Source: an optimization exercise on an open RTL-to-GDS flow (aim: small area). Production flows keep margins and buffers that such runs may drop. At most, simulation tests tie the RTL to the original design; equivalence was not proved. Not every run is shown, and edits may drop behaviour that the tests do not exercise. The RTL of runs 2 and 3 was laid out without a check of its function. Power and IR drop assume default switching activity.

--- design/flow/run.sh ---
#!/bin/bash
# synth_recipe.tcl (not shown) runs the flow's synth.tcl, then flattens the netlist and writes it again
# the make line also repeats each setting of config.mk as NAME=value (left out here)
make -C /OpenROAD-flow-scripts/flow DESIGN_CONFIG=/design/flow/config.mk WORK_HOME=/design/flow/orfs CLKGATE_MAP_FILE= SYNTH_SCRIPT=/design/flow/synth_recipe.tcl finish
--- design/flow/config.mk ---
export PLATFORM = sky130hd
export DESIGN_NAME = calc_5
export DESIGN_NICKNAME = calc_5
export VERILOG_FILES = /design/flow/design.v
export SDC_FILE = /design/flow/constraint.sdc
export NUM_CORES = 4
export LEC_CHECK = 0
export CAP_MARGIN = 20
export CORE_MARGIN = 2
export CORE_UTILIZATION = 40
export SLEW_MARGIN = 20
--- design/flow/constraint.sdc ---
create_clock -name core_clock -period 10.0 [get_ports {clk16M}]
set_input_delay 2.0000 -clock core_clock [delete_from_list [all_inputs] [get_ports {clk16M}]]
set_output_delay 2.0000 -clock core_clock [all_outputs]
set_load 0.01 [all_outputs]
--- design/flow/design.v ---
`timescale 1ns / 1ps
module calc_5(
	 input [0:0] sw,
	 input rst,
	 input clk16M,
	 input clk,
	 input mosi,
	 output [7:0] seg_n,
	 output [3:0] dig_n,
	 output [4:0] col_n,
	 output [7:0] ld
    );
assign col_n = 5'h1f;
reg [1:0] ce;
always @(posedge clk16M)
	if (rst) ce <= 2'b00;
	else     ce <= {ce[0], clk};
wire pulse = ce[1] & ~ce[0];
reg [9:0] shr;
wire rdy = ~shr[0] & shr[9];
always @(posedge clk16M)
	if (rst | rdy) shr <= 10'h3ff;
	else if (pulse) shr <= {mosi, shr[9:1]};
reg [7:0] data;
always @(posedge clk16M)
	if (rst) data <= 8'd0;
	else if (rdy) data <= shr[8:1];
assign ld = data;
wire [7:0] c = shr[8:1];
wire is_op  = (c == 8'h2B) | (c == 8'h2D) | (c == 8'h2A) | (c == 8'h2F);
wire is_eq  = (c == 8'h3D) | (c == 8'h0D);
wire is_num = (c[7:4] == 4'h3) & (c[3:0] <= 4'd9);
wire is_esc = (c == 8'h1B);
localparam OPA = 3'd0, OPA2 = 3'd1, OP = 3'd2, OPB = 3'd3, OPB2 = 3'd4, EQU = 3'd5;
reg [2:0] st;
reg [6:0] A, B;
reg [1:0] opc;       
reg valid;           
reg busy;            
wire go = rdy & ~is_esc;
wire ld_a1 = go & is_num & (st == OPA);
wire ld_a2 = go & is_num & (st == OPA2);
wire ld_b1 = go & is_num & (st == OPB);
wire ld_b2 = go & is_num & (st == OPB2);
wire set_op = go & is_op & ((st == OPA2) | (st == OP));
wire start = go & is_eq & ((st == OPB2) | (st == EQU));
always @(posedge clk16M)
	if (rst) st <= OPA;
	else if (rdy) begin
		if (is_esc) st <= OPA;
		else case (st)
			OPA:  if (is_num) st <= OPA2;
			OPA2: if (is_num) st <= OP; else if (is_op) st <= OPB;
			OP:   if (is_op) st <= OPB;
			OPB:  if (is_num) st <= OPB2;
			OPB2: if (is_num) st <= EQU; else if (is_eq) st <= OPA;
			EQU:  if (is_eq) st <= OPA;
			default: st <= OPA;
		endcase
	end
always @(posedge clk16M)
	if (rst) A <= 7'd0;
	else if (ld_a1) A <= {3'b000, c[3:0]};
	else if (ld_a2) A <= A[3:0] * 4'd10 + c[3:0];
always @(posedge clk16M)
	if (rst) B <= 7'd0;
	else if (ld_b1) B <= {3'b000, c[3:0]};
	else if (ld_b2) B <= B[3:0] * 4'd10 + c[3:0];
always @(posedge clk16M)
	if (set_op) opc <= {c[1] & (~c[0] | c[2]), c[2]};
always @(posedge clk16M)
	if (rst | ld_a1) valid <= 1'b0;
	else if (start) valid <= 1'b1;
reg [6:0] x, r, y;
reg [15:0] res;
wire xa = (x == A);
wire rb = (r == B);
wire y99 = (y == 7'd99);
wire is_add = (opc == 2'd0);
wire is_sub = (opc == 2'd1);
wire is_mul = (opc == 2'd2);
wire is_div = (opc == 2'd3);
reg x_inc, r_inc, r_clr, y_inc, y_clr, res_inc, done;
always @(*) begin
	x_inc = 0; r_inc = 0; r_clr = 0; y_inc = 0; y_clr = 0; res_inc = 0; done = 0;
	case (opc)
		2'd0: begin  
			if (!xa) begin x_inc = 1; res_inc = 1; end
			else if (!rb) begin r_inc = 1; res_inc = 1; end
			else done = 1;
		end
		2'd1: begin  
			if (xa) done = rb;
			else begin x_inc = 1; if (rb) res_inc = 1; else r_inc = 1; end
		end
		2'd2: begin  
			if (xa) done = 1;
			else if (rb) begin r_clr = 1; x_inc = 1; end
			else begin r_inc = 1; res_inc = 1; end
		end
		2'd3: begin  
			if (rb) begin r_clr = 1; res_inc = 1; end
			else if (xa) done = 1;
			else begin
				r_inc = 1;
				if (y99) begin y_clr = 1; x_inc = 1; end
				else y_inc = 1;
			end
		end
	endcase
end
always @(posedge clk16M)
	if (rst | ld_a1) busy <= 1'b0;
	else if (start) busy <= 1'b1;
	else if (done) busy <= 1'b0;
always @(posedge clk16M)
	if (~busy) begin
		x <= 7'd0; r <= 7'd0; y <= 7'd0;
	end else begin
		if (x_inc) x <= x + 7'd1;
		if (r_clr) r <= 7'd0; else if (r_inc) r <= r + 7'd1;
		if (y_clr) y <= 7'd0; else if (y_inc) y <= y + 7'd1;
	end
wire [3:0] r0 = res[3:0], r1 = res[7:4], r2 = res[11:8], r3 = res[15:12];
wire c0 = res_inc & (r0 == 4'd9);
wire c1 = c0 & (r1 == 4'd9);
wire c2 = c1 & (r2 == 4'd9);
always @(posedge clk16M)
	if (rst | start) res <= 16'd0;
	else if (busy & res_inc) begin
		res[3:0]   <= c0 ? 4'd0 : r0 + 4'd1;
		if (c0) res[7:4]   <= c1 ? 4'd0 : r1 + 4'd1;
		if (c1) res[11:8]  <= c2 ? 4'd0 : r2 + 4'd1;
		if (c2) res[15:12] <= r3 + 4'd1;
	end
reg [15:0] q40;
wire tc = &q40;
always @(posedge clk16M)
	if (rst | tc) q40 <= 16'h2b03;
	else q40 <= {q40[14:0], q40[15] ^ q40[14] ^ q40[12] ^ q40[3]};
reg [1:0] dsel;      
always @(posedge clk16M)
	if (rst) dsel <= 2'd0;
	else if (tc) dsel <= dsel + 2'd1;
wire [3:0] dg = ~(4'b0001 << dsel);
assign dig_n = dg;
reg [3:0] hexd, bcdd;
always @(*)
	case (dsel)
		2'd0: begin hexd = B[3:0];         bcdd = r0; end
		2'd1: begin hexd = {1'b0, B[6:4]}; bcdd = r1; end
		2'd2: begin hexd = A[3:0];         bcdd = r2; end
		default: begin hexd = {1'b0, A[6:4]}; bcdd = r3; end
	endcase
wire s = sw[0];
wire blank = ~s & ~valid;
wire dp = ~s & (~valid | (is_div & (dsel == 2'd2)));
wire [3:0] nib = busy ? 4'hE : ((s | ~valid) ? hexd : bcdd);
reg [6:0] seg;
always @(*)
	if (blank) seg = 7'b1111111;
	else case (nib)
		4'h1: seg = 7'b1111001;
		4'h2: seg = 7'b0100100;
		4'h3: seg = 7'b0110000;
		4'h4: seg = 7'b0011001;
		4'h5: seg = 7'b0010010;
		4'h6: seg = 7'b0000010;
		4'h7: seg = 7'b1111000;
		4'h8: seg = 7'b0000000;
		4'h9: seg = 7'b0010000;
		4'hA: seg = 7'b0001000;
		4'hB: seg = 7'b0000011;
		4'hC: seg = 7'b1000110;
		4'hD: seg = 7'b0100001;
		4'hE: seg = 7'b0000110;
		4'hF: seg = 7'b0001110;
		default: seg = 7'b1000000;
	endcase
assign seg_n = {~dp, seg};
endmodule
### Cell density map, run 1

12 x 12 tiles, from black (low) to pale yellow (high), 0 to 100% covered.
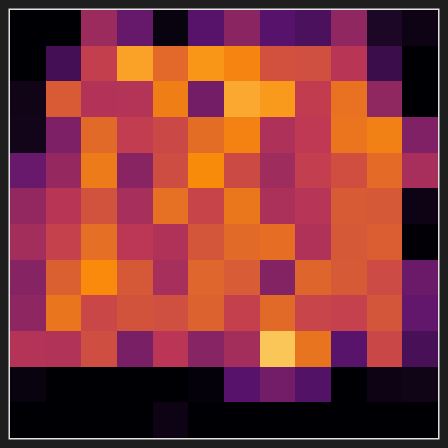
nearly empty tiles = 16%
tiles over 75% full = 3.5%
fullest tile = 88%
mean over tiles = 40%
Starting Density: 41.2%
Core Region: 13,300 µm²
final core utilization: 45.8%

### Nets reached from selected ports, run 1

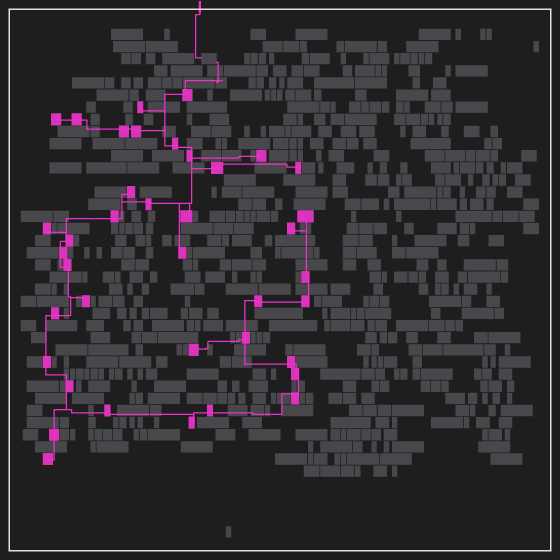
magenta -> rst  # direction input, edge top, end cells 40, buffers 2, wire 419 µm

### Sequential cells grouped by signal name, run 1

The bar under the picture is 20 µm long.
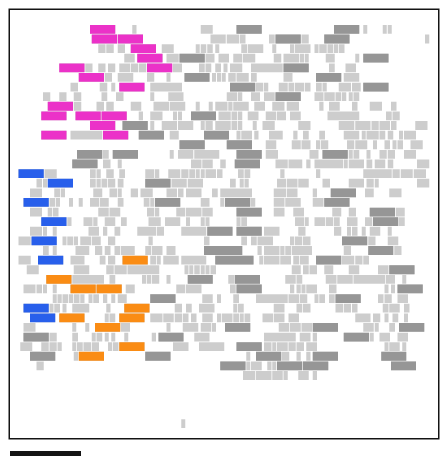
magenta -> q40  # placed flops 16, where top left
orange -> shr  # placed flops 10
blue -> data  # placed flops 8, where left middle
not coloured = 62
Reg area: 1940 µm²
sequential power: 0.399 mW

==> impl_metrics.ini, run 1 <==
[sta]
finalSetupTns_ps = 0
fin_ws_ps = 2560
setup_viol = 0
final_max_slew_viol_count = 0
post-route-min-period_ps = 7440
period_share_pct = 74.4
worst_slew_pin_slew_ps = 888
fin_skew_ps = 8.37
slew-limit-headroom_pct = 40.3
hold_viol = 0
whs_ps = 446
rsz0062_at_grt = false
fmax_mhz = 134

[logic_synthesis]
muxShareOfSynthArea_pct = 4.36
synth_warnings = 1
synthesis.area_um2 = 5480
synth.most_common_cell = dfxtp_1
synth_top_cells_by_count = 94 x dfxtp_1, 75 x nand2_1, 51 x nor2_1
synth-xor-area-share_pct = 7.51
synth_top_family_by_area = simple AND/OR/NAND/NOR gates
synthFlopType = dfxtp_1
synth-edff-count = 2
yosysTopAreaCell = dfxtp_1
synth-async-reset-ratio_pct = 0
ys_seq_area_share_pct = 35.4
synth_compound_area_share_pct = 13.9
synthCells = 644
ys_types = 67
synth_top_area_share_pct = 34.3
synthTopCellsByArea = dfxtp_1 34%, ha_1 8.4%, nand2_1 5.1%
synthAdderAreaFrac_pct = 9.90
ys_seq_elements = 96
synth_area_per_cell_um2 = 8.51
synthSimpleGateAreaFrac_pct = 24.1

[routing]
dr.pass1.iters = 5
dr_wl_met3_um = 416
wl_per_cell_um = 14.3
met1Wirelength_um = 5760
top_layer = met4
initialDrtViolationCount = 208
vias_per_cell = 5.29
antenna_left = 0
wl_met2_um = 5550
routed_wl_um = 11900
routed-via-count = 4387
drc_errors = 0

[cells_and_area]
sh_seq_area_pct = 31.9
seq_cell_count = 96
buffers_excl_clock = 25
multi_input_gates = 492
nNonClkInverters = 25
multi_input_area_um2 = 3300
clk_share_pct = 4.79
final_common_cell = dfxtp_1
final_cells = 829
final_cell_mix = 94 x dfxtp_1, 75 x nand2_1, 51 x nor2_1, 42 x a21oi_1, 37 x ha_1
fin_nets = 695
clock_buffers = 12
largest_cell_class = multi-input combinational cells
nonClkBufAreaFrac_pct = 4.07
diodes = 0
area_growth_pct = 11.1
fill_cells = 1301
reg_top3 = q40 x16, res x16, shr x10
fin_area_um2 = 6090
multi_input_area_share_pct = 54.1
drive_above_1_share_pct = 4.90

[worst_setup_path]
crit_path_start = sw[0]
critPathTopFamily = buffers and inverters
end_kind = primary output
slowest_delay_ps = 560
crit_path_cell_trace = clkdlybuf4s50_1 > nand2b_1 > mux4_2 > nor2_1 > inv_1 > ha_1 > mux4_2 > or2_1 > clkdlybuf4s50_1
crit_path_start_kind = input pin
crit_type = in2out
cp_num_cells = 9
path_max_fanout = 13
rr_worst_depth = 6
reg2reg_from = shr[3]
worstPathRequired_ps = 8000
crit_slowest_cell = mux4_2
cp_num_buf_inv = 3
r2r_slack_ps = 7310
endpoint = seg_n[3]
worstPathArrival_ps = 5440
r2r_end = res[2]

[pwr]
p_total_mw = 0.771
leakagePower_nw = 2.30
power_leader = registers
p_sw_mw = 0.173
vdd_ir_drop_max_mv = 0.105
seq_power_share_pct = 51.8
p_clk_mw = 0.337
pwr-share-comb_pct = 4.5
p_int_mw = 0.599
p_per_area_nw_per_um2 = 127
comb-power_mw = 0.0347
switching_share_pct = 22.4
pwr-share-clk_pct = 43.7

[global_route]
grt_start_max_net_pins = 41
grt-ovfl-total = 0
grt_antenna_before_repair = 0
use_met3_pct = 4.61
use_met2_pct = 28.1
grt_pass1_vias = 4281
grt_pass1_wl_um = 20400
top_usage_layer = met2
grt.total_usage_pct = 17.3
grt_use_met1_pct = 22.5

[clock_tree]
cts_buffers = 9
cts_sinks = 96
postCtsHoldBufs = 0
insertion_delay_ps = 350
clock_path_buffers = 2
cts_tree = yes
post_cts_buffers = 0
cts-root-buf = clkbuf_16
clk_pin_slew_ps = 60
cts_resized = 0
ctsHtreeMaxLevel = 3

[floorplan]
ios = 30
die-area_um2 = 14700
die_y_um = 121
die_x_um = 121
taps = 176
fp-row-count = 42

[min_path]
min_path_type = reg2reg
holdPathEnd = q40[11]
hp-start = q40[10]
worstHoldPathCells = 1

[run]
drv_cap = 0

[placement]
place.gp.congestion = 0.826
place_area_um2 = 5800
dpl_worst_slack_ps = 2590
numPortBuffers = 24
placedCellCount = 814
dp_hpwl_um = 8520

[status]
status = complete, no violations
### Signal wires on met2, run 1

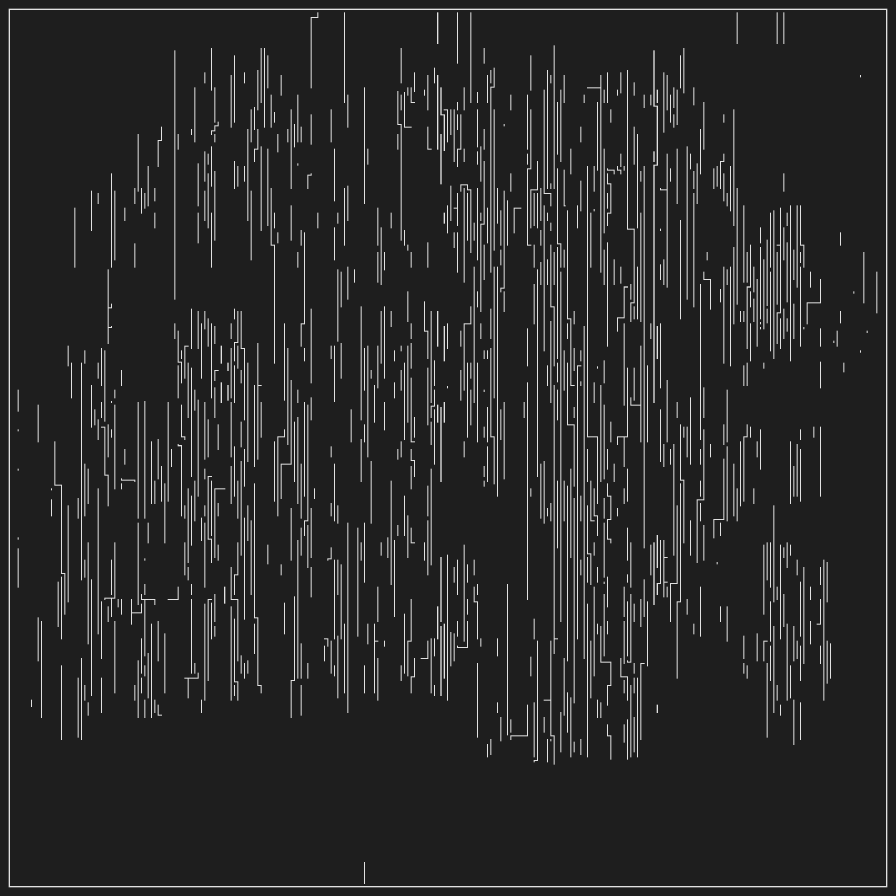

## Run 2: what changed since run 1
--- a/design/flow/design.v
+++ b/design/flow/design.v
@@ -136,11 +136,10 @@
 reg [15:0] q40;
-wire tc = &q40;
+wire tc = (q40 == 16'd0);
 always @(posedge clk16M)
-	if (rst | tc) q40 <= 16'h2b03;
-	else q40 <= {q40[14:0], q40[15] ^ q40[14] ^ q40[12] ^ q40[3]};
-reg [1:0] dsel;      
+	if (rst | tc) q40 <= 16'd39999;
+	else q40 <= q40 - 16'd1;
+reg [3:0] dg;
 always @(posedge clk16M)
-	if (rst) dsel <= 2'd0;
-	else if (tc) dsel <= dsel + 2'd1;
-wire [3:0] dg = ~(4'b0001 << dsel);
+	if (rst) dg <= 4'b1110;
+	else if (tc) dg <= {dg[2:0], dg[3]};
 assign dig_n = dg;
@@ -148,6 +147,6 @@
 always @(*)
-	case (dsel)
-		2'd0: begin hexd = B[3:0];         bcdd = r0; end
-		2'd1: begin hexd = {1'b0, B[6:4]}; bcdd = r1; end
-		2'd2: begin hexd = A[3:0];         bcdd = r2; end
+	case (dg)
+		4'b1110: begin hexd = B[3:0];         bcdd = r0; end
+		4'b1101: begin hexd = {1'b0, B[6:4]}; bcdd = r1; end
+		4'b1011: begin hexd = A[3:0];         bcdd = r2; end
 		default: begin hexd = {1'b0, A[6:4]}; bcdd = r3; end
@@ -156,3 +155,3 @@
 wire blank = ~s & ~valid;
-wire dp = ~s & (~valid | (is_div & (dsel == 2'd2)));
+wire dp = ~s & (~valid | (is_div & ~dg[2]));
 wire [3:0] nib = busy ? 4'hE : ((s | ~valid) ? hexd : bcdd);
### Signal wires on met2, run 2

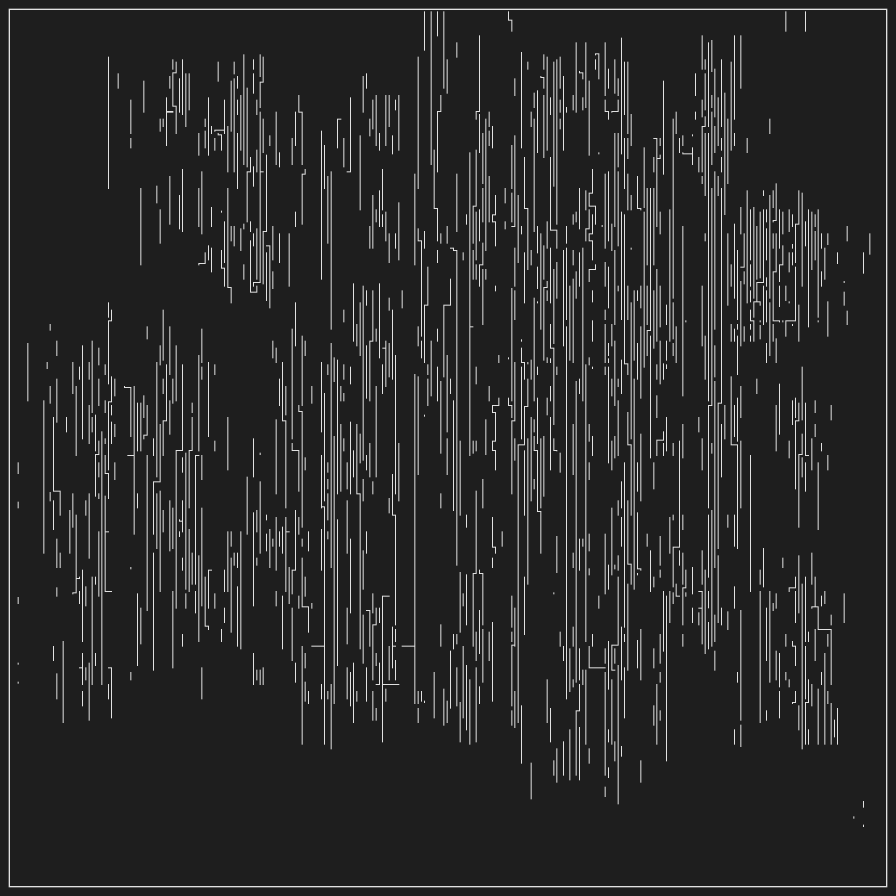
wire length on this layer = 6,380 µm
nets with wire on the layer = 627
longest straight run = 53.0 µm
main direction = vertical
vias post-DR: 4,914
M2 GR Usage: 30.6%

### Worst path highlighted, run 2

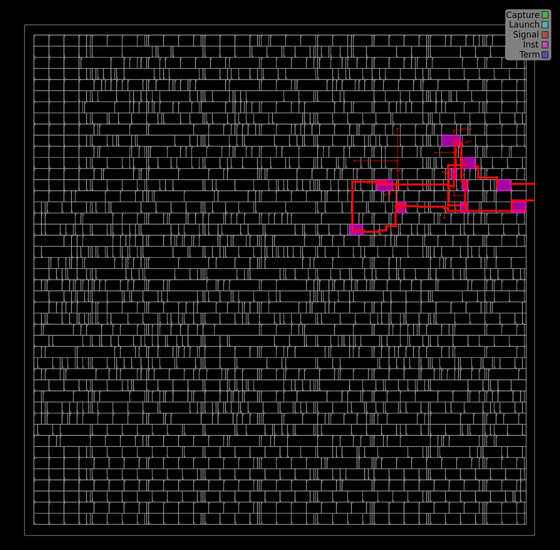
final worst setup slack: 3020 ps
final core utilization: 44.9%
minimum clock period: 6980 ps

### Cell density map, run 2

12 x 12 tiles, from black (low) to pale yellow (high), 0 to 100% covered.
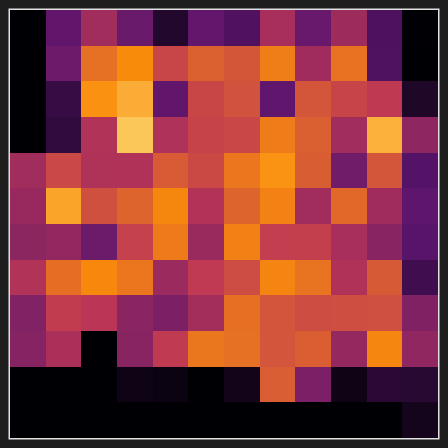
nearly empty tiles = 15%
emptiest ninth of the die = bottom left
densest ninth of the die = middle

### Nets reached from selected ports, run 2

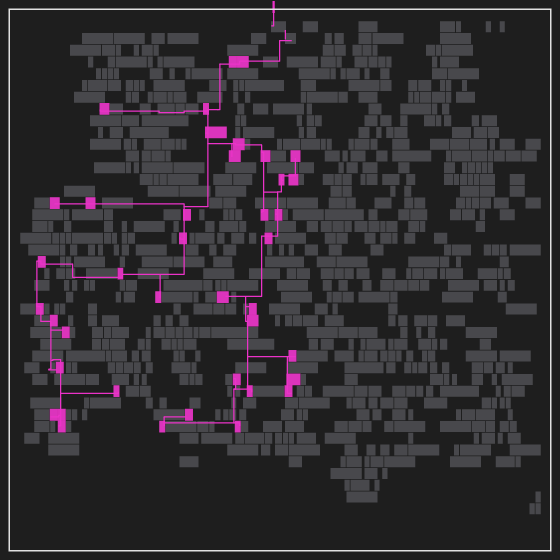
magenta -> rst  # direction input, edge top, end cells 40, buffers 2, wire 424 µm
IO buf count: 24
# IOs: 30

==> impl_metrics.ini, run 2 <==
[clock_tree]
ctsHtreeMaxLevel = 3
postCtsHoldBufs = 0
cts_buffers = 9
cts_resized = 0
post_cts_buffers = 0
cts-root-buf = clkbuf_16
clk_pin_slew_ps = 70

[min_path]
worstHoldPathCells = 1

[routing]
wl_met2_um = 6380
wl_per_cell_um = 14.8
drc_errors = 0
top_layer = met4
vias_per_cell = 5.42
met1Wirelength_um = 6320

[sta]
fmax_mhz = 143
final_max_slew_viol_count = 0
fin_skew_ps = 6.47
whs_ps = 418
worst_slew_pin_slew_ps = 1000
hold_viol = 0
finalSetupTns_ps = 0
slew-limit-headroom_pct = 32.8

[global_route]
use_met3_pct = 3.48
grt_use_met1_pct = 22.1
grt_start_max_net_pins = 41
grt-ovfl-total = 0

[cells_and_area]
multi_input_area_share_pct = 56.0
multi_input_area_um2 = 3620
diodes = 0
nNonClkInverters = 24
final_cell_mix = 108 x nand2_1, 96 x dfxtp_1, 69 x nor2_1, 45 x a21oi_1, 32 x ha_1
fin_nets = 758
final-seq-area_um2 = 1980
area_growth_pct = 10.8
largest_cell_class = multi-input combinational cells

[floorplan]
die_y_um = 125
core_um2 = 14400
fp-row-count = 44
die_x_um = 125
start_util_pct = 40.5

[worst_setup_path]
path_max_fanout = 9
end_kind = primary output
crit_path_cell_trace = clkdlybuf4s50_1 > nor2b_1 > a2111oi_0 > a2111o_1 > inv_1 > ha_1 > nand2_1 > o21ai_0 > a221o_1 > clkdlybuf4s50_1
worstPathArrival_ps = 4980
reg2reg_from = opc[0]
cp_num_buf_inv = 3
crit_slowest_cell = clkdlybuf4s50_1
critPathTopFamily = compound AO/OA/AOI/OAI gates
crit_type = in2out

[logic_synthesis]
synth-async-reset-ratio_pct = 0
ys_seq_area_share_pct = 33.9
synthTopCellsByArea = dfxtp_1 33%, nand2_1 6.9%, ha_1 6.8%
synthAdderAreaFrac_pct = 8.22
synth_warnings = 1
synthCells = 713
yosysTopAreaCell = dfxtp_1
synth_top_area_share_pct = 32.9
synthFlopType = dfxtp_1
synth.most_common_cell = nand2_1
synthesis.area_um2 = 5850
ys_seq_elements = 98

[pwr]
seq_power_share_pct = 50.6
power_leader = registers
p_sw_mw = 0.186
p_int_mw = 0.609
leakagePower_nw = 2.46
p_total_mw = 0.795
pwr-share-clk_pct = 45.2
pwr-share-comb_pct = 4.3

[status]
status = complete, no violations

[placement]
dp_hpwl_um = 9580
### Sequential cells grouped by signal name, run 2

The bar under the picture is 20 µm long.
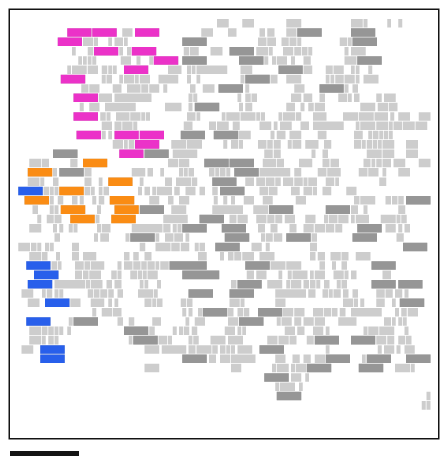

## Run 3: what changed since run 2
--- a/design/flow/design.v
+++ b/design/flow/design.v
@@ -60,2 +60,3 @@
 	end
+wire [6:0] two = (st == OPA2 ? A[3:0] : B[3:0]) * 4'd10 + c[3:0];
 always @(posedge clk16M)
@@ -63,3 +64,3 @@
 	else if (ld_a1) A <= {3'b000, c[3:0]};
-	else if (ld_a2) A <= A[3:0] * 4'd10 + c[3:0];
+	else if (ld_a2) A <= two;
 always @(posedge clk16M)
@@ -67,3 +68,3 @@
 	else if (ld_b1) B <= {3'b000, c[3:0]};
-	else if (ld_b2) B <= B[3:0] * 4'd10 + c[3:0];
+	else if (ld_b2) B <= two;
 always @(posedge clk16M)
@@ -136,10 +137,11 @@
 reg [15:0] q40;
-wire tc = (q40 == 16'd0);
+wire tc = &q40;
 always @(posedge clk16M)
-	if (rst | tc) q40 <= 16'd39999;
-	else q40 <= q40 - 16'd1;
-reg [3:0] dg;
+	if (rst | tc) q40 <= 16'h2b03;
+	else q40 <= {q40[14:0], q40[15] ^ q40[14] ^ q40[12] ^ q40[3]};
+reg [1:0] dsel;      
 always @(posedge clk16M)
-	if (rst) dg <= 4'b1110;
-	else if (tc) dg <= {dg[2:0], dg[3]};
+	if (rst) dsel <= 2'd0;
+	else if (tc) dsel <= dsel + 2'd1;
+wire [3:0] dg = ~(4'b0001 << dsel);
 assign dig_n = dg;
@@ -147,6 +149,6 @@
 always @(*)
-	case (dg)
-		4'b1110: begin hexd = B[3:0];         bcdd = r0; end
-		4'b1101: begin hexd = {1'b0, B[6:4]}; bcdd = r1; end
-		4'b1011: begin hexd = A[3:0];         bcdd = r2; end
+	case (dsel)
+		2'd0: begin hexd = B[3:0];         bcdd = r0; end
+		2'd1: begin hexd = {1'b0, B[6:4]}; bcdd = r1; end
+		2'd2: begin hexd = A[3:0];         bcdd = r2; end
 		default: begin hexd = {1'b0, A[6:4]}; bcdd = r3; end
@@ -155,3 +157,3 @@
 wire blank = ~s & ~valid;
-wire dp = ~s & (~valid | (is_div & ~dg[2]));
+wire dp = ~s & (~valid | (is_div & (dsel == 2'd2)));
 wire [3:0] nib = busy ? 4'hE : ((s | ~valid) ? hexd : bcdd);
==> design/flow/flow/run.sh (new file) <==
#!/bin/bash
# Own layout flow: the standard flow (standard.sh) with three area changes.
#  2. Port buffers: buffer_ports with the smallest buffer (every port still gets a buffer).
#  3. CTS: settings from flow/cts_args.txt (no dummy loads, smaller clock buffers).
# Every tool's output goes to a log file of its own in the work folder.
set -euo pipefail
W=$PWD
R=$W/orfs/results/$FLOW_PLATFORM/calc_5/base
HERE=$(cd "$(dirname "${BASH_SOURCE[0]}")" && pwd)

bash standard.sh synth > $W/log_std_synth.txt 2>&1
flops() { grep -oE '^ *sky130_fd_sc_hd__(df|edf|sdf|dl)[a-z0-9_]+ +[^ ]+' "$1" | sed -E 's/_[0-9]+ +/ /; s/^ *//' | sort; }
flops $R/1_2_yosys.v > $W/flops_std.txt
mkdir -p $W/std_synth
cp $R/1_2_yosys.v $R/1_2_yosys.sdc $R/1_synth.odb $R/1_synth.sdc $W/std_synth/

# 1b. own synthesis: same script with the ABC call replaced
{ cat "$HERE/abc_override.tcl"; cat $W/synth_recipe.tcl; } > $W/own_synth.tcl
rm -f $R/1_2_yosys.v $R/1_2_yosys.sdc $R/1_synth.odb $R/1_synth.sdc
MAKECMD=$(grep -E '^make ' standard.sh | sed -E 's#"\$\{@:-finish\}"##; s#SYNTH_SCRIPT=[^ ]+#SYNTH_SCRIPT='"$W"'/own_synth.tcl#')
if eval "$MAKECMD ADDER_MAP_FILE= synth" > $W/log_own_synth.txt 2>&1; then
  flops $R/1_2_yosys.v > $W/flops_own.txt
else
  : > $W/flops_own.txt
fi
if ! cmp -s $W/flops_std.txt $W/flops_own.txt; then
  echo "own synthesis registers differ from the standard synthesis: using the standard netlist" | tee $W/log_fallback.txt
  cp $W/std_synth/* $R/
fi
touch $R/1_synth.odb $R/1_synth.sdc

# 2-3. the rest of the standard flow
export BUFFER_PORTS_ARGS="-buffer_cell sky130_fd_sc_hd__buf_1"
if [[ -s "$HERE/cts_args.txt" ]]; then export CTS_ARGS="$(cat "$HERE/cts_args.txt")"; fi
bash standard.sh > $W/log_std_finish.txt 2>&1
==> design/flow/flow/abc_override.tcl (new file) <==
# Final technology mapping with Yosys's default ABC script: drop ORFS's -script, -constr and -D.
proc abc {args} {
  set out {}
  set i 0
  while {$i < [llength $args]} {
    set a [lindex $args $i]
    if {$a in {-script -constr -D}} { incr i 2; continue }
    lappend out $a
    incr i
  }
  puts "own flow: abc $out"
  yosys abc {*}$out
}
==> design/flow/flow/cts_args.txt (new file) <==
-sink_clustering_enable -repair_clock_nets -dont_use_dummy_load -buf_list sky130_fd_sc_hd__clkbuf_8
==> design/flow/standard.sh (new file) <==
#!/bin/bash
# synth_recipe.tcl (not shown) runs the flow's synth.tcl, then flattens the netlist and writes it again
# the make line also repeats each setting of config.mk as NAME=value (left out here)
make -C /OpenROAD-flow-scripts/flow DESIGN_CONFIG=/design/flow/config.mk WORK_HOME=/design/flow/orfs CLKGATE_MAP_FILE= SYNTH_SCRIPT=/design/flow/synth_recipe.tcl "${@:-finish}"
removed: design/flow/run.sh
### Sequential cells grouped by signal name, run 3

The bar under the picture is 20 µm long.
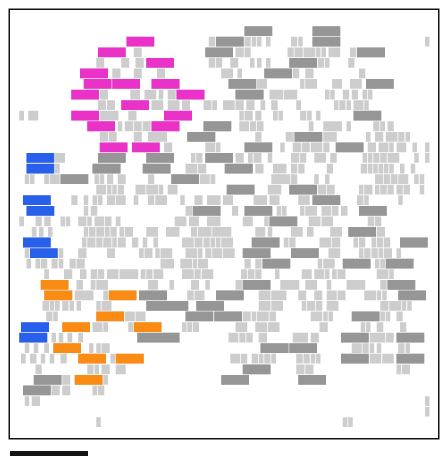
orange -> shr  # placed flops 10, where bottom left
magenta -> q40  # placed flops 16, where top left
blue -> data  # placed flops 8, where left middle

### Signal wires on met2, run 3

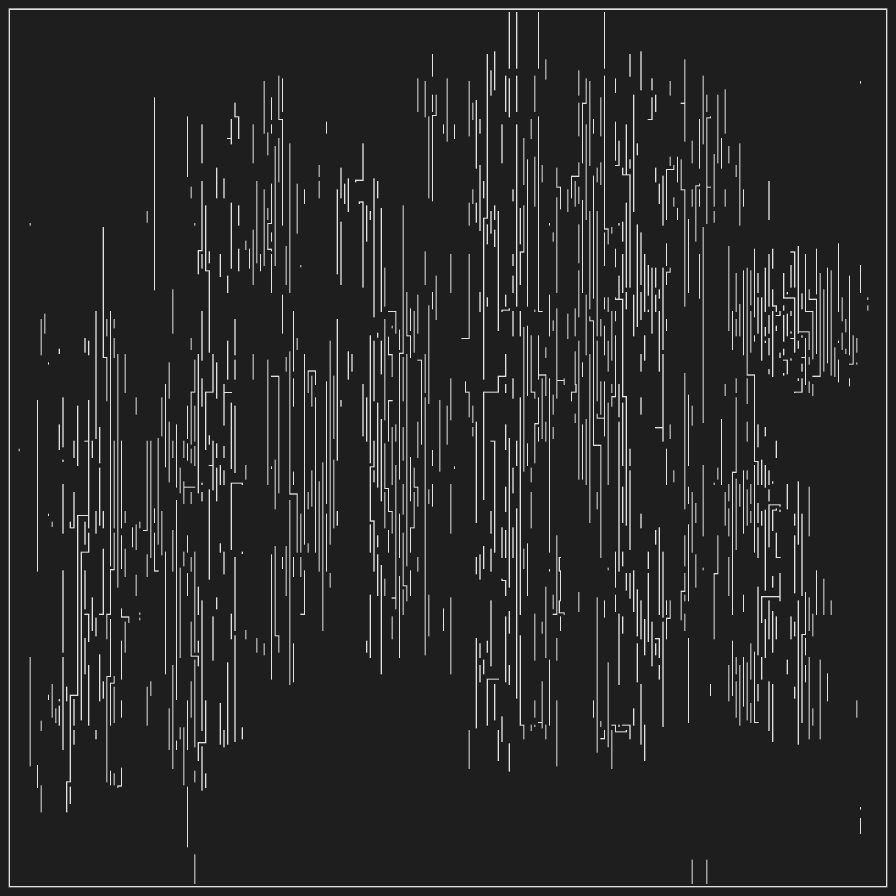
main direction = vertical
wire length on this layer = 4,710 µm
nets with wire on the layer = 502
longest straight run = 32.3 µm
share of all routed wire = 46%
M2 GR Usage: 30.2%
vias post-DR: 4,006
total wire length: 10,200 µm

### Worst path highlighted, run 3

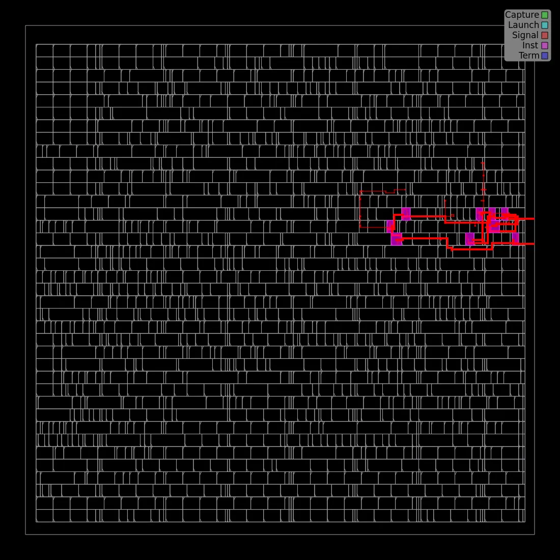
Layout Cells excl Fill: 726
minimum clock period: 6100 ps
Fin Setup TNS: 0 ps
final core utilization: 44.7%

### Cell density map, run 3

11 x 11 tiles, from black (low) to pale yellow (high), 0 to 100% covered.
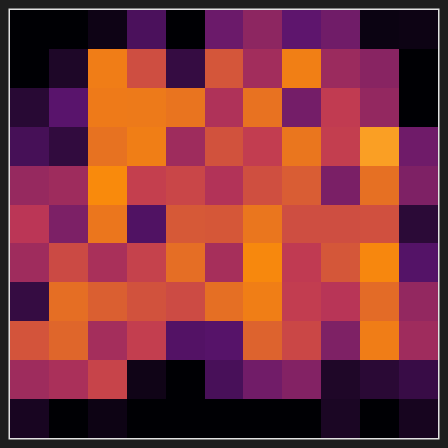
mean over tiles = 39%
fullest tile = 79%
densest ninth of the die = middle
Core Region: 10,900 µm²
Starting Density: 41.2%

==> impl_metrics.ini, run 3 <==
[clock_tree]
clock_path_buffers = 2
postCtsHoldBufs = 0
cts_tree = yes
cts_buffers = 9
cts_sinks = 96
insertion_delay_ps = 370
cts-root-buf = clkbuf_8
post_cts_buffers = 0
cts_resized = 0
clk_pin_slew_ps = 100
ctsHtreeMaxLevel = 3

[cells_and_area]
multi_input_area_share_pct = 50.3
fin_nets = 593
drive_above_1_share_pct = 1.88
multi_input_area_um2 = 2460
area_growth_pct = 8.47
largest_cell_class = multi-input combinational cells
buffers_excl_clock = 26
final-seq-area_um2 = 1940
final_common_cell = dfxtp_1
fill_cells = 1127
clock_buffers = 9
multi_input_gates = 433
sh_seq_area_pct = 39.7
final_cell_mix = 94 x dfxtp_1, 74 x nor2_1, 58 x nand2_1, 47 x a21oi_1, 29 x o21ai_0
nonClkBufAreaFrac_pct = 2.15
reg_top3 = q40 x16, res x16, shr x10
nNonClkInverters = 22
diodes = 0
fin_area_um2 = 4890
seq_cell_count = 96
clk_share_pct = 2.53

[worst_setup_path]
cp_num_buf_inv = 2
crit_path_start_kind = input pin
crit_type = in2out
endpoint = seg_n[0]
crit_path_cell_trace = buf_1 > nor2b_1 > nor2_1 > nor3_1 > nor2_1 > a21oi_1 > nand2_1 > a21o_1 > buf_1
slowest_delay_ps = 790
critPathTopFamily = simple AND/OR/NAND/NOR gates
cp_num_cells = 9
worstPathRequired_ps = 8000
worstPathArrival_ps = 4100
rr_worst_depth = 9
r2r_slack_ps = 6690
path_max_fanout = 11
end_kind = primary output
crit_slowest_cell = nor3_1
r2r_end = res[14]
crit_path_start = sw[0]
reg2reg_from = B[6]

[floorplan]
taps = 140
die_y_um = 110
ios = 30
die_x_um = 110
die-area_um2 = 12100
fp-row-count = 38

[routing]
met1Wirelength_um = 4900
dr.pass1.iters = 7
wl_met2_um = 4710
drc_errors = 0
wl_per_cell_um = 14.0
top_layer = met4
vias_per_cell = 5.52
antenna_left = 0
dr_wl_met3_um = 453
initialDrtViolationCount = 281

[min_path]
min_path_type = reg2reg
hp-start = q40[11]
worstHoldPathCells = 1
holdPathEnd = q40[12]

[placement]
dpl_worst_slack_ps = 3980
numPortBuffers = 24
place_area_um2 = 4770
place.gp.congestion = 0.818
placedCellCount = 717
dp_hpwl_um = 7380

[sta]
fin_ws_ps = 3900
fin_skew_ps = 27.6
period_share_pct = 61.0
whs_ps = 438
setup_viol = 0
hold_viol = 0
final_max_slew_viol_count = 0
slew-limit-headroom_pct = 31.6
rsz0062_at_grt = false
fmax_mhz = 164
worst_slew_pin_slew_ps = 1020

[pwr]
vdd_ir_drop_max_mv = 0.0946
p_per_area_nw_per_um2 = 126
seq_power_share_pct = 64.0
p_clk_mw = 0.197
p_sw_mw = 0.137
power_leader = registers
p_int_mw = 0.480
p_total_mw = 0.617
pwr-share-comb_pct = 4.1
pwr-share-clk_pct = 31.9
comb-power_mw = 0.0251
switching_share_pct = 22.2
leakagePower_nw = 1.65
p_seq_mw = 0.395

[global_route]
grt.total_usage_pct = 18.0
grt-ovfl-total = 0
grt_pass1_wl_um = 17100
use_met3_pct = 4.64
grt_pass1_vias = 3648
top_usage_layer = met2
grt_use_met1_pct = 23.2
grt_start_max_net_pins = 35
grt_antenna_before_repair = 0

[logic_synthesis]
synth_compound_area_share_pct = 18.4
synthFlopType = dfxtp_1
synth_top_family_by_area = simple AND/OR/NAND/NOR gates
synth_warnings = 1
synthCells = 552
synth_top_area_share_pct = 41.7
synthAdderAreaFrac_pct = 0.222
synthTopCellsByArea = dfxtp_1 42%, nor2_1 6.2%, a21oi_1 5.2%
ys_types = 54
synth-edff-count = 2
synth-xor-area-share_pct = 6.02
synth_top_cells_by_count = 94 x dfxtp_1, 74 x nor2_1, 58 x nand2_1
synth_area_per_cell_um2 = 8.17
synth-async-reset-ratio_pct = 0
yosysTopAreaCell = dfxtp_1
ys_seq_area_share_pct = 43.1
muxShareOfSynthArea_pct = 0.888
ys_seq_elements = 96
synthSimpleGateAreaFrac_pct = 28.6
synthesis.area_um2 = 4510
synth.most_common_cell = dfxtp_1

[status]
status = complete, no violations

[run]
drv_cap = 0
### Nets reached from selected ports, run 3

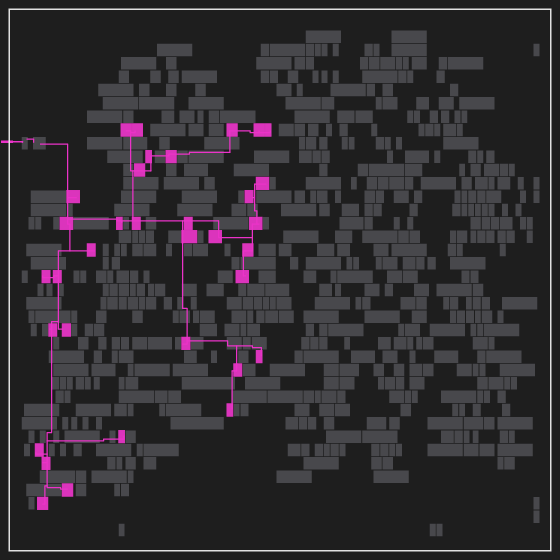

## Run 4: what changed since run 3
--- a/design/flow/design.v
+++ b/design/flow/design.v
@@ -33,3 +33,3 @@
 wire is_esc = (c == 8'h1B);
-localparam OPA = 3'd0, OPA2 = 3'd1, OP = 3'd2, OPB = 3'd3, OPB2 = 3'd4, EQU = 3'd5;
+localparam OPA = 3'b000, OPA2 = 3'b001, OP = 3'b011, OPB = 3'b100, OPB2 = 3'b101, EQU = 3'b111;
 reg [2:0] st;
@@ -60,11 +60,10 @@
 	end
-wire [6:0] two = (st == OPA2 ? A[3:0] : B[3:0]) * 4'd10 + c[3:0];
+wire [3:0] prev = (st == OPA2) ? A[3:0] : (st == OPB2) ? B[3:0] : 4'd0;
+wire [6:0] two = prev * 4'd10 + c[3:0];
 always @(posedge clk16M)
 	if (rst) A <= 7'd0;
-	else if (ld_a1) A <= {3'b000, c[3:0]};
-	else if (ld_a2) A <= two;
+	else if (ld_a1 | ld_a2) A <= two;
 always @(posedge clk16M)
 	if (rst) B <= 7'd0;
-	else if (ld_b1) B <= {3'b000, c[3:0]};
-	else if (ld_b2) B <= two;
+	else if (ld_b1 | ld_b2) B <= two;
 always @(posedge clk16M)
--- a/design/flow/flow/run.sh
+++ b/design/flow/flow/run.sh
@@ -17,3 +17,3 @@
 # 1b. own synthesis: same script with the ABC call replaced
-{ cat "$HERE/abc_override.tcl"; cat $W/synth_recipe.tcl; } > $W/own_synth.tcl
+{ echo "set own_abc_script $HERE/area.abc"; sed "s/^set own_abc_script.*//" "$HERE/abc_override.tcl"; cat $W/synth_recipe.tcl; } > $W/own_synth.tcl
 rm -f $R/1_2_yosys.v $R/1_2_yosys.sdc $R/1_synth.odb $R/1_synth.sdc
==> design/flow/flow/abc_override.tcl (replaced) <==
# Final technology mapping for area: ABC with flow/area.abc instead of ORFS's script, and
# without ORFS's -constr and -D (no delay target, no buffering or upsizing in ABC).
set own_abc_script [file join [file dirname [info script]] area.abc]
proc abc {args} {
  global own_abc_script
  set out [list -script $own_abc_script]
  set i 0
  while {$i < [llength $args]} {
    set a [lindex $args $i]
    if {$a in {-script -constr -D}} { incr i 2; continue }
    lappend out $a
    incr i
  }
  puts "own flow: abc $out"
  yosys abc {*}$out
}
==> design/flow/flow/area.abc (new file) <==
strash
dch -f
amap
topo
### Nets reached from selected ports, run 4

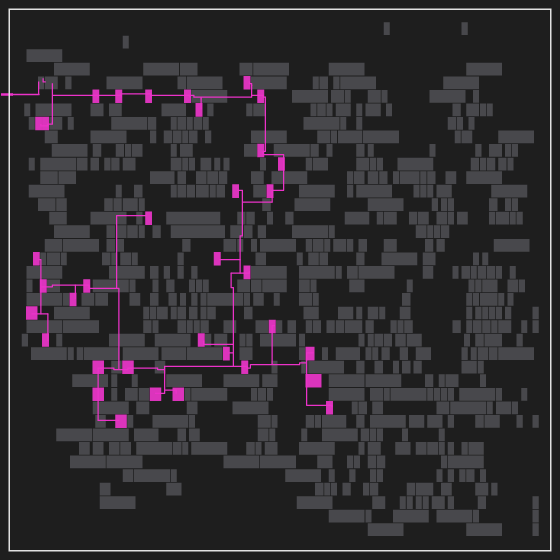
magenta -> rst  # direction input, edge left, end cells 35, buffers 2, wire 330 µm

### Sequential cells grouped by signal name, run 4

The bar under the picture is 20 µm long.
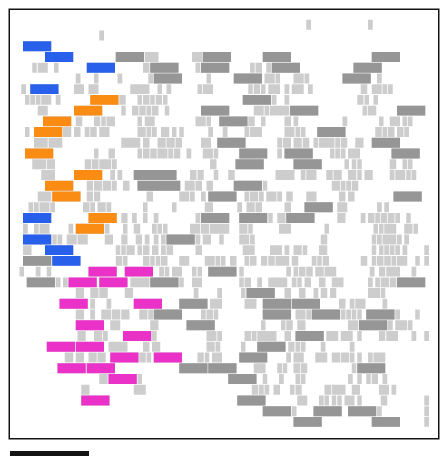
sequential share of cell area: 40.9%
sequential power: 0.396 mW

### Cell density map, run 4

11 x 11 tiles, from black (low) to pale yellow (high), 0 to 100% covered.
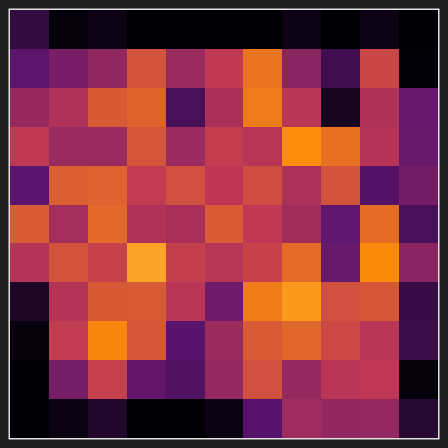
final core utilization: 44.2%
Starting Density: 40.6%
Core Region: 10,700 µm²

### Worst path highlighted, run 4

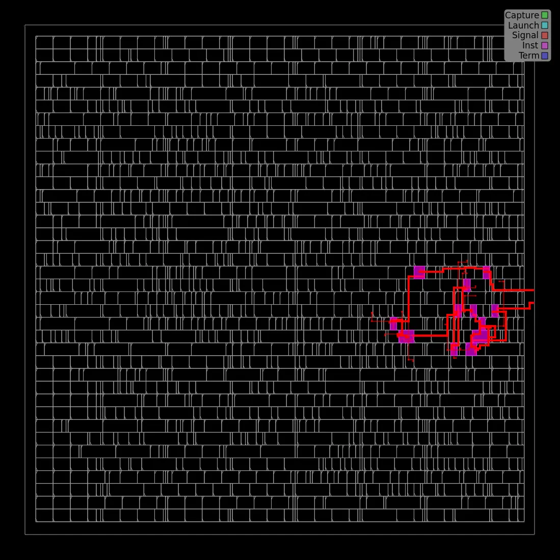
final worst setup slack: 3480 ps
minimum clock period: 6520 ps
Layout Cells excl Fill: 744

==> impl_metrics.ini, run 4 <==
[worst_setup_path]
crit_path_start_kind = input pin
worstPathRequired_ps = 8000
cp_num_buf_inv = 5
endpoint = seg_n[0]
crit_type = in2out
slowest_delay_ps = 630
end_kind = primary output
rr_worst_depth = 14
cp_num_cells = 12
r2r_slack_ps = 5890
critPathTopFamily = simple AND/OR/NAND/NOR gates
crit_slowest_cell = a221oi_1
crit_path_cell_trace = buf_1 > nor2b_1 > clkinv_1 > a221oi_1 > clkinv_1 > nor2_1 > clkinv_1 > nor2_1 > a31oi_1 > nor2_1 > a311o_1 > buf_1
reg2reg_from = B[5]
worstPathArrival_ps = 4520

[pwr]
comb-power_mw = 0.0280
pwr-share-comb_pct = 4.5
p_sw_mw = 0.143
p_per_area_nw_per_um2 = 132
seq_power_share_pct = 63.5
vdd_ir_drop_max_mv = 0.0614
p_clk_mw = 0.200
power_leader = registers
p_int_mw = 0.482
p_total_mw = 0.624
pwr-share-clk_pct = 32.1
switching_share_pct = 22.8

[routing]
drc_errors = 0
initialDrtViolationCount = 293
top_layer = met4
vias_per_cell = 5.53
dr_wl_met3_um = 407
routed-via-count = 4113

[cells_and_area]
multi_input_gates = 397
multi_input_area_share_pct = 44.6
fin_area_um2 = 4750
largest_cell_class = multi-input combinational cells
nNonClkInverters = 76
final_cell_mix = 109 x nor2_1, 94 x dfxtp_1, 76 x clkinv_1, 44 x nand2_1, 33 x a21oi_1
final-seq-area_um2 = 1940
diodes = 0
fill_cells = 1133
fin_nets = 611
reg_top3 = q40 x16, res x16, shr x10
final_common_cell = nor2_1
buffers_excl_clock = 26
seq_cell_count = 96
clock_buffers = 9
multi_input_area_um2 = 2110
nonClkBufAreaFrac_pct = 2.21

[sta]
final_max_slew_viol_count = 0
hold_viol = 0
worst_slew_pin_slew_ps = 834
finalSetupTns_ps = 0
setup_viol = 0
period_share_pct = 65.2
whs_ps = 423
fmax_mhz = 153
slew-limit-headroom_pct = 44.3

[placement]
dpl_worst_slack_ps = 3520
place.gp.congestion = 0.805
place_area_um2 = 4620
numPortBuffers = 24
dp_hpwl_um = 7780
placedCellCount = 735

[global_route]
grt_pass1_vias = 3685
grt_use_met1_pct = 23.6
use_met3_pct = 2.53
use_met2_pct = 30.0
grt_start_max_net_pins = 36
grt-ovfl-total = 0
grt_pass1_wl_um = 17100

[floorplan]
die_x_um = 108
fp-row-count = 38
die_y_um = 108
taps = 140

[logic_synthesis]
synth-edff-count = 2
synthAdderAreaFrac_pct = 0
synth_top_cells_by_count = 109 x nor2_1, 94 x dfxtp_1, 76 x clkinv_1
synthesis.area_um2 = 4360
synth_warnings = 1
synth.most_common_cell = nor2_1
synth-async-reset-ratio_pct = 0
synth-xor-area-share_pct = 0
synth_top_area_share_pct = 43.1
synth_top_family_by_area = simple AND/OR/NAND/NOR gates
synthSimpleGateAreaFrac_pct = 24.1
synth_compound_area_share_pct = 23.9
ys_types = 40
yosysTopAreaCell = dfxtp_1
ys_seq_area_share_pct = 44.5
synthTopCellsByArea = dfxtp_1 43%, nor2_1 9.4%, clkinv_1 6.5%

[status]
status = complete, no violations

[run]
drv_cap = 0

[clock_tree]
ctsHtreeMaxLevel = 3
cts_buffers = 9
postCtsHoldBufs = 0
post_cts_buffers = 0
clock_path_buffers = 2
insertion_delay_ps = 360
cts-root-buf = clkbuf_8
cts_tree = yes
cts_sinks = 96

[min_path]
holdPathEnd = ce[1]
min_path_type = reg2reg
hp-start = ce[0]
### Signal wires on met2, run 4

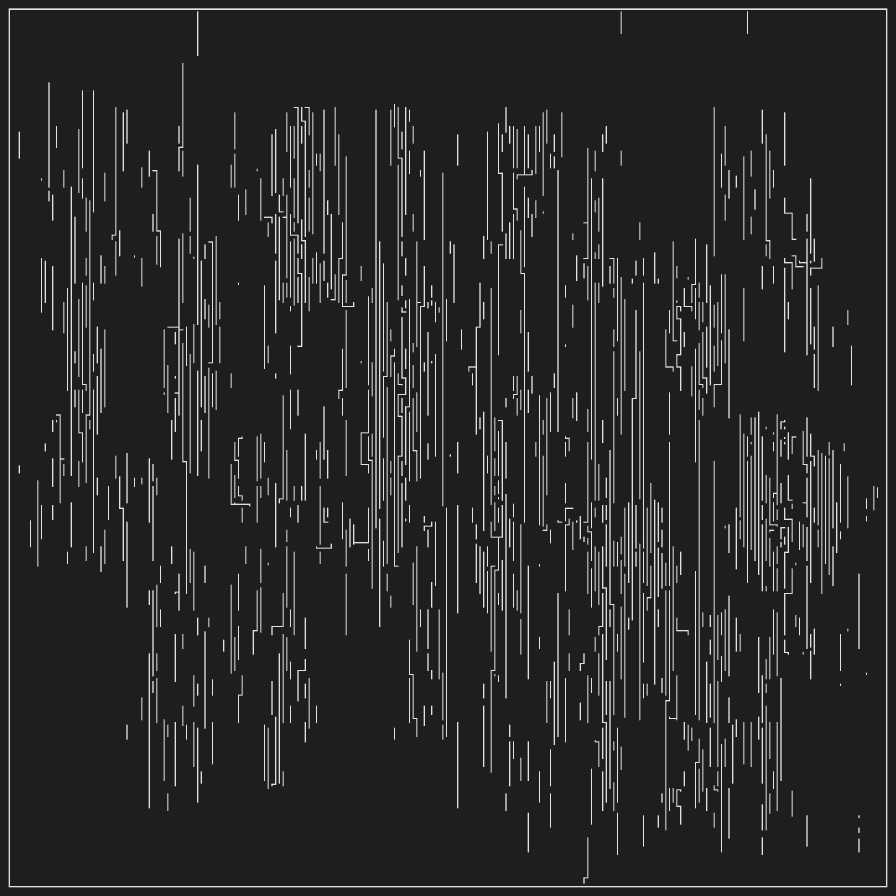

## Run 5: what changed since run 4
--- a/design/flow/design.v
+++ b/design/flow/design.v
@@ -61,9 +61,7 @@
 wire [3:0] prev = (st == OPA2) ? A[3:0] : (st == OPB2) ? B[3:0] : 4'd0;
-wire [6:0] two = prev * 4'd10 + c[3:0];
+wire [6:0] two = rst ? 7'd0 : prev * 4'd10 + c[3:0];
 always @(posedge clk16M)
-	if (rst) A <= 7'd0;
-	else if (ld_a1 | ld_a2) A <= two;
+	if (rst | ld_a1 | ld_a2) A <= two;
 always @(posedge clk16M)
-	if (rst) B <= 7'd0;
-	else if (ld_b1 | ld_b2) B <= two;
+	if (rst | ld_b1 | ld_b2) B <= two;
 always @(posedge clk16M)
@@ -73,3 +71,19 @@
 	else if (start) valid <= 1'b1;
-reg [6:0] x, r, y;
+reg [6:0] p;
+reg [8:0] q;
+wire p100 = (p == 7'h34);
+wire tc = p100 & (q == 9'h057);
+always @(posedge clk16M)
+	if (rst | p100) p <= 7'h7f;
+	else p <= {p[5:0], p[6] ^ p[5]};
+always @(posedge clk16M)
+	if (rst | tc) q <= 9'h1ff;
+	else if (p100) q <= {q[7:0], q[8] ^ q[4]};
+reg [1:0] dsel;      
+always @(posedge clk16M)
+	if (rst) dsel <= 2'd0;
+	else if (tc) dsel <= dsel + 2'd1;
+wire [3:0] dg = ~(4'b0001 << dsel);
+assign dig_n = dg;
+reg [6:0] x, r;
 reg [15:0] res;
@@ -77,10 +91,8 @@
 wire rb = (r == B);
-wire y99 = (y == 7'd99);
-wire is_add = (opc == 2'd0);
-wire is_sub = (opc == 2'd1);
-wire is_mul = (opc == 2'd2);
+wire bz = (B == 7'd0);
+wire aligned = ~&x;      
 wire is_div = (opc == 2'd3);
-reg x_inc, r_inc, r_clr, y_inc, y_clr, res_inc, done;
+reg x_inc, r_inc, r_clr, res_inc, done;
 always @(*) begin
-	x_inc = 0; r_inc = 0; r_clr = 0; y_inc = 0; y_clr = 0; res_inc = 0; done = 0;
+	x_inc = 0; r_inc = 0; r_clr = 0; res_inc = 0; done = 0;
 	case (opc)
@@ -101,8 +113,9 @@
 		2'd3: begin  
-			if (rb) begin r_clr = 1; res_inc = 1; end
-			else if (xa) done = 1;
-			else begin
+			x_inc = p100 & ~xa;
+			if (xa) begin
+				if (rb) begin r_clr = 1; res_inc = 1; end
+				else done = ~bz;
+			end else if (aligned) begin
 				r_inc = 1;
-				if (y99) begin y_clr = 1; x_inc = 1; end
-				else y_inc = 1;
+				if (rb) begin r_clr = 1; res_inc = 1; end
 			end
@@ -117,7 +130,6 @@
 	if (~busy) begin
-		x <= 7'd0; r <= 7'd0; y <= 7'd0;
+		x <= {7{is_div}}; r <= 7'd0;
 	end else begin
 		if (x_inc) x <= x + 7'd1;
-		if (r_clr) r <= 7'd0; else if (r_inc) r <= r + 7'd1;
-		if (y_clr) y <= 7'd0; else if (y_inc) y <= y + 7'd1;
+		r <= (r_clr ? 7'd0 : r) + {6'd0, r_inc};
 	end
@@ -128,3 +140,3 @@
 always @(posedge clk16M)
-	if (rst | start) res <= 16'd0;
+	if (start) res <= 16'd0;
 	else if (busy & res_inc) begin
@@ -135,13 +147,2 @@
 	end
-reg [15:0] q40;
-wire tc = &q40;
-always @(posedge clk16M)
-	if (rst | tc) q40 <= 16'h2b03;
-	else q40 <= {q40[14:0], q40[15] ^ q40[14] ^ q40[12] ^ q40[3]};
-reg [1:0] dsel;      
-always @(posedge clk16M)
-	if (rst) dsel <= 2'd0;
-	else if (tc) dsel <= dsel + 2'd1;
-wire [3:0] dg = ~(4'b0001 << dsel);
-assign dig_n = dg;
 reg [3:0] hexd, bcdd;
==> design/flow/flow/area.abc (replaced) <==
strash
&get -n
&deepsyn -J 200
&put
&get -n
&st
&dch -f
&nf -R 1000
&put
topo
### Signal wires on met2, run 5

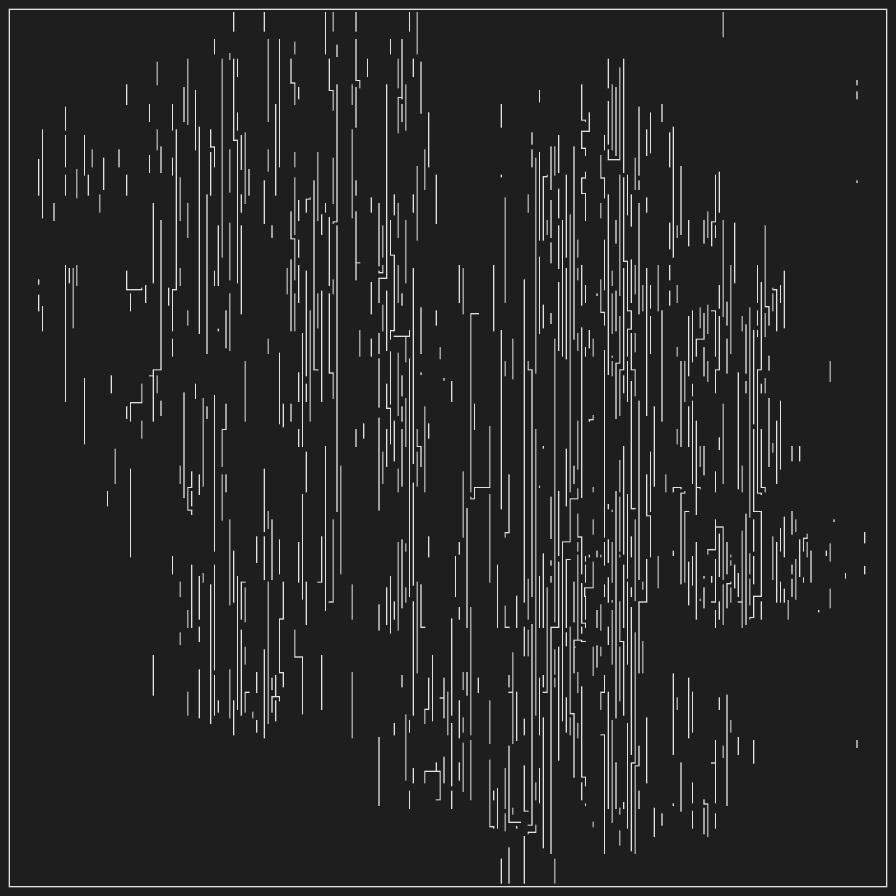
wire length on this layer = 4,010 µm
main direction = vertical

### Cell density map, run 5

11 x 11 tiles, from black (low) to pale yellow (high), 0 to 100% covered.
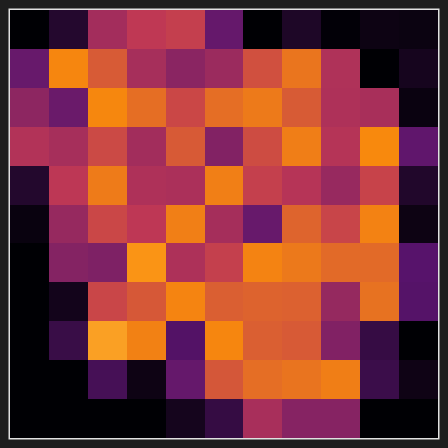
emptiest ninth of the die = bottom left
mean over tiles = 39%
fullest tile = 79%

==> impl_metrics.ini, run 5 <==
[cells_and_area]
final-seq-area_um2 = 2010
clock_buffers = 9
diodes = 0
largest_cell_class = registers
final_common_cell = dfxtp_1
area_growth_pct = 9.28
final_cell_mix = 66 x dfxtp_1, 46 x nor2_1, 37 x nand2_1, 36 x a21oi_1, 26 x nor3_1
nonClkBufAreaFrac_pct = 2.34
fin_area_um2 = 4490
seq_cell_count = 89
fill_cells = 1011
reg_top3 = res x16, shr x10, q x9
multi_input_gates = 334
clk_share_pct = 2.76
drive_above_1_share_pct = 2.48
nNonClkInverters = 25

[routing]
vias_per_cell = 5.47
dr_wl_met3_um = 444
dr.pass1.iters = 5
initialDrtViolationCount = 253
wl_met2_um = 4010
met1Wirelength_um = 4220
top_layer = met4
wl_per_cell_um = 14.4
antenna_left = 0
routed_wl_um = 8930
drc_errors = 0

[worst_setup_path]
r2r_end = res[15]
critPathTopFamily = compound AO/OA/AOI/OAI gates
path_max_fanout = 10
end_kind = primary output
cp_num_cells = 12
worstPathArrival_ps = 4080
rr_worst_depth = 16
slowest_delay_ps = 320
crit_path_cell_trace = buf_1 > nor2_1 > a21oi_1 > clkinv_1 > a21oi_1 > and3_1 > clkinv_1 > a21oi_1 > nor2_1 > a21boi_0 > o21ai_0 > buf_1
crit_slowest_cell = a21oi_1
worstPathRequired_ps = 8000
r2r_slack_ps = 5060
cp_num_buf_inv = 4

[clock_tree]
cts_resized = 0
cts-root-buf = clkbuf_8
postCtsHoldBufs = 0
insertion_delay_ps = 350
cts_tree = yes
ctsHtreeMaxLevel = 3
cts_buffers = 9
clk_pin_slew_ps = 70
cts_sinks = 89
post_cts_buffers = 0

[sta]
setup_viol = 0
whs_ps = 444
worst_slew_pin_slew_ps = 994
final_max_slew_viol_count = 0
finalSetupTns_ps = 0
rsz0062_at_grt = false
fmax_mhz = 165
fin_skew_ps = 20.2
period_share_pct = 60.8

[placement]
dp_hpwl_um = 6550
dpl_worst_slack_ps = 3950
place_area_um2 = 4360
numPortBuffers = 24
placedCellCount = 610

[logic_synthesis]
synthTopCellsByArea = dfxtp_1 32%, edfxtp_1 17%, a21oi_1 4.4%
synth_compound_area_share_pct = 19.6
synth-async-reset-ratio_pct = 0
synth_top_cells_by_count = 66 x dfxtp_1, 46 x nor2_1, 37 x nand2_1
synth_warnings = 1
ys_seq_elements = 89
synth_top_family_by_area = simple AND/OR/NAND/NOR gates
synthAdderAreaFrac_pct = 0
synthFlopType = dfxtp_1
synth-xor-area-share_pct = 4.69
synth.most_common_cell = dfxtp_1
yosysTopAreaCell = dfxtp_1
ys_types = 47
synth_area_per_cell_um2 = 9.16
muxShareOfSynthArea_pct = 1.00

[min_path]
min_path_type = reg2reg
hp-start = p[0]
holdPathEnd = p[1]
worstHoldPathCells = 1

[floorplan]
fp-row-count = 37
core_um2 = 10100
die-area_um2 = 11100
die_y_um = 105
die_x_um = 105
start_util_pct = 40.6
ios = 30
taps = 136

[global_route]
use_met3_pct = 4.14
grt_use_met1_pct = 23.5
use_met2_pct = 26.2
grt_antenna_before_repair = 0
grt_pass1_wl_um = 15600
grt.total_usage_pct = 17.4
grt_start_max_net_pins = 26

[pwr]
p_clk_mw = 0.190
switching_share_pct = 23.1
vdd_ir_drop_max_mv = 0.0651
leakagePower_nw = 1.59
power_leader = registers
comb-power_mw = 0.0418
p_total_mw = 0.611
seq_power_share_pct = 62.0
p_int_mw = 0.470
p_per_area_nw_per_um2 = 136
pwr-share-clk_pct = 31.1

[run]
drv_cap = 0

[status]
status = complete, no violations
### Worst path highlighted, run 5

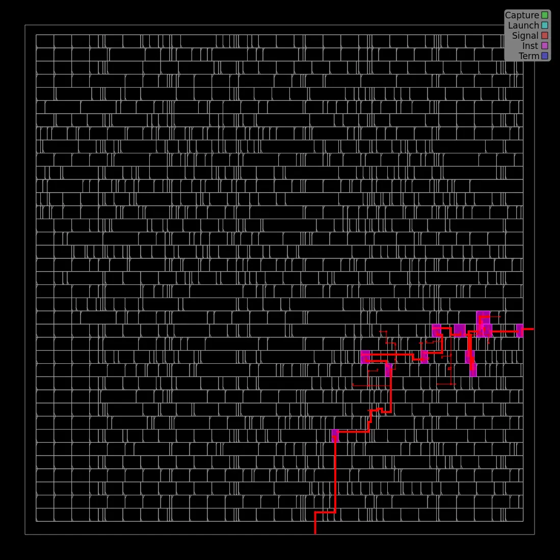
final core utilization: 44.3%
final worst setup slack: 3920 ps
Layout Cells excl Fill: 619
minimum clock period: 6080 ps

### Sequential cells grouped by signal name, run 5

The bar under the picture is 20 µm long.
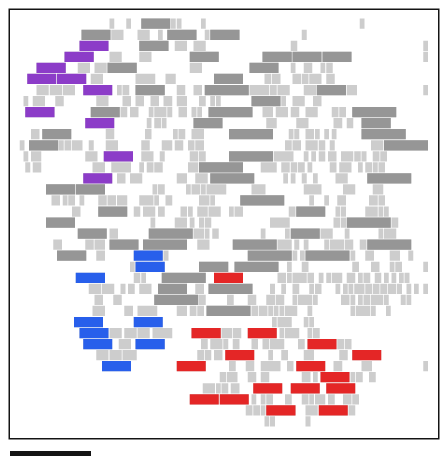
sequential share of cell area: 44.8%
sequential power: 0.379 mW

## Run 6: what changed since run 5
==> design/flow/flow/cts_args.txt (replaced) <==
-sink_clustering_enable -repair_clock_nets -dont_use_dummy_load -buf_list {sky130_fd_sc_hd__clkbuf_2 sky130_fd_sc_hd__clkbuf_4 sky130_fd_sc_hd__clkbuf_8}
### Nets reached from selected ports, run 6

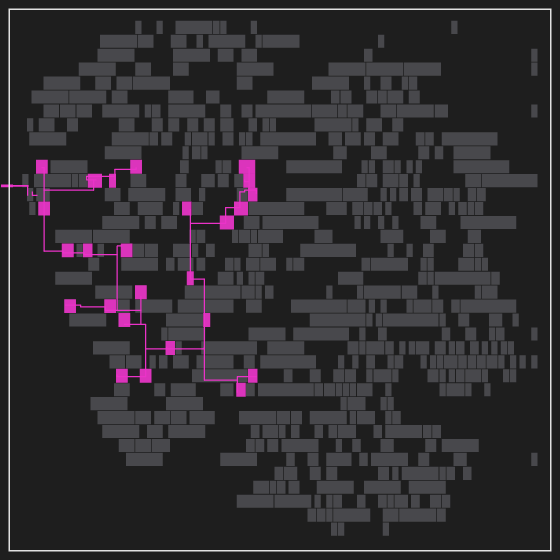

==> impl_metrics.ini, run 6 <==
[logic_synthesis]
ys_types = 47
synth_top_family_by_area = simple AND/OR/NAND/NOR gates
synth_area_per_cell_um2 = 9.16
ys_seq_area_share_pct = 48.9
synthAdderAreaFrac_pct = 0
synthSimpleGateAreaFrac_pct = 22.5
synth_top_area_share_pct = 32.1
synthFlopType = dfxtp_1
synthesis.area_um2 = 4110
synth-edff-count = 23
synth.most_common_cell = dfxtp_1

[cells_and_area]
nNonClkInverters = 25
nonClkBufAreaFrac_pct = 2.34
clock_buffers = 9
reg_top3 = res x16, shr x10, q x9
fill_cells = 1011
diodes = 0
final_cell_mix = 66 x dfxtp_1, 46 x nor2_1, 37 x nand2_1, 36 x a21oi_1, 26 x nor3_1
largest_cell_class = registers
area_growth_pct = 9.28
fin_nets = 490
multi_input_gates = 334
fin_area_um2 = 4490

[routing]
initialDrtViolationCount = 253
routed_wl_um = 8930
routed-via-count = 3388
dr.pass1.iters = 5
met1Wirelength_um = 4220
drc_errors = 0
antenna_left = 0
wl_met2_um = 4010

[placement]
numPortBuffers = 24
dpl_worst_slack_ps = 3950
placedCellCount = 610
place.gp.congestion = 0.967
place_area_um2 = 4360

[pwr]
p_per_area_nw_per_um2 = 136
power_leader = registers
p_sw_mw = 0.141
p_total_mw = 0.611
p_int_mw = 0.470
vdd_ir_drop_max_mv = 0.0651

[status]
status = complete, no violations

[sta]
hold_viol = 0
finalSetupTns_ps = 0
setup_viol = 0
post-route-min-period_ps = 6080

[global_route]
grt_pass1_vias = 3275
grt_start_max_net_pins = 26
use_met3_pct = 4.14
grt.total_usage_pct = 17.4
grt_antenna_before_repair = 0

[clock_tree]
cts_sinks = 89
cts_buffers = 9
clk_pin_slew_ps = 70
cts_tree = yes
post_cts_buffers = 0
cts_resized = 0
clock_path_buffers = 2

[floorplan]
die_x_um = 105
core_um2 = 10100
ios = 30
die_y_um = 105
taps = 136
die-area_um2 = 11100

[worst_setup_path]
r2r_end = res[15]
crit_path_cell_trace = buf_1 > nor2_1 > a21oi_1 > clkinv_1 > a21oi_1 > and3_1 > clkinv_1 > a21oi_1 > nor2_1 > a21boi_0 > o21ai_0 > buf_1
slowest_delay_ps = 320
cp_num_buf_inv = 4
worstPathArrival_ps = 4080
reg2reg_from = A[0]
crit_type = in2out
end_kind = primary output
crit_path_start = sw[0]

[min_path]
hp-start = p[0]
min_path_type = reg2reg
## Run 7: what changed since run 6
--- a/design/flow/design.v
+++ b/design/flow/design.v
@@ -33,3 +33,4 @@
 wire is_esc = (c == 8'h1B);
-localparam OPA = 3'b000, OPA2 = 3'b001, OP = 3'b011, OPB = 3'b100, OPB2 = 3'b101, EQU = 3'b111;
+localparam OPA = 3'b000, OPA2 = 3'b001, OP = 3'b011, RESD = 3'b010,
+           OPB = 3'b100, OPB2 = 3'b101, EQU = 3'b111, RESB = 3'b110;
 reg [2:0] st;
@@ -37,6 +38,8 @@
 reg [1:0] opc;       
-reg valid;           
-reg busy;            
+wire valid = (st == RESD) | (st == RESB);    
+wire busy = (st == RESB);                    
+wire wait_a = (st == OPA) | valid;           
+wire done;
 wire go = rdy & ~is_esc;
-wire ld_a1 = go & is_num & (st == OPA);
+wire ld_a1 = go & is_num & wait_a;
 wire ld_a2 = go & is_num & (st == OPA2);
@@ -49,5 +52,6 @@
 	else if (rdy) begin
-		if (is_esc) st <= OPA;
-		else case (st)
-			OPA:  if (is_num) st <= OPA2;
+		if (is_esc) begin
+			if (!valid) st <= OPA;
+		end else case (st)
+			OPA, RESD, RESB: if (is_num) st <= OPA2;
 			OPA2: if (is_num) st <= OP; else if (is_op) st <= OPB;
@@ -55,7 +59,6 @@
 			OPB:  if (is_num) st <= OPB2;
-			OPB2: if (is_num) st <= EQU; else if (is_eq) st <= OPA;
-			EQU:  if (is_eq) st <= OPA;
-			default: st <= OPA;
+			OPB2: if (is_num) st <= EQU; else if (is_eq) st <= RESB;
+			EQU:  if (is_eq) st <= RESB;
 		endcase
-	end
+	end else if (busy & done) st <= RESD;
 wire [3:0] prev = (st == OPA2) ? A[3:0] : (st == OPB2) ? B[3:0] : 4'd0;
@@ -68,5 +71,2 @@
 	if (set_op) opc <= {c[1] & (~c[0] | c[2]), c[2]};
-always @(posedge clk16M)
-	if (rst | ld_a1) valid <= 1'b0;
-	else if (start) valid <= 1'b1;
 reg [6:0] p;
@@ -94,5 +94,6 @@
 wire is_div = (opc == 2'd3);
-reg x_inc, r_inc, r_clr, res_inc, done;
+reg x_inc, r_inc, r_clr, res_inc, done_c;
+assign done = done_c;
 always @(*) begin
-	x_inc = 0; r_inc = 0; r_clr = 0; res_inc = 0; done = 0;
+	x_inc = 0; r_inc = 0; r_clr = 0; res_inc = 0; done_c = 0;
 	case (opc)
@@ -101,6 +102,6 @@
 			else if (!rb) begin r_inc = 1; res_inc = 1; end
-			else done = 1;
+			else done_c = 1;
 		end
 		2'd1: begin  
-			if (xa) done = rb;
+			if (xa) done_c = rb;
 			else begin x_inc = 1; if (rb) res_inc = 1; else r_inc = 1; end
@@ -108,3 +109,3 @@
 		2'd2: begin  
-			if (xa) done = 1;
+			if (xa) done_c = 1;
 			else if (rb) begin r_clr = 1; x_inc = 1; end
@@ -116,3 +117,3 @@
 				if (rb) begin r_clr = 1; res_inc = 1; end
-				else done = ~bz;
+				else done_c = ~bz;
 			end else if (aligned) begin
@@ -124,6 +125,2 @@
 end
-always @(posedge clk16M)
-	if (rst | ld_a1) busy <= 1'b0;
-	else if (start) busy <= 1'b1;
-	else if (done) busy <= 1'b0;
 always @(posedge clk16M)
@@ -140,3 +137,3 @@
 always @(posedge clk16M)
-	if (start) res <= 16'd0;
+	if (~valid) res <= 16'd0;
 	else if (busy & res_inc) begin
==> design/flow/flow/cts_args.txt (replaced) <==
-sink_clustering_enable -repair_clock_nets -dont_use_dummy_load -buf_list sky130_fd_sc_hd__clkbuf_8
### Cell density map, run 7

10 x 10 tiles, from black (low) to pale yellow (high), 0 to 100% covered.
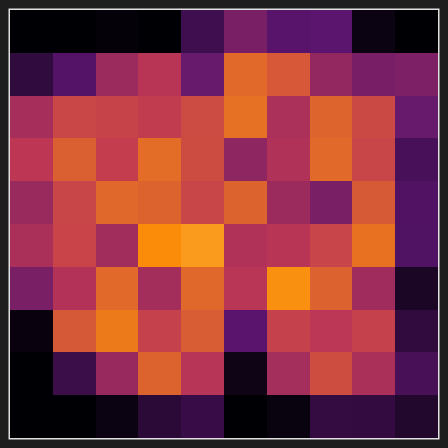
densest ninth of the die = middle
nearly empty tiles = 9.0%
emptiest ninth of the die = bottom left

### Signal wires on met2, run 7

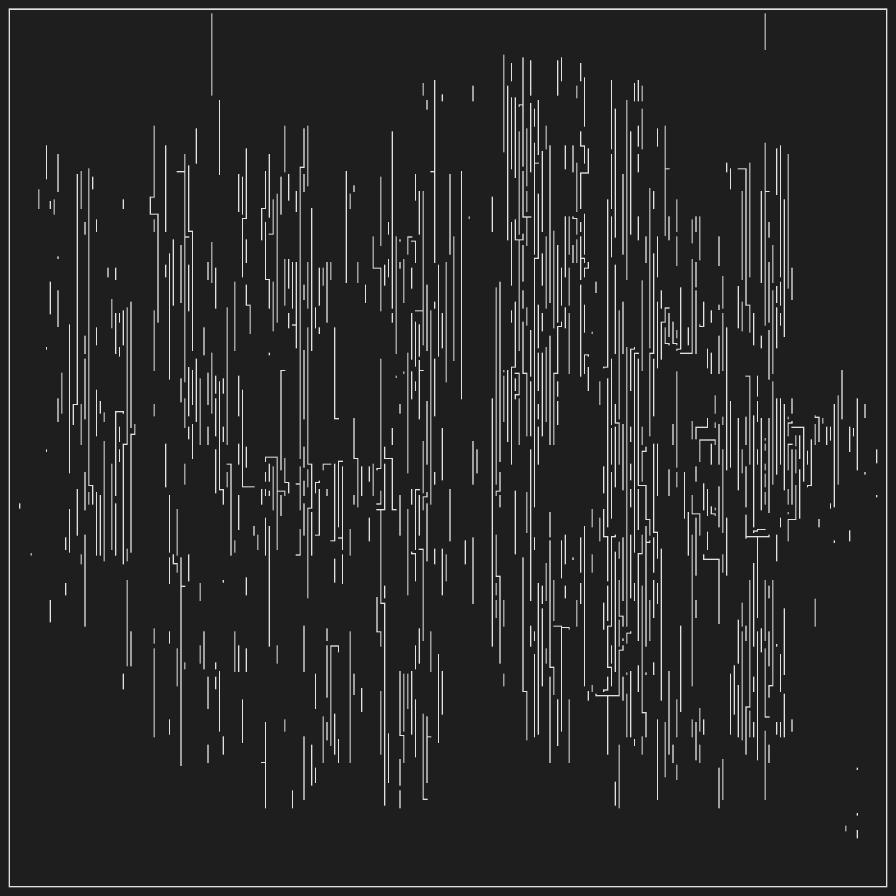
wire length on this layer = 4,300 µm
main direction = vertical
longest straight run = 37.9 µm

==> impl_metrics.ini, run 7 <==
[sta]
slew-limit-headroom_pct = 44.0
post-route-min-period_ps = 6230
finalSetupTns_ps = 0
period_share_pct = 62.3
final_max_slew_viol_count = 0
fin_skew_ps = 25.9
whs_ps = 463
fmax_mhz = 160

[clock_tree]
cts_sinks = 87
clk_pin_slew_ps = 90
clock_path_buffers = 2
ctsHtreeMaxLevel = 3

[cells_and_area]
clk_share_pct = 2.79
fin_util_pct = 45.2
fin_nets = 480
nNonClkInverters = 23
multi_input_gates = 328
multi_input_area_share_pct = 44.8
clock_buffers = 9
final_cell_mix = 64 x dfxtp_1, 40 x nor2_1, 33 x nand2_1, 31 x o21ai_0, 27 x a21oi_1
final-seq-area_um2 = 1970
fill_cells = 1007
diodes = 0

[pwr]
p_clk_mw = 0.187
pwr-share-clk_pct = 31.9
p_total_mw = 0.586

[global_route]
grt_antenna_before_repair = 0
grt_use_met1_pct = 23.9
grt_start_max_net_pins = 28
grt.total_usage_pct = 17.5

[worst_setup_path]
crit_path_cell_trace = buf_1 > o221ai_1 > o21ai_0 > clkinv_1 > nor2_1 > o21ai_0 > o21ai_0 > nand2_1 > o311ai_0 > buf_1
crit_path_start = sw[0]
path_max_fanout = 10
cp_num_buf_inv = 3
endpoint = seg_n[0]
rr_worst_depth = 15
crit_path_start_kind = input pin
worstPathRequired_ps = 8000
cp_num_cells = 10

[logic_synthesis]
ys_types = 50
synthFlopType = dfxtp_1
synth_area_per_cell_um2 = 9.27
synthSimpleGateAreaFrac_pct = 20.1
synth.most_common_cell = dfxtp_1
synth_compound_area_share_pct = 24.8
synthesis.area_um2 = 4070
synth-edff-count = 23

[routing]
vias_per_cell = 5.75
routed_wl_um = 9350
initialDrtViolationCount = 182
wl_per_cell_um = 15.4
routed-via-count = 3485
dr_wl_met3_um = 456
met1Wirelength_um = 4450

[status]
status = complete, no violations

[placement]
place_area_um2 = 4310
dp_hpwl_um = 6820
placedCellCount = 596

[min_path]
hp-start = p[1]
holdPathEnd = p[2]

[floorplan]
core_um2 = 9820
### Sequential cells grouped by signal name, run 7

The bar under the picture is 20 µm long.
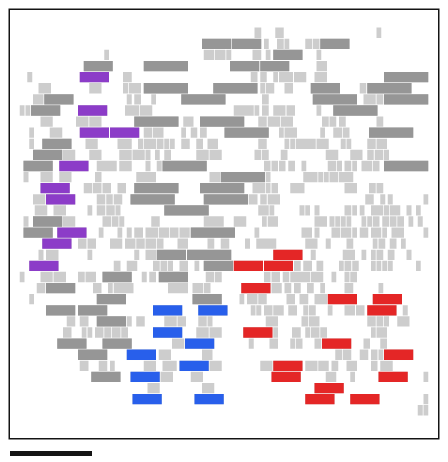
purple -> shr  # placed flops 10
red -> res  # placed flops 16
blue -> q  # placed flops 9
not coloured = 52

### Worst path highlighted, run 7

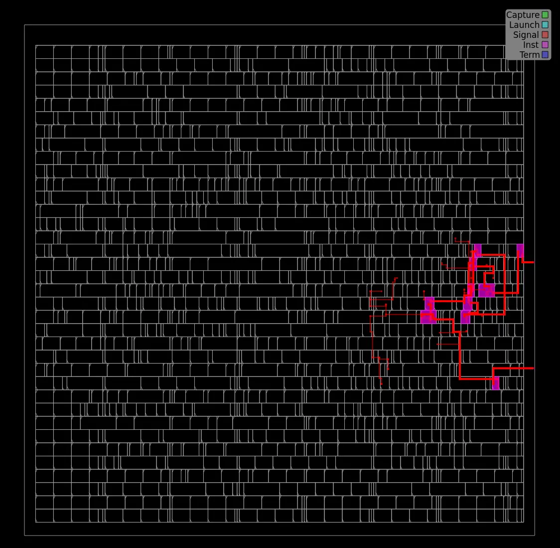
final worst setup slack: 3770 ps
Layout Cells excl Fill: 606

### Nets reached from selected ports, run 7

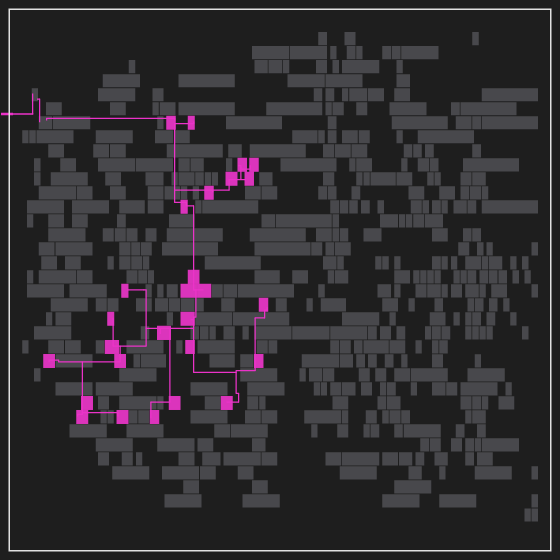

## Run 8: what changed since run 7
--- a/design/flow/design.v
+++ b/design/flow/design.v
@@ -33,4 +33,4 @@
 wire is_esc = (c == 8'h1B);
-localparam OPA = 3'b000, OPA2 = 3'b001, OP = 3'b011, RESD = 3'b010,
-           OPB = 3'b100, OPB2 = 3'b101, EQU = 3'b111, RESB = 3'b110;
+localparam OPA = 3'b000, OPA2 = 3'b001, OP = 3'b010, RESD = 3'b011,
+           OPB = 3'b100, OPB2 = 3'b101, EQU = 3'b110, RESB = 3'b111;
 reg [2:0] st;
### Nets reached from selected ports, run 8

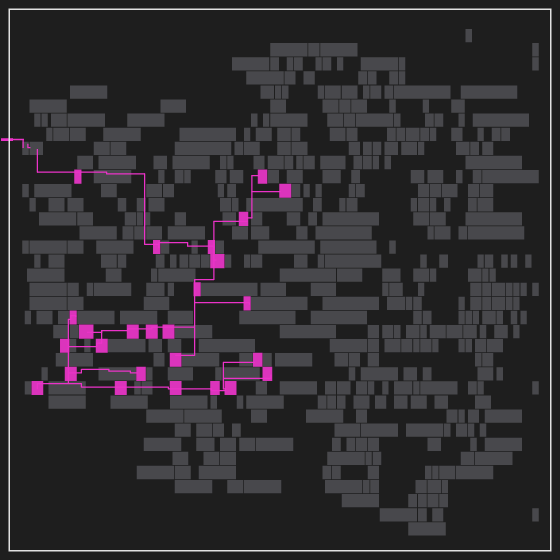
magenta -> rst  # direction input, edge left, end cells 26, buffers 2, wire 248 µm

### Cell density map, run 8

10 x 10 tiles, from black (low) to pale yellow (high), 0 to 100% covered.
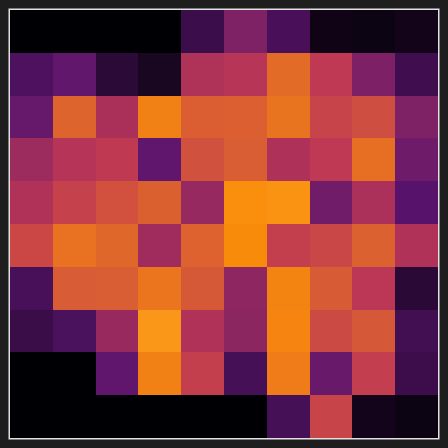
fullest tile = 78%
nearly empty tiles = 12%
mean over tiles = 39%

### Worst path highlighted, run 8

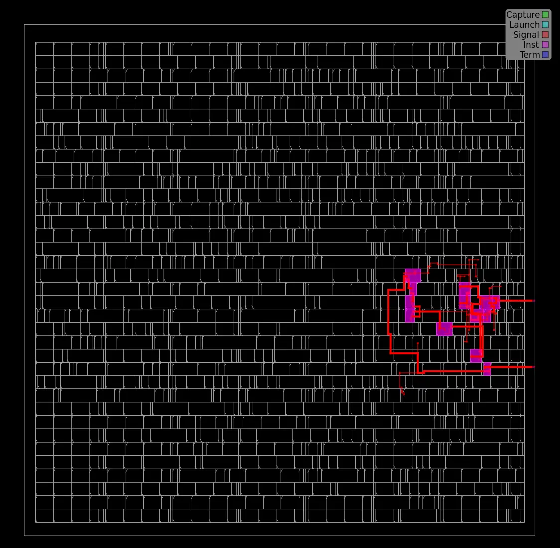
Layout Cells excl Fill: 600
minimum clock period: 6430 ps
final core utilization: 45.0%

### Sequential cells grouped by signal name, run 8

The bar under the picture is 20 µm long.
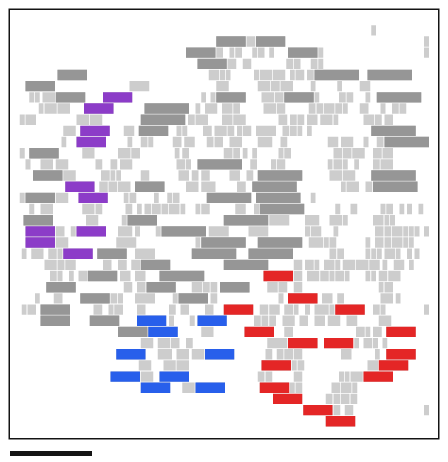
red -> res  # placed flops 16
blue -> q  # placed flops 9
purple -> shr  # placed flops 10, where left middle
not coloured = 52

==> impl_metrics.ini, run 8 <==
[cells_and_area]
final-seq-area_um2 = 1970
fin_nets = 474
reg_top3 = res x16, shr x10, q x9
multi_input_gates = 322
sh_seq_area_pct = 44.8
seq_cell_count = 87
clk_share_pct = 2.82
nonClkBufAreaFrac_pct = 2.56
area_growth_pct = 9.46
final_common_cell = dfxtp_1
buffers_excl_clock = 27
final_cell_mix = 64 x dfxtp_1, 42 x nor2_1, 33 x nand2_1, 24 x o21ai_0, 24 x buf_1
fill_cells = 998
clock_buffers = 9

[placement]
dp_hpwl_um = 6400
numPortBuffers = 24
dpl_worst_slack_ps = 3640
place_area_um2 = 4280
place.gp.congestion = 0.874

[global_route]
use_met2_pct = 27.2
grt_start_max_net_pins = 27
top_usage_layer = met2
grt_pass1_wl_um = 14900
grt.total_usage_pct = 16.8
grt_antenna_before_repair = 0
use_met3_pct = 2.63
grt_use_met1_pct = 22.3

[logic_synthesis]
ys_seq_elements = 87
synthTopCellsByArea = dfxtp_1 32%, edfxtp_1 17%, nor2_1 3.9%
synth-async-reset-ratio_pct = 0
synth_top_cells_by_count = 64 x dfxtp_1, 42 x nor2_1, 33 x nand2_1
synth-edff-count = 23
synth-xor-area-share_pct = 3.92
yosysTopAreaCell = dfxtp_1
synthAdderAreaFrac_pct = 0
ys_types = 47
synth_top_area_share_pct = 31.9
synth.most_common_cell = dfxtp_1
synth_top_family_by_area = simple AND/OR/NAND/NOR gates
synthesis.area_um2 = 4020
synthFlopType = dfxtp_1
synth_compound_area_share_pct = 21.7
muxShareOfSynthArea_pct = 0.498

[routing]
routed_wl_um = 8830
wl_met2_um = 4000
vias_per_cell = 5.54
antenna_left = 0
dr_wl_met3_um = 381
wl_per_cell_um = 14.7
met1Wirelength_um = 4320
dr.pass1.iters = 4

[clock_tree]
cts_sinks = 87
clock_path_buffers = 2
cts-root-buf = clkbuf_8
post_cts_buffers = 0
ctsHtreeMaxLevel = 3

[status]
status = complete, no violations

[sta]
final_max_slew_viol_count = 0
period_share_pct = 64.3
setup_viol = 0
rsz0062_at_grt = false
whs_ps = 446
worst_slew_pin_slew_ps = 965
fmax_mhz = 155
fin_ws_ps = 3570
slew-limit-headroom_pct = 35.0

[pwr]
pwr-share-clk_pct = 31.9
switching_share_pct = 22.2
p_seq_mw = 0.369
p_clk_mw = 0.187
seq_power_share_pct = 62.9
leakagePower_nw = 1.50
p_per_area_nw_per_um2 = 133
comb-power_mw = 0.0306

[floorplan]
core_um2 = 9770
start_util_pct = 41.1
ios = 30
die-area_um2 = 10900
fp-row-count = 36
taps = 133
die_x_um = 104

[worst_setup_path]
cp_num_cells = 13
path_max_fanout = 7
reg2reg_from = x[3]
worstPathArrival_ps = 4430
end_kind = primary output
cp_num_buf_inv = 2
r2r_slack_ps = 5920
crit_path_start = sw[0]
crit_path_cell_trace = buf_1 > o221ai_1 > nor2_1 > o21ai_0 > o21ai_0 > xor2_1 > or2_0 > nor2b_1 > a31oi_1 > o21a_1 > nand2_1 > o211ai_1 > buf_1
worstPathRequired_ps = 8000
slowest_delay_ps = 330
crit_slowest_cell = or2_0
crit_path_start_kind = input pin
rr_worst_depth = 17

[min_path]
hp-start = p[3]
worstHoldPathCells = 1
min_path_type = reg2reg

[run]
drv_cap = 0
### Signal wires on met2, run 8

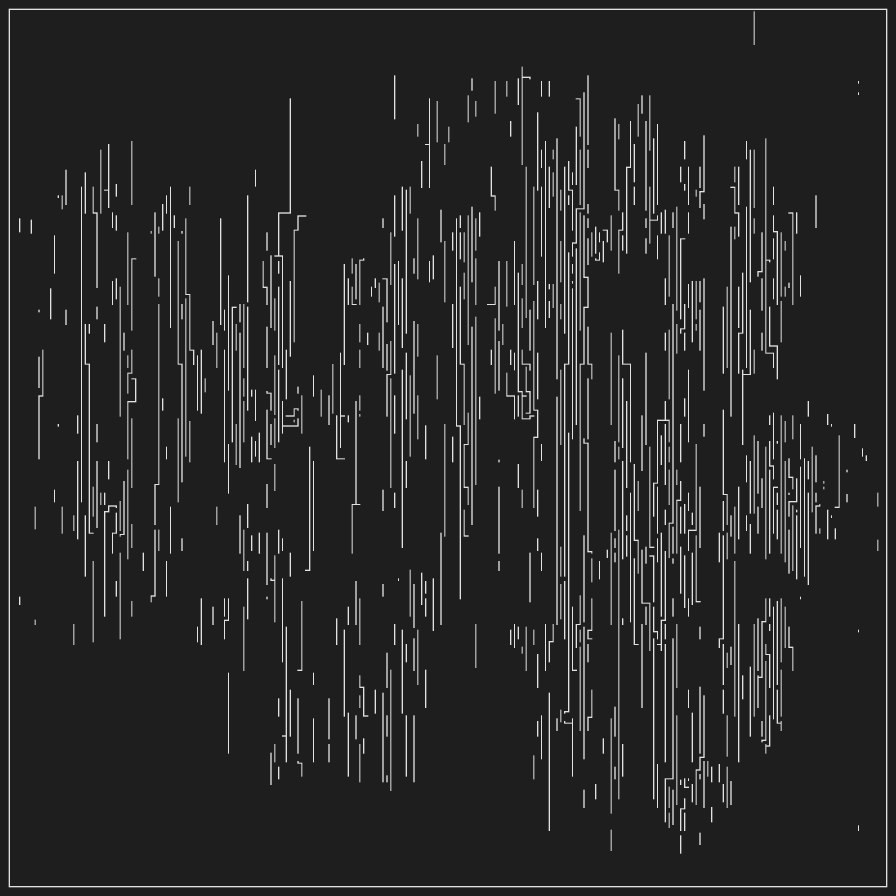

## Run 9: what changed since run 8
--- a/design/flow/design.v
+++ b/design/flow/design.v
@@ -73,9 +73,9 @@
 reg [8:0] q;
-wire p100 = (p == 7'h34);
-wire tc = p100 & (q == 9'h057);
+wire p100 = ((p & 7'b1110101) == (7'h5d & 7'b1110101));
+wire tc = p100 & ((q & 9'b110011111) == (9'h0f8 & 9'b110011111));
 always @(posedge clk16M)
-	if (rst | p100) p <= 7'h7f;
+	if (rst | p100) p <= 7'h01;
 	else p <= {p[5:0], p[6] ^ p[5]};
 always @(posedge clk16M)
-	if (rst | tc) q <= 9'h1ff;
+	if (rst | tc) q <= 9'h001;
 	else if (p100) q <= {q[7:0], q[8] ^ q[4]};
@@ -132,6 +132,9 @@
 	end
+function [3:0] bcd_inc(input [3:0] d);
+	bcd_inc = {d[3] ? ~d[0] : &d[2:0], d[2] ^ (d[1] & d[0]), d[0] ? ~d[1] & ~d[3] : d[1], ~d[0]};
+endfunction
 wire [3:0] r0 = res[3:0], r1 = res[7:4], r2 = res[11:8], r3 = res[15:12];
-wire c0 = res_inc & (r0 == 4'd9);
-wire c1 = c0 & (r1 == 4'd9);
-wire c2 = c1 & (r2 == 4'd9);
+wire c0 = res_inc & r0[3] & r0[0];
+wire c1 = c0 & r1[3] & r1[0];
+wire c2 = c1 & r2[3] & r2[0];
 always @(posedge clk16M)
@@ -139,6 +142,6 @@
 	else if (busy & res_inc) begin
-		res[3:0]   <= c0 ? 4'd0 : r0 + 4'd1;
-		if (c0) res[7:4]   <= c1 ? 4'd0 : r1 + 4'd1;
-		if (c1) res[11:8]  <= c2 ? 4'd0 : r2 + 4'd1;
-		if (c2) res[15:12] <= r3 + 4'd1;
+		res[3:0] <= bcd_inc(r0);
+		if (c0) res[7:4]   <= bcd_inc(r1);
+		if (c1) res[11:8]  <= bcd_inc(r2);
+		if (c2) res[15:12] <= bcd_inc(r3);
 	end
### Signal wires on met2, run 9

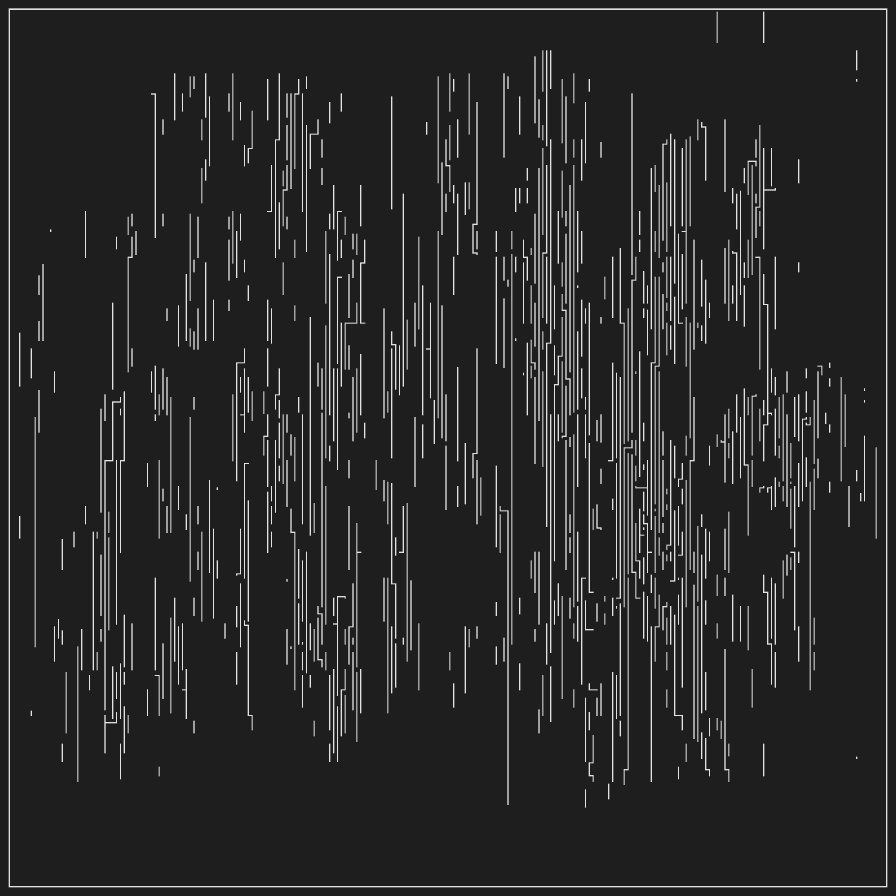
wire length on this layer = 4,240 µm
longest straight run = 46.2 µm
nets with wire on the layer = 407
main direction = vertical

### Cell density map, run 9

10 x 10 tiles, from black (low) to pale yellow (high), 0 to 100% covered.
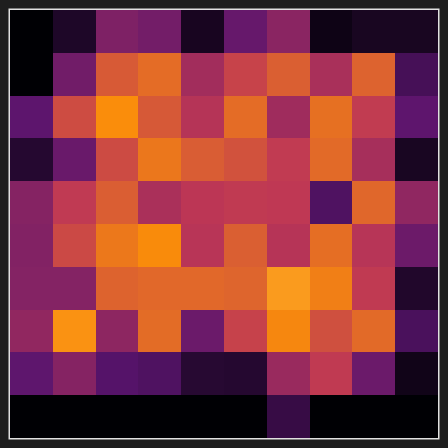
densest ninth of the die = middle
nearly empty tiles = 11%
fullest tile = 78%
final core utilization: 45.0%
Core Region: 9730 µm²
Starting Density: 41.1%

### Sequential cells grouped by signal name, run 9

The bar under the picture is 20 µm long.
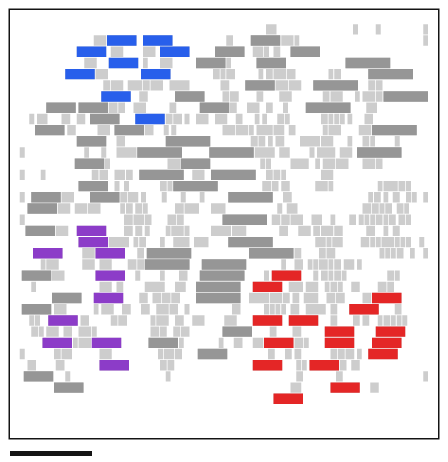
purple -> shr  # placed flops 10
red -> res  # placed flops 16, where bottom right
blue -> q  # placed flops 9, where top left

### Worst path highlighted, run 9

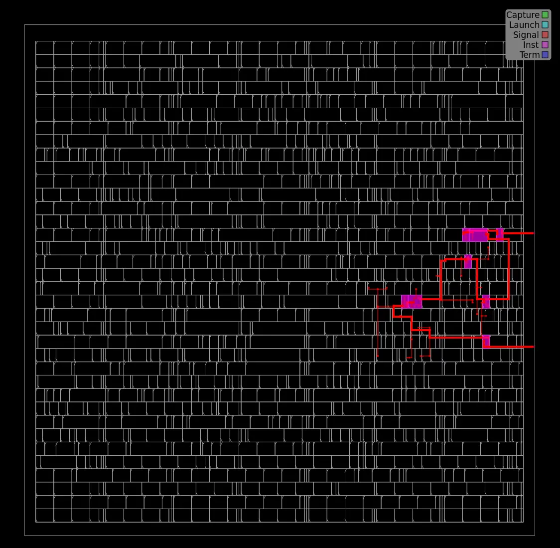
final worst setup slack: 4230 ps
minimum clock period: 5770 ps
Layout Cells excl Fill: 601

==> impl_metrics.ini, run 9 <==
[floorplan]
fp-row-count = 36
die-area_um2 = 10800
taps = 133
die_y_um = 104
ios = 30
die_x_um = 104

[pwr]
seq_power_share_pct = 62.3
p_seq_mw = 0.369
pwr-share-clk_pct = 31.8
leakagePower_nw = 1.47
comb-power_mw = 0.0350
switching_share_pct = 22.7
pwr-share-comb_pct = 5.9
p_int_mw = 0.458
p_clk_mw = 0.188
p_sw_mw = 0.134
p_per_area_nw_per_um2 = 135
p_total_mw = 0.592

[logic_synthesis]
synth_top_family_by_area = simple AND/OR/NAND/NOR gates
synth.most_common_cell = dfxtp_1
synthTopCellsByArea = dfxtp_1 32%, edfxtp_1 17%, nor2_1 5.2%
ys_seq_area_share_pct = 49.3
synth-edff-count = 23
synthSimpleGateAreaFrac_pct = 21.6
muxShareOfSynthArea_pct = 1.53
synth_top_cells_by_count = 64 x dfxtp_1, 55 x nor2_1, 31 x a21oi_1
synthFlopType = dfxtp_1
ys_seq_elements = 87
synth-async-reset-ratio_pct = 0
synthAdderAreaFrac_pct = 0
synthCells = 434
synthesis.area_um2 = 4000
synth-xor-area-share_pct = 4.38
synth_top_area_share_pct = 32.0
ys_types = 45

[clock_tree]
ctsHtreeMaxLevel = 3
cts-root-buf = clkbuf_8
cts_buffers = 9
insertion_delay_ps = 360
cts_resized = 0
clk_pin_slew_ps = 90
clock_path_buffers = 2
post_cts_buffers = 0

[global_route]
use_met3_pct = 4.01
grt-ovfl-total = 0
grt_pass1_wl_um = 15300
grt_pass1_vias = 3150
top_usage_layer = met2
grt_start_max_net_pins = 22
grt.total_usage_pct = 17.3
use_met2_pct = 28.1
grt_antenna_before_repair = 0
grt_use_met1_pct = 22.3

[min_path]
worstHoldPathCells = 1
hp-start = p[1]
min_path_type = reg2reg

[cells_and_area]
fin_area_um2 = 4380
reg_top3 = res x16, shr x10, q x9
fin_nets = 475
sh_seq_area_pct = 45.0
buffers_excl_clock = 26
largest_cell_class = registers
area_growth_pct = 9.61
clock_buffers = 9
final-seq-area_um2 = 1970
multi_input_area_share_pct = 44.4
fill_cells = 982

[worst_setup_path]
crit_path_start_kind = input pin
end_kind = primary output
slowest_delay_ps = 520
endpoint = seg_n[1]
worstPathArrival_ps = 3770
critPathTopFamily = buffers and inverters
crit_path_cell_trace = buf_1 > clkinv_1 > a211oi_1 > nor2_1 > nand2_1 > mux2i_1 > nand2_1 > buf_1
path_max_fanout = 8
worstPathRequired_ps = 8000
crit_slowest_cell = a211oi_1
r2r_end = res[14]
rr_worst_depth = 14
cp_num_cells = 8
crit_type = in2out
r2r_slack_ps = 5850

[routing]
dr_wl_met3_um = 517
drc_errors = 0
antenna_left = 0
wl_met2_um = 4240
initialDrtViolationCount = 158
met1Wirelength_um = 4140
routed-via-count = 3343

[sta]
fin_skew_ps = 24.9
rsz0062_at_grt = false
setup_viol = 0
whs_ps = 440
slew-limit-headroom_pct = 48.6
worst_slew_pin_slew_ps = 769
finalSetupTns_ps = 0
final_max_slew_viol_count = 0
fmax_mhz = 173
period_share_pct = 57.7

[placement]
numPortBuffers = 24
dp_hpwl_um = 6600
dpl_worst_slack_ps = 4270
placedCellCount = 592
place.gp.congestion = 0.853
place_area_um2 = 4250

[status]
status = complete, no violations

[run]
drv_cap = 0
### Nets reached from selected ports, run 9

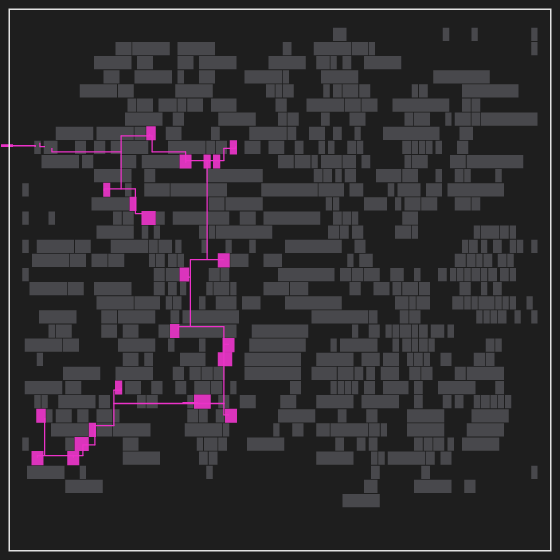

## Run 10: what changed since run 9
--- a/design/flow/design.v
+++ b/design/flow/design.v
@@ -92,3 +92,3 @@
 wire bz = (B == 7'd0);
-wire aligned = ~&x;      
+wire aligned = ~&x[6:4];  
 wire is_div = (opc == 2'd3);
### Nets reached from selected ports, run 10

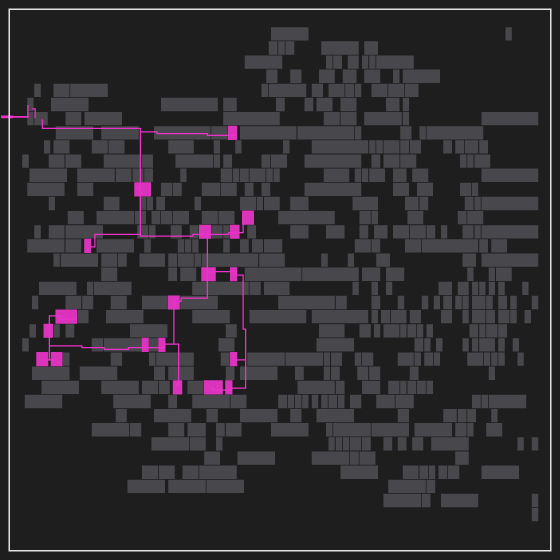
magenta -> rst  # direction input, edge left, end cells 21, buffers 2, wire 226 µm

### Cell density map, run 10

10 x 10 tiles, from black (low) to pale yellow (high), 0 to 100% covered.
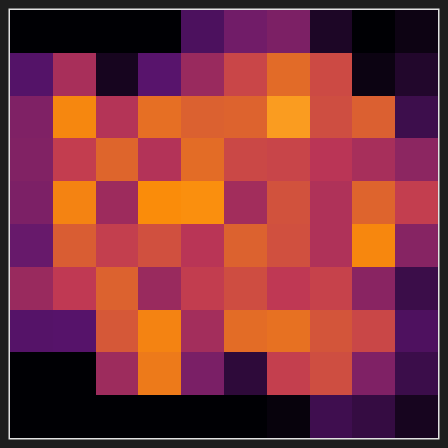
final core utilization: 44.8%
Starting Density: 41.0%

### Signal wires on met2, run 10

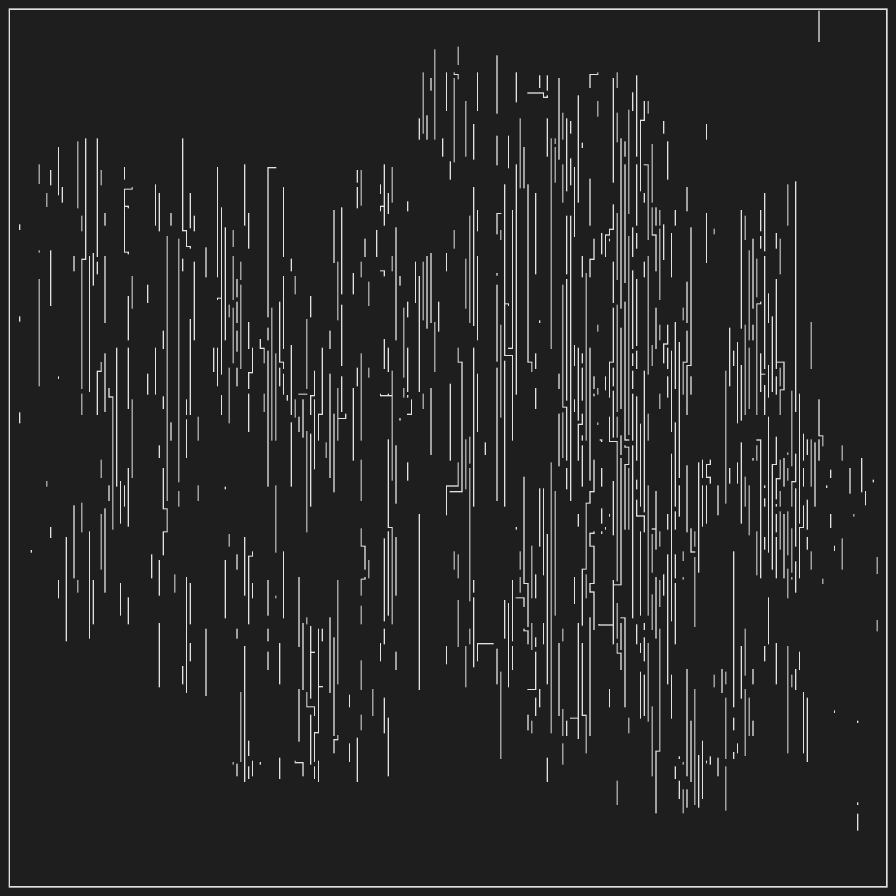
main direction = vertical
share of all routed wire = 44%
nets with wire on the layer = 397
longest straight run = 33.7 µm
wire length on this layer = 3,770 µm

### Worst path highlighted, run 10

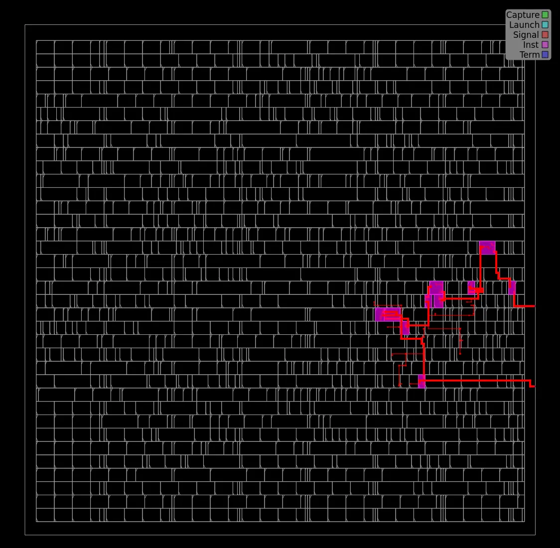
Layout Cells excl Fill: 591
final worst setup slack: 4010 ps

==> impl_metrics.ini, run 10 <==
[global_route]
grt_antenna_before_repair = 0
grt.total_usage_pct = 16.2
use_met2_pct = 25.5
grt_use_met1_pct = 22.4
use_met3_pct = 3.01
top_usage_layer = met2

[logic_synthesis]
yosysTopAreaCell = dfxtp_1
ys_types = 46
synth_compound_area_share_pct = 17.9
synth_top_area_share_pct = 32.1
synth-edff-count = 23
synth-async-reset-ratio_pct = 0
ys_seq_elements = 87
synthCells = 425

[worst_setup_path]
crit_path_start = sw[0]
crit_type = in2out
cp_num_cells = 10
critPathTopFamily = compound AO/OA/AOI/OAI gates
crit_slowest_cell = buf_1
crit_path_cell_trace = buf_1 > o21ai_0 > a211o_1 > o21ai_0 > nor2_1 > a211oi_1 > o21ai_0 > nor2_1 > xnor2_1 > buf_1
reg2reg_from = x[4]
r2r_end = res[13]
crit_path_start_kind = input pin
r2r_slack_ps = 6290

[floorplan]
fp-row-count = 36
taps = 133
core_um2 = 9730
die-area_um2 = 10800
die_y_um = 104

[cells_and_area]
multi_input_gates = 321
clk_share_pct = 2.84
multi_input_area_share_pct = 44.4
nonClkBufAreaFrac_pct = 2.24
fill_cells = 964
diodes = 0
final_common_cell = dfxtp_1
fin_nets = 465
final_cell_mix = 64 x dfxtp_1, 56 x nor2_1, 31 x nand2_1, 28 x nor3_1
fin_area_um2 = 4350

[clock_tree]
cts_tree = yes
cts_resized = 0
cts_sinks = 87
clock_path_buffers = 2
cts-root-buf = clkbuf_8

[status]
status = complete, no violations

[sta]
setup_viol = 0
hold_viol = 0
rsz0062_at_grt = false
period_share_pct = 59.9
whs_ps = 439
fin_skew_ps = 26.5

[pwr]
switching_share_pct = 22.4
pwr-share-clk_pct = 31.7
p_int_mw = 0.458
p_per_area_nw_per_um2 = 136
p_clk_mw = 0.187
comb-power_mw = 0.0346
leakagePower_nw = 1.46
p_total_mw = 0.590
p_sw_mw = 0.132

[placement]
placedCellCount = 582

[routing]
vias_per_cell = 5.45
wl_per_cell_um = 14.4

[min_path]
holdPathEnd = p[4]
worstHoldPathCells = 1
### Sequential cells grouped by signal name, run 10

The bar under the picture is 20 µm long.
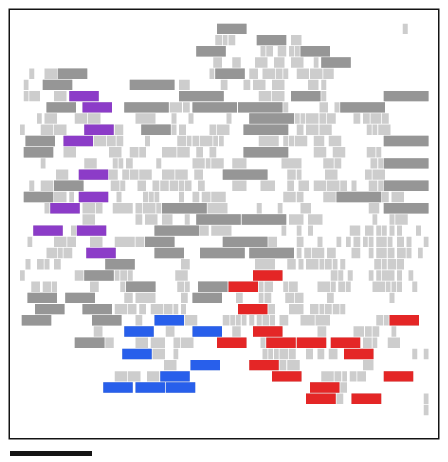

## Run 11: what changed since run 10
==> design/flow/flow/area.abc (replaced) <==
strash
&get -n
&deepsyn -J 1000
&put
&get -n
&st
&dch -f
&nf -R 1000
&put
topo
### Sequential cells grouped by signal name, run 11

The bar under the picture is 20 µm long.
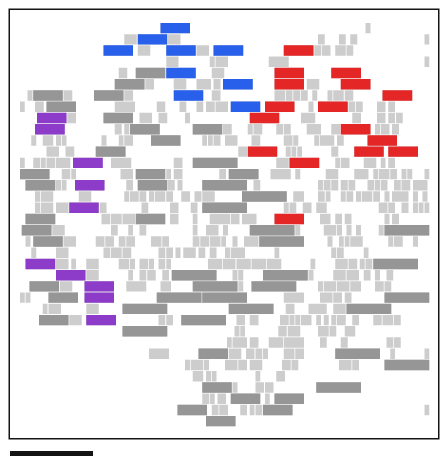
red -> res  # placed flops 16
blue -> q  # placed flops 9, where top middle
purple -> shr  # placed flops 10, where left middle

### Nets reached from selected ports, run 11

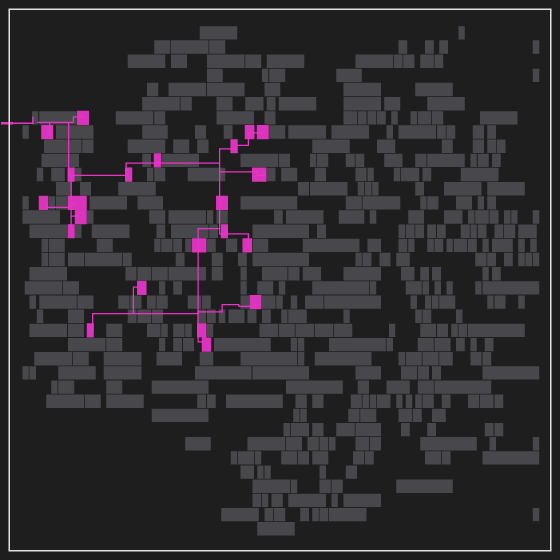
magenta -> rst  # direction input, edge left, end cells 23, buffers 1, wire 196 µm

### Worst path highlighted, run 11

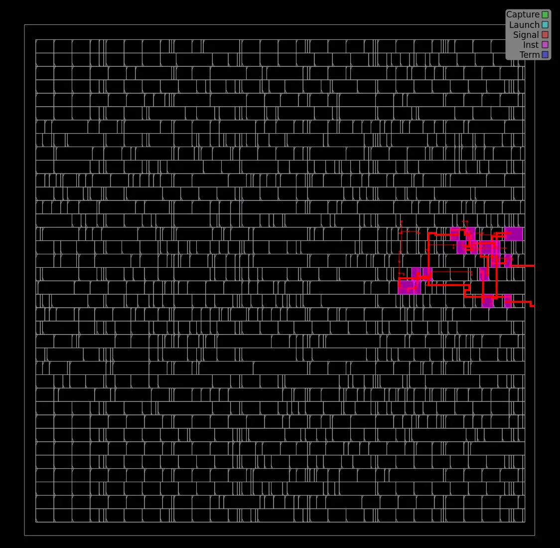
final core utilization: 44.7%
final worst setup slack: 3240 ps
minimum clock period: 6760 ps
Layout Cells excl Fill: 590

### Cell density map, run 11

10 x 10 tiles, from black (low) to pale yellow (high), 0 to 100% covered.
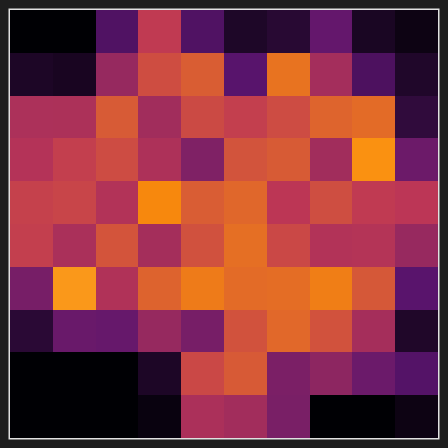
tiles over 75% full = 2.0%
mean over tiles = 39%
emptiest ninth of the die = bottom left
Starting Density: 40.8%

==> impl_metrics.ini, run 11 <==
[status]
status = complete, no violations

[pwr]
p_total_mw = 0.591
p_int_mw = 0.458
switching_share_pct = 22.6
p_seq_mw = 0.368
p_sw_mw = 0.134
power_leader = registers
seq_power_share_pct = 62.2
leakagePower_nw = 1.51
p_per_area_nw_per_um2 = 136
vdd_ir_drop_max_mv = 0.0671
pwr-share-clk_pct = 31.8
p_clk_mw = 0.188
pwr-share-comb_pct = 6.0
comb-power_mw = 0.0354

[cells_and_area]
multi_input_area_share_pct = 44.2
nNonClkInverters = 16
clock_buffers = 9
reg_top3 = res x16, shr x10, q x9
multi_input_gates = 319
clk_share_pct = 2.85
final_common_cell = dfxtp_1
buffers_excl_clock = 26
multi_input_area_um2 = 1920
largest_cell_class = registers
final_cell_mix = 64 x dfxtp_1, 42 x nor2_1, 34 x a21oi_1, 29 x nand2_1, 24 x buf_1
drive_above_1_share_pct = 2.63
diodes = 0
area_growth_pct = 9.45
final-seq-area_um2 = 1970
fin_nets = 464
nonClkBufAreaFrac_pct = 2.36
fin_area_um2 = 4350
sh_seq_area_pct = 45.3

[clock_tree]
clock_path_buffers = 2
post_cts_buffers = 0
clk_pin_slew_ps = 80
cts_buffers = 9
cts_sinks = 87
postCtsHoldBufs = 0
cts-root-buf = clkbuf_8

[logic_synthesis]
synthFlopType = dfxtp_1
synth_compound_area_share_pct = 20.9
synth_warnings = 1
synth.most_common_cell = dfxtp_1
synth_area_per_cell_um2 = 9.39
synth_top_family_by_area = simple AND/OR/NAND/NOR gates
synthAdderAreaFrac_pct = 0
yosysTopAreaCell = dfxtp_1
synth_top_area_share_pct = 32.2
synthSimpleGateAreaFrac_pct = 21.7
synth-async-reset-ratio_pct = 0
synthTopCellsByArea = dfxtp_1 32%, edfxtp_1 17%, a21oi_1 4.3%
synth-edff-count = 23
muxShareOfSynthArea_pct = 1.54
synth-xor-area-share_pct = 3.75
ys_types = 46

[routing]
routed_wl_um = 8720
drc_errors = 0
dr.pass1.iters = 6
met1Wirelength_um = 4340
routed-via-count = 3262
vias_per_cell = 5.53
wl_per_cell_um = 14.8
initialDrtViolationCount = 196

[floorplan]
die_y_um = 104
ios = 30
die-area_um2 = 10700
fp-row-count = 36
die_x_um = 104
core_um2 = 9730

[min_path]
hp-start = p[6]
holdPathEnd = p[0]

[global_route]
use_met2_pct = 25.8
grt.total_usage_pct = 16.9
top_usage_layer = met2
use_met3_pct = 2.83
grt_start_max_net_pins = 24
grt_antenna_before_repair = 0
grt_use_met1_pct = 23.0
grt-ovfl-total = 0
grt_pass1_vias = 3114
grt_pass1_wl_um = 14800

[worst_setup_path]
worstPathRequired_ps = 8000
crit_slowest_cell = mux2_1
worstPathArrival_ps = 4760
crit_path_start = sw[0]
end_kind = primary output
r2r_end = res[13]
reg2reg_from = x[1]
cp_num_cells = 15
rr_worst_depth = 16
path_max_fanout = 9
crit_path_cell_trace = buf_1 > o221ai_1 > nor2_1 > o21ai_0 > o21ai_0 > nor3_1 > nor3_1 > o21ai_0 > nor2_1 > mux2_1 > a21oi_1 > or2_0 > o21ba_1 > a21oi_1 > buf_1
r2r_slack_ps = 5950
critPathTopFamily = compound AO/OA/AOI/OAI gates

[placement]
place_area_um2 = 4220
dpl_worst_slack_ps = 3290
placedCellCount = 580
dp_hpwl_um = 6280
numPortBuffers = 24

[sta]
final_max_slew_viol_count = 0
fmax_mhz = 148
whs_ps = 431
worst_slew_pin_slew_ps = 975
setup_viol = 0
rsz0062_at_grt = false
hold_viol = 0

[run]
drv_cap = 0

[re-timing with driven ports]
The flow's constraints put no driver on any port. The routed layouts listed below were extracted and timed again, unchanged, in two steps. Step 1 (the two cells are an assumption about what drives the block):
set clk [get_ports {clk16M}]
set_driving_cell -lib_cell sky130_fd_sc_hd__clkbuf_16 $clk
set_driving_cell -lib_cell sky130_fd_sc_hd__buf_2 [delete_from_list [all_inputs] $clk]
Step 2 moves the port delays by t, midway between the first and last clock arrival at a register: inputs arrive t later, outputs are due t later. That takes back most of the time a late clock gives input paths. a / b / c = ideal ports / drivers / drivers and shift; a / b = the first two.
run | shift t [ns] | setup WS [ns] | hold slack, ns | worst slew at a driven data input, ns
run 1 | 0.389 | 2.565 / 2.540 / 2.540 | 0.446 / 0.446 / 0.446 | 0.03
run 2 | 0.395 | 3.016 / 2.991 / 2.991 | 0.418 / 0.418 / 0.418 | 0.03
run 3 | 0.394 | 3.898 / 3.878 / 3.878 | 0.438 / 0.438 / 0.438 | 0.03
run 4 | 0.385 | 3.479 / 3.451 / 3.451 | 0.423 / 0.423 / 0.423 | 0.03
run 5 | 0.378 | 3.922 / 3.884 / 3.884 | 0.444 / 0.444 / 0.444 | 0.04
run 6 | 0.378 | 3.922 / 3.884 / 3.884 | 0.444 / 0.444 / 0.444 | 0.04
run 7 | 0.365 | 3.768 / 3.741 / 3.741 | 0.463 / 0.463 / 0.463 | 0.03
run 8 | 0.370 | 3.566 / 3.540 / 3.540 | 0.446 / 0.446 / 0.446 | 0.03
run 9 | 0.379 | 4.229 / 4.201 / 4.201 | 0.440 / 0.440 / 0.440 | 0.03
run 10 | 0.373 | 4.012 / 3.977 / 3.977 | 0.439 / 0.439 / 0.439 | 0.04
run 11 | 0.368 | 3.239 / 3.215 / 3.215 | 0.431 / 0.431 / 0.431 | 0.03
After both steps setup and hold are still met in every run listed.
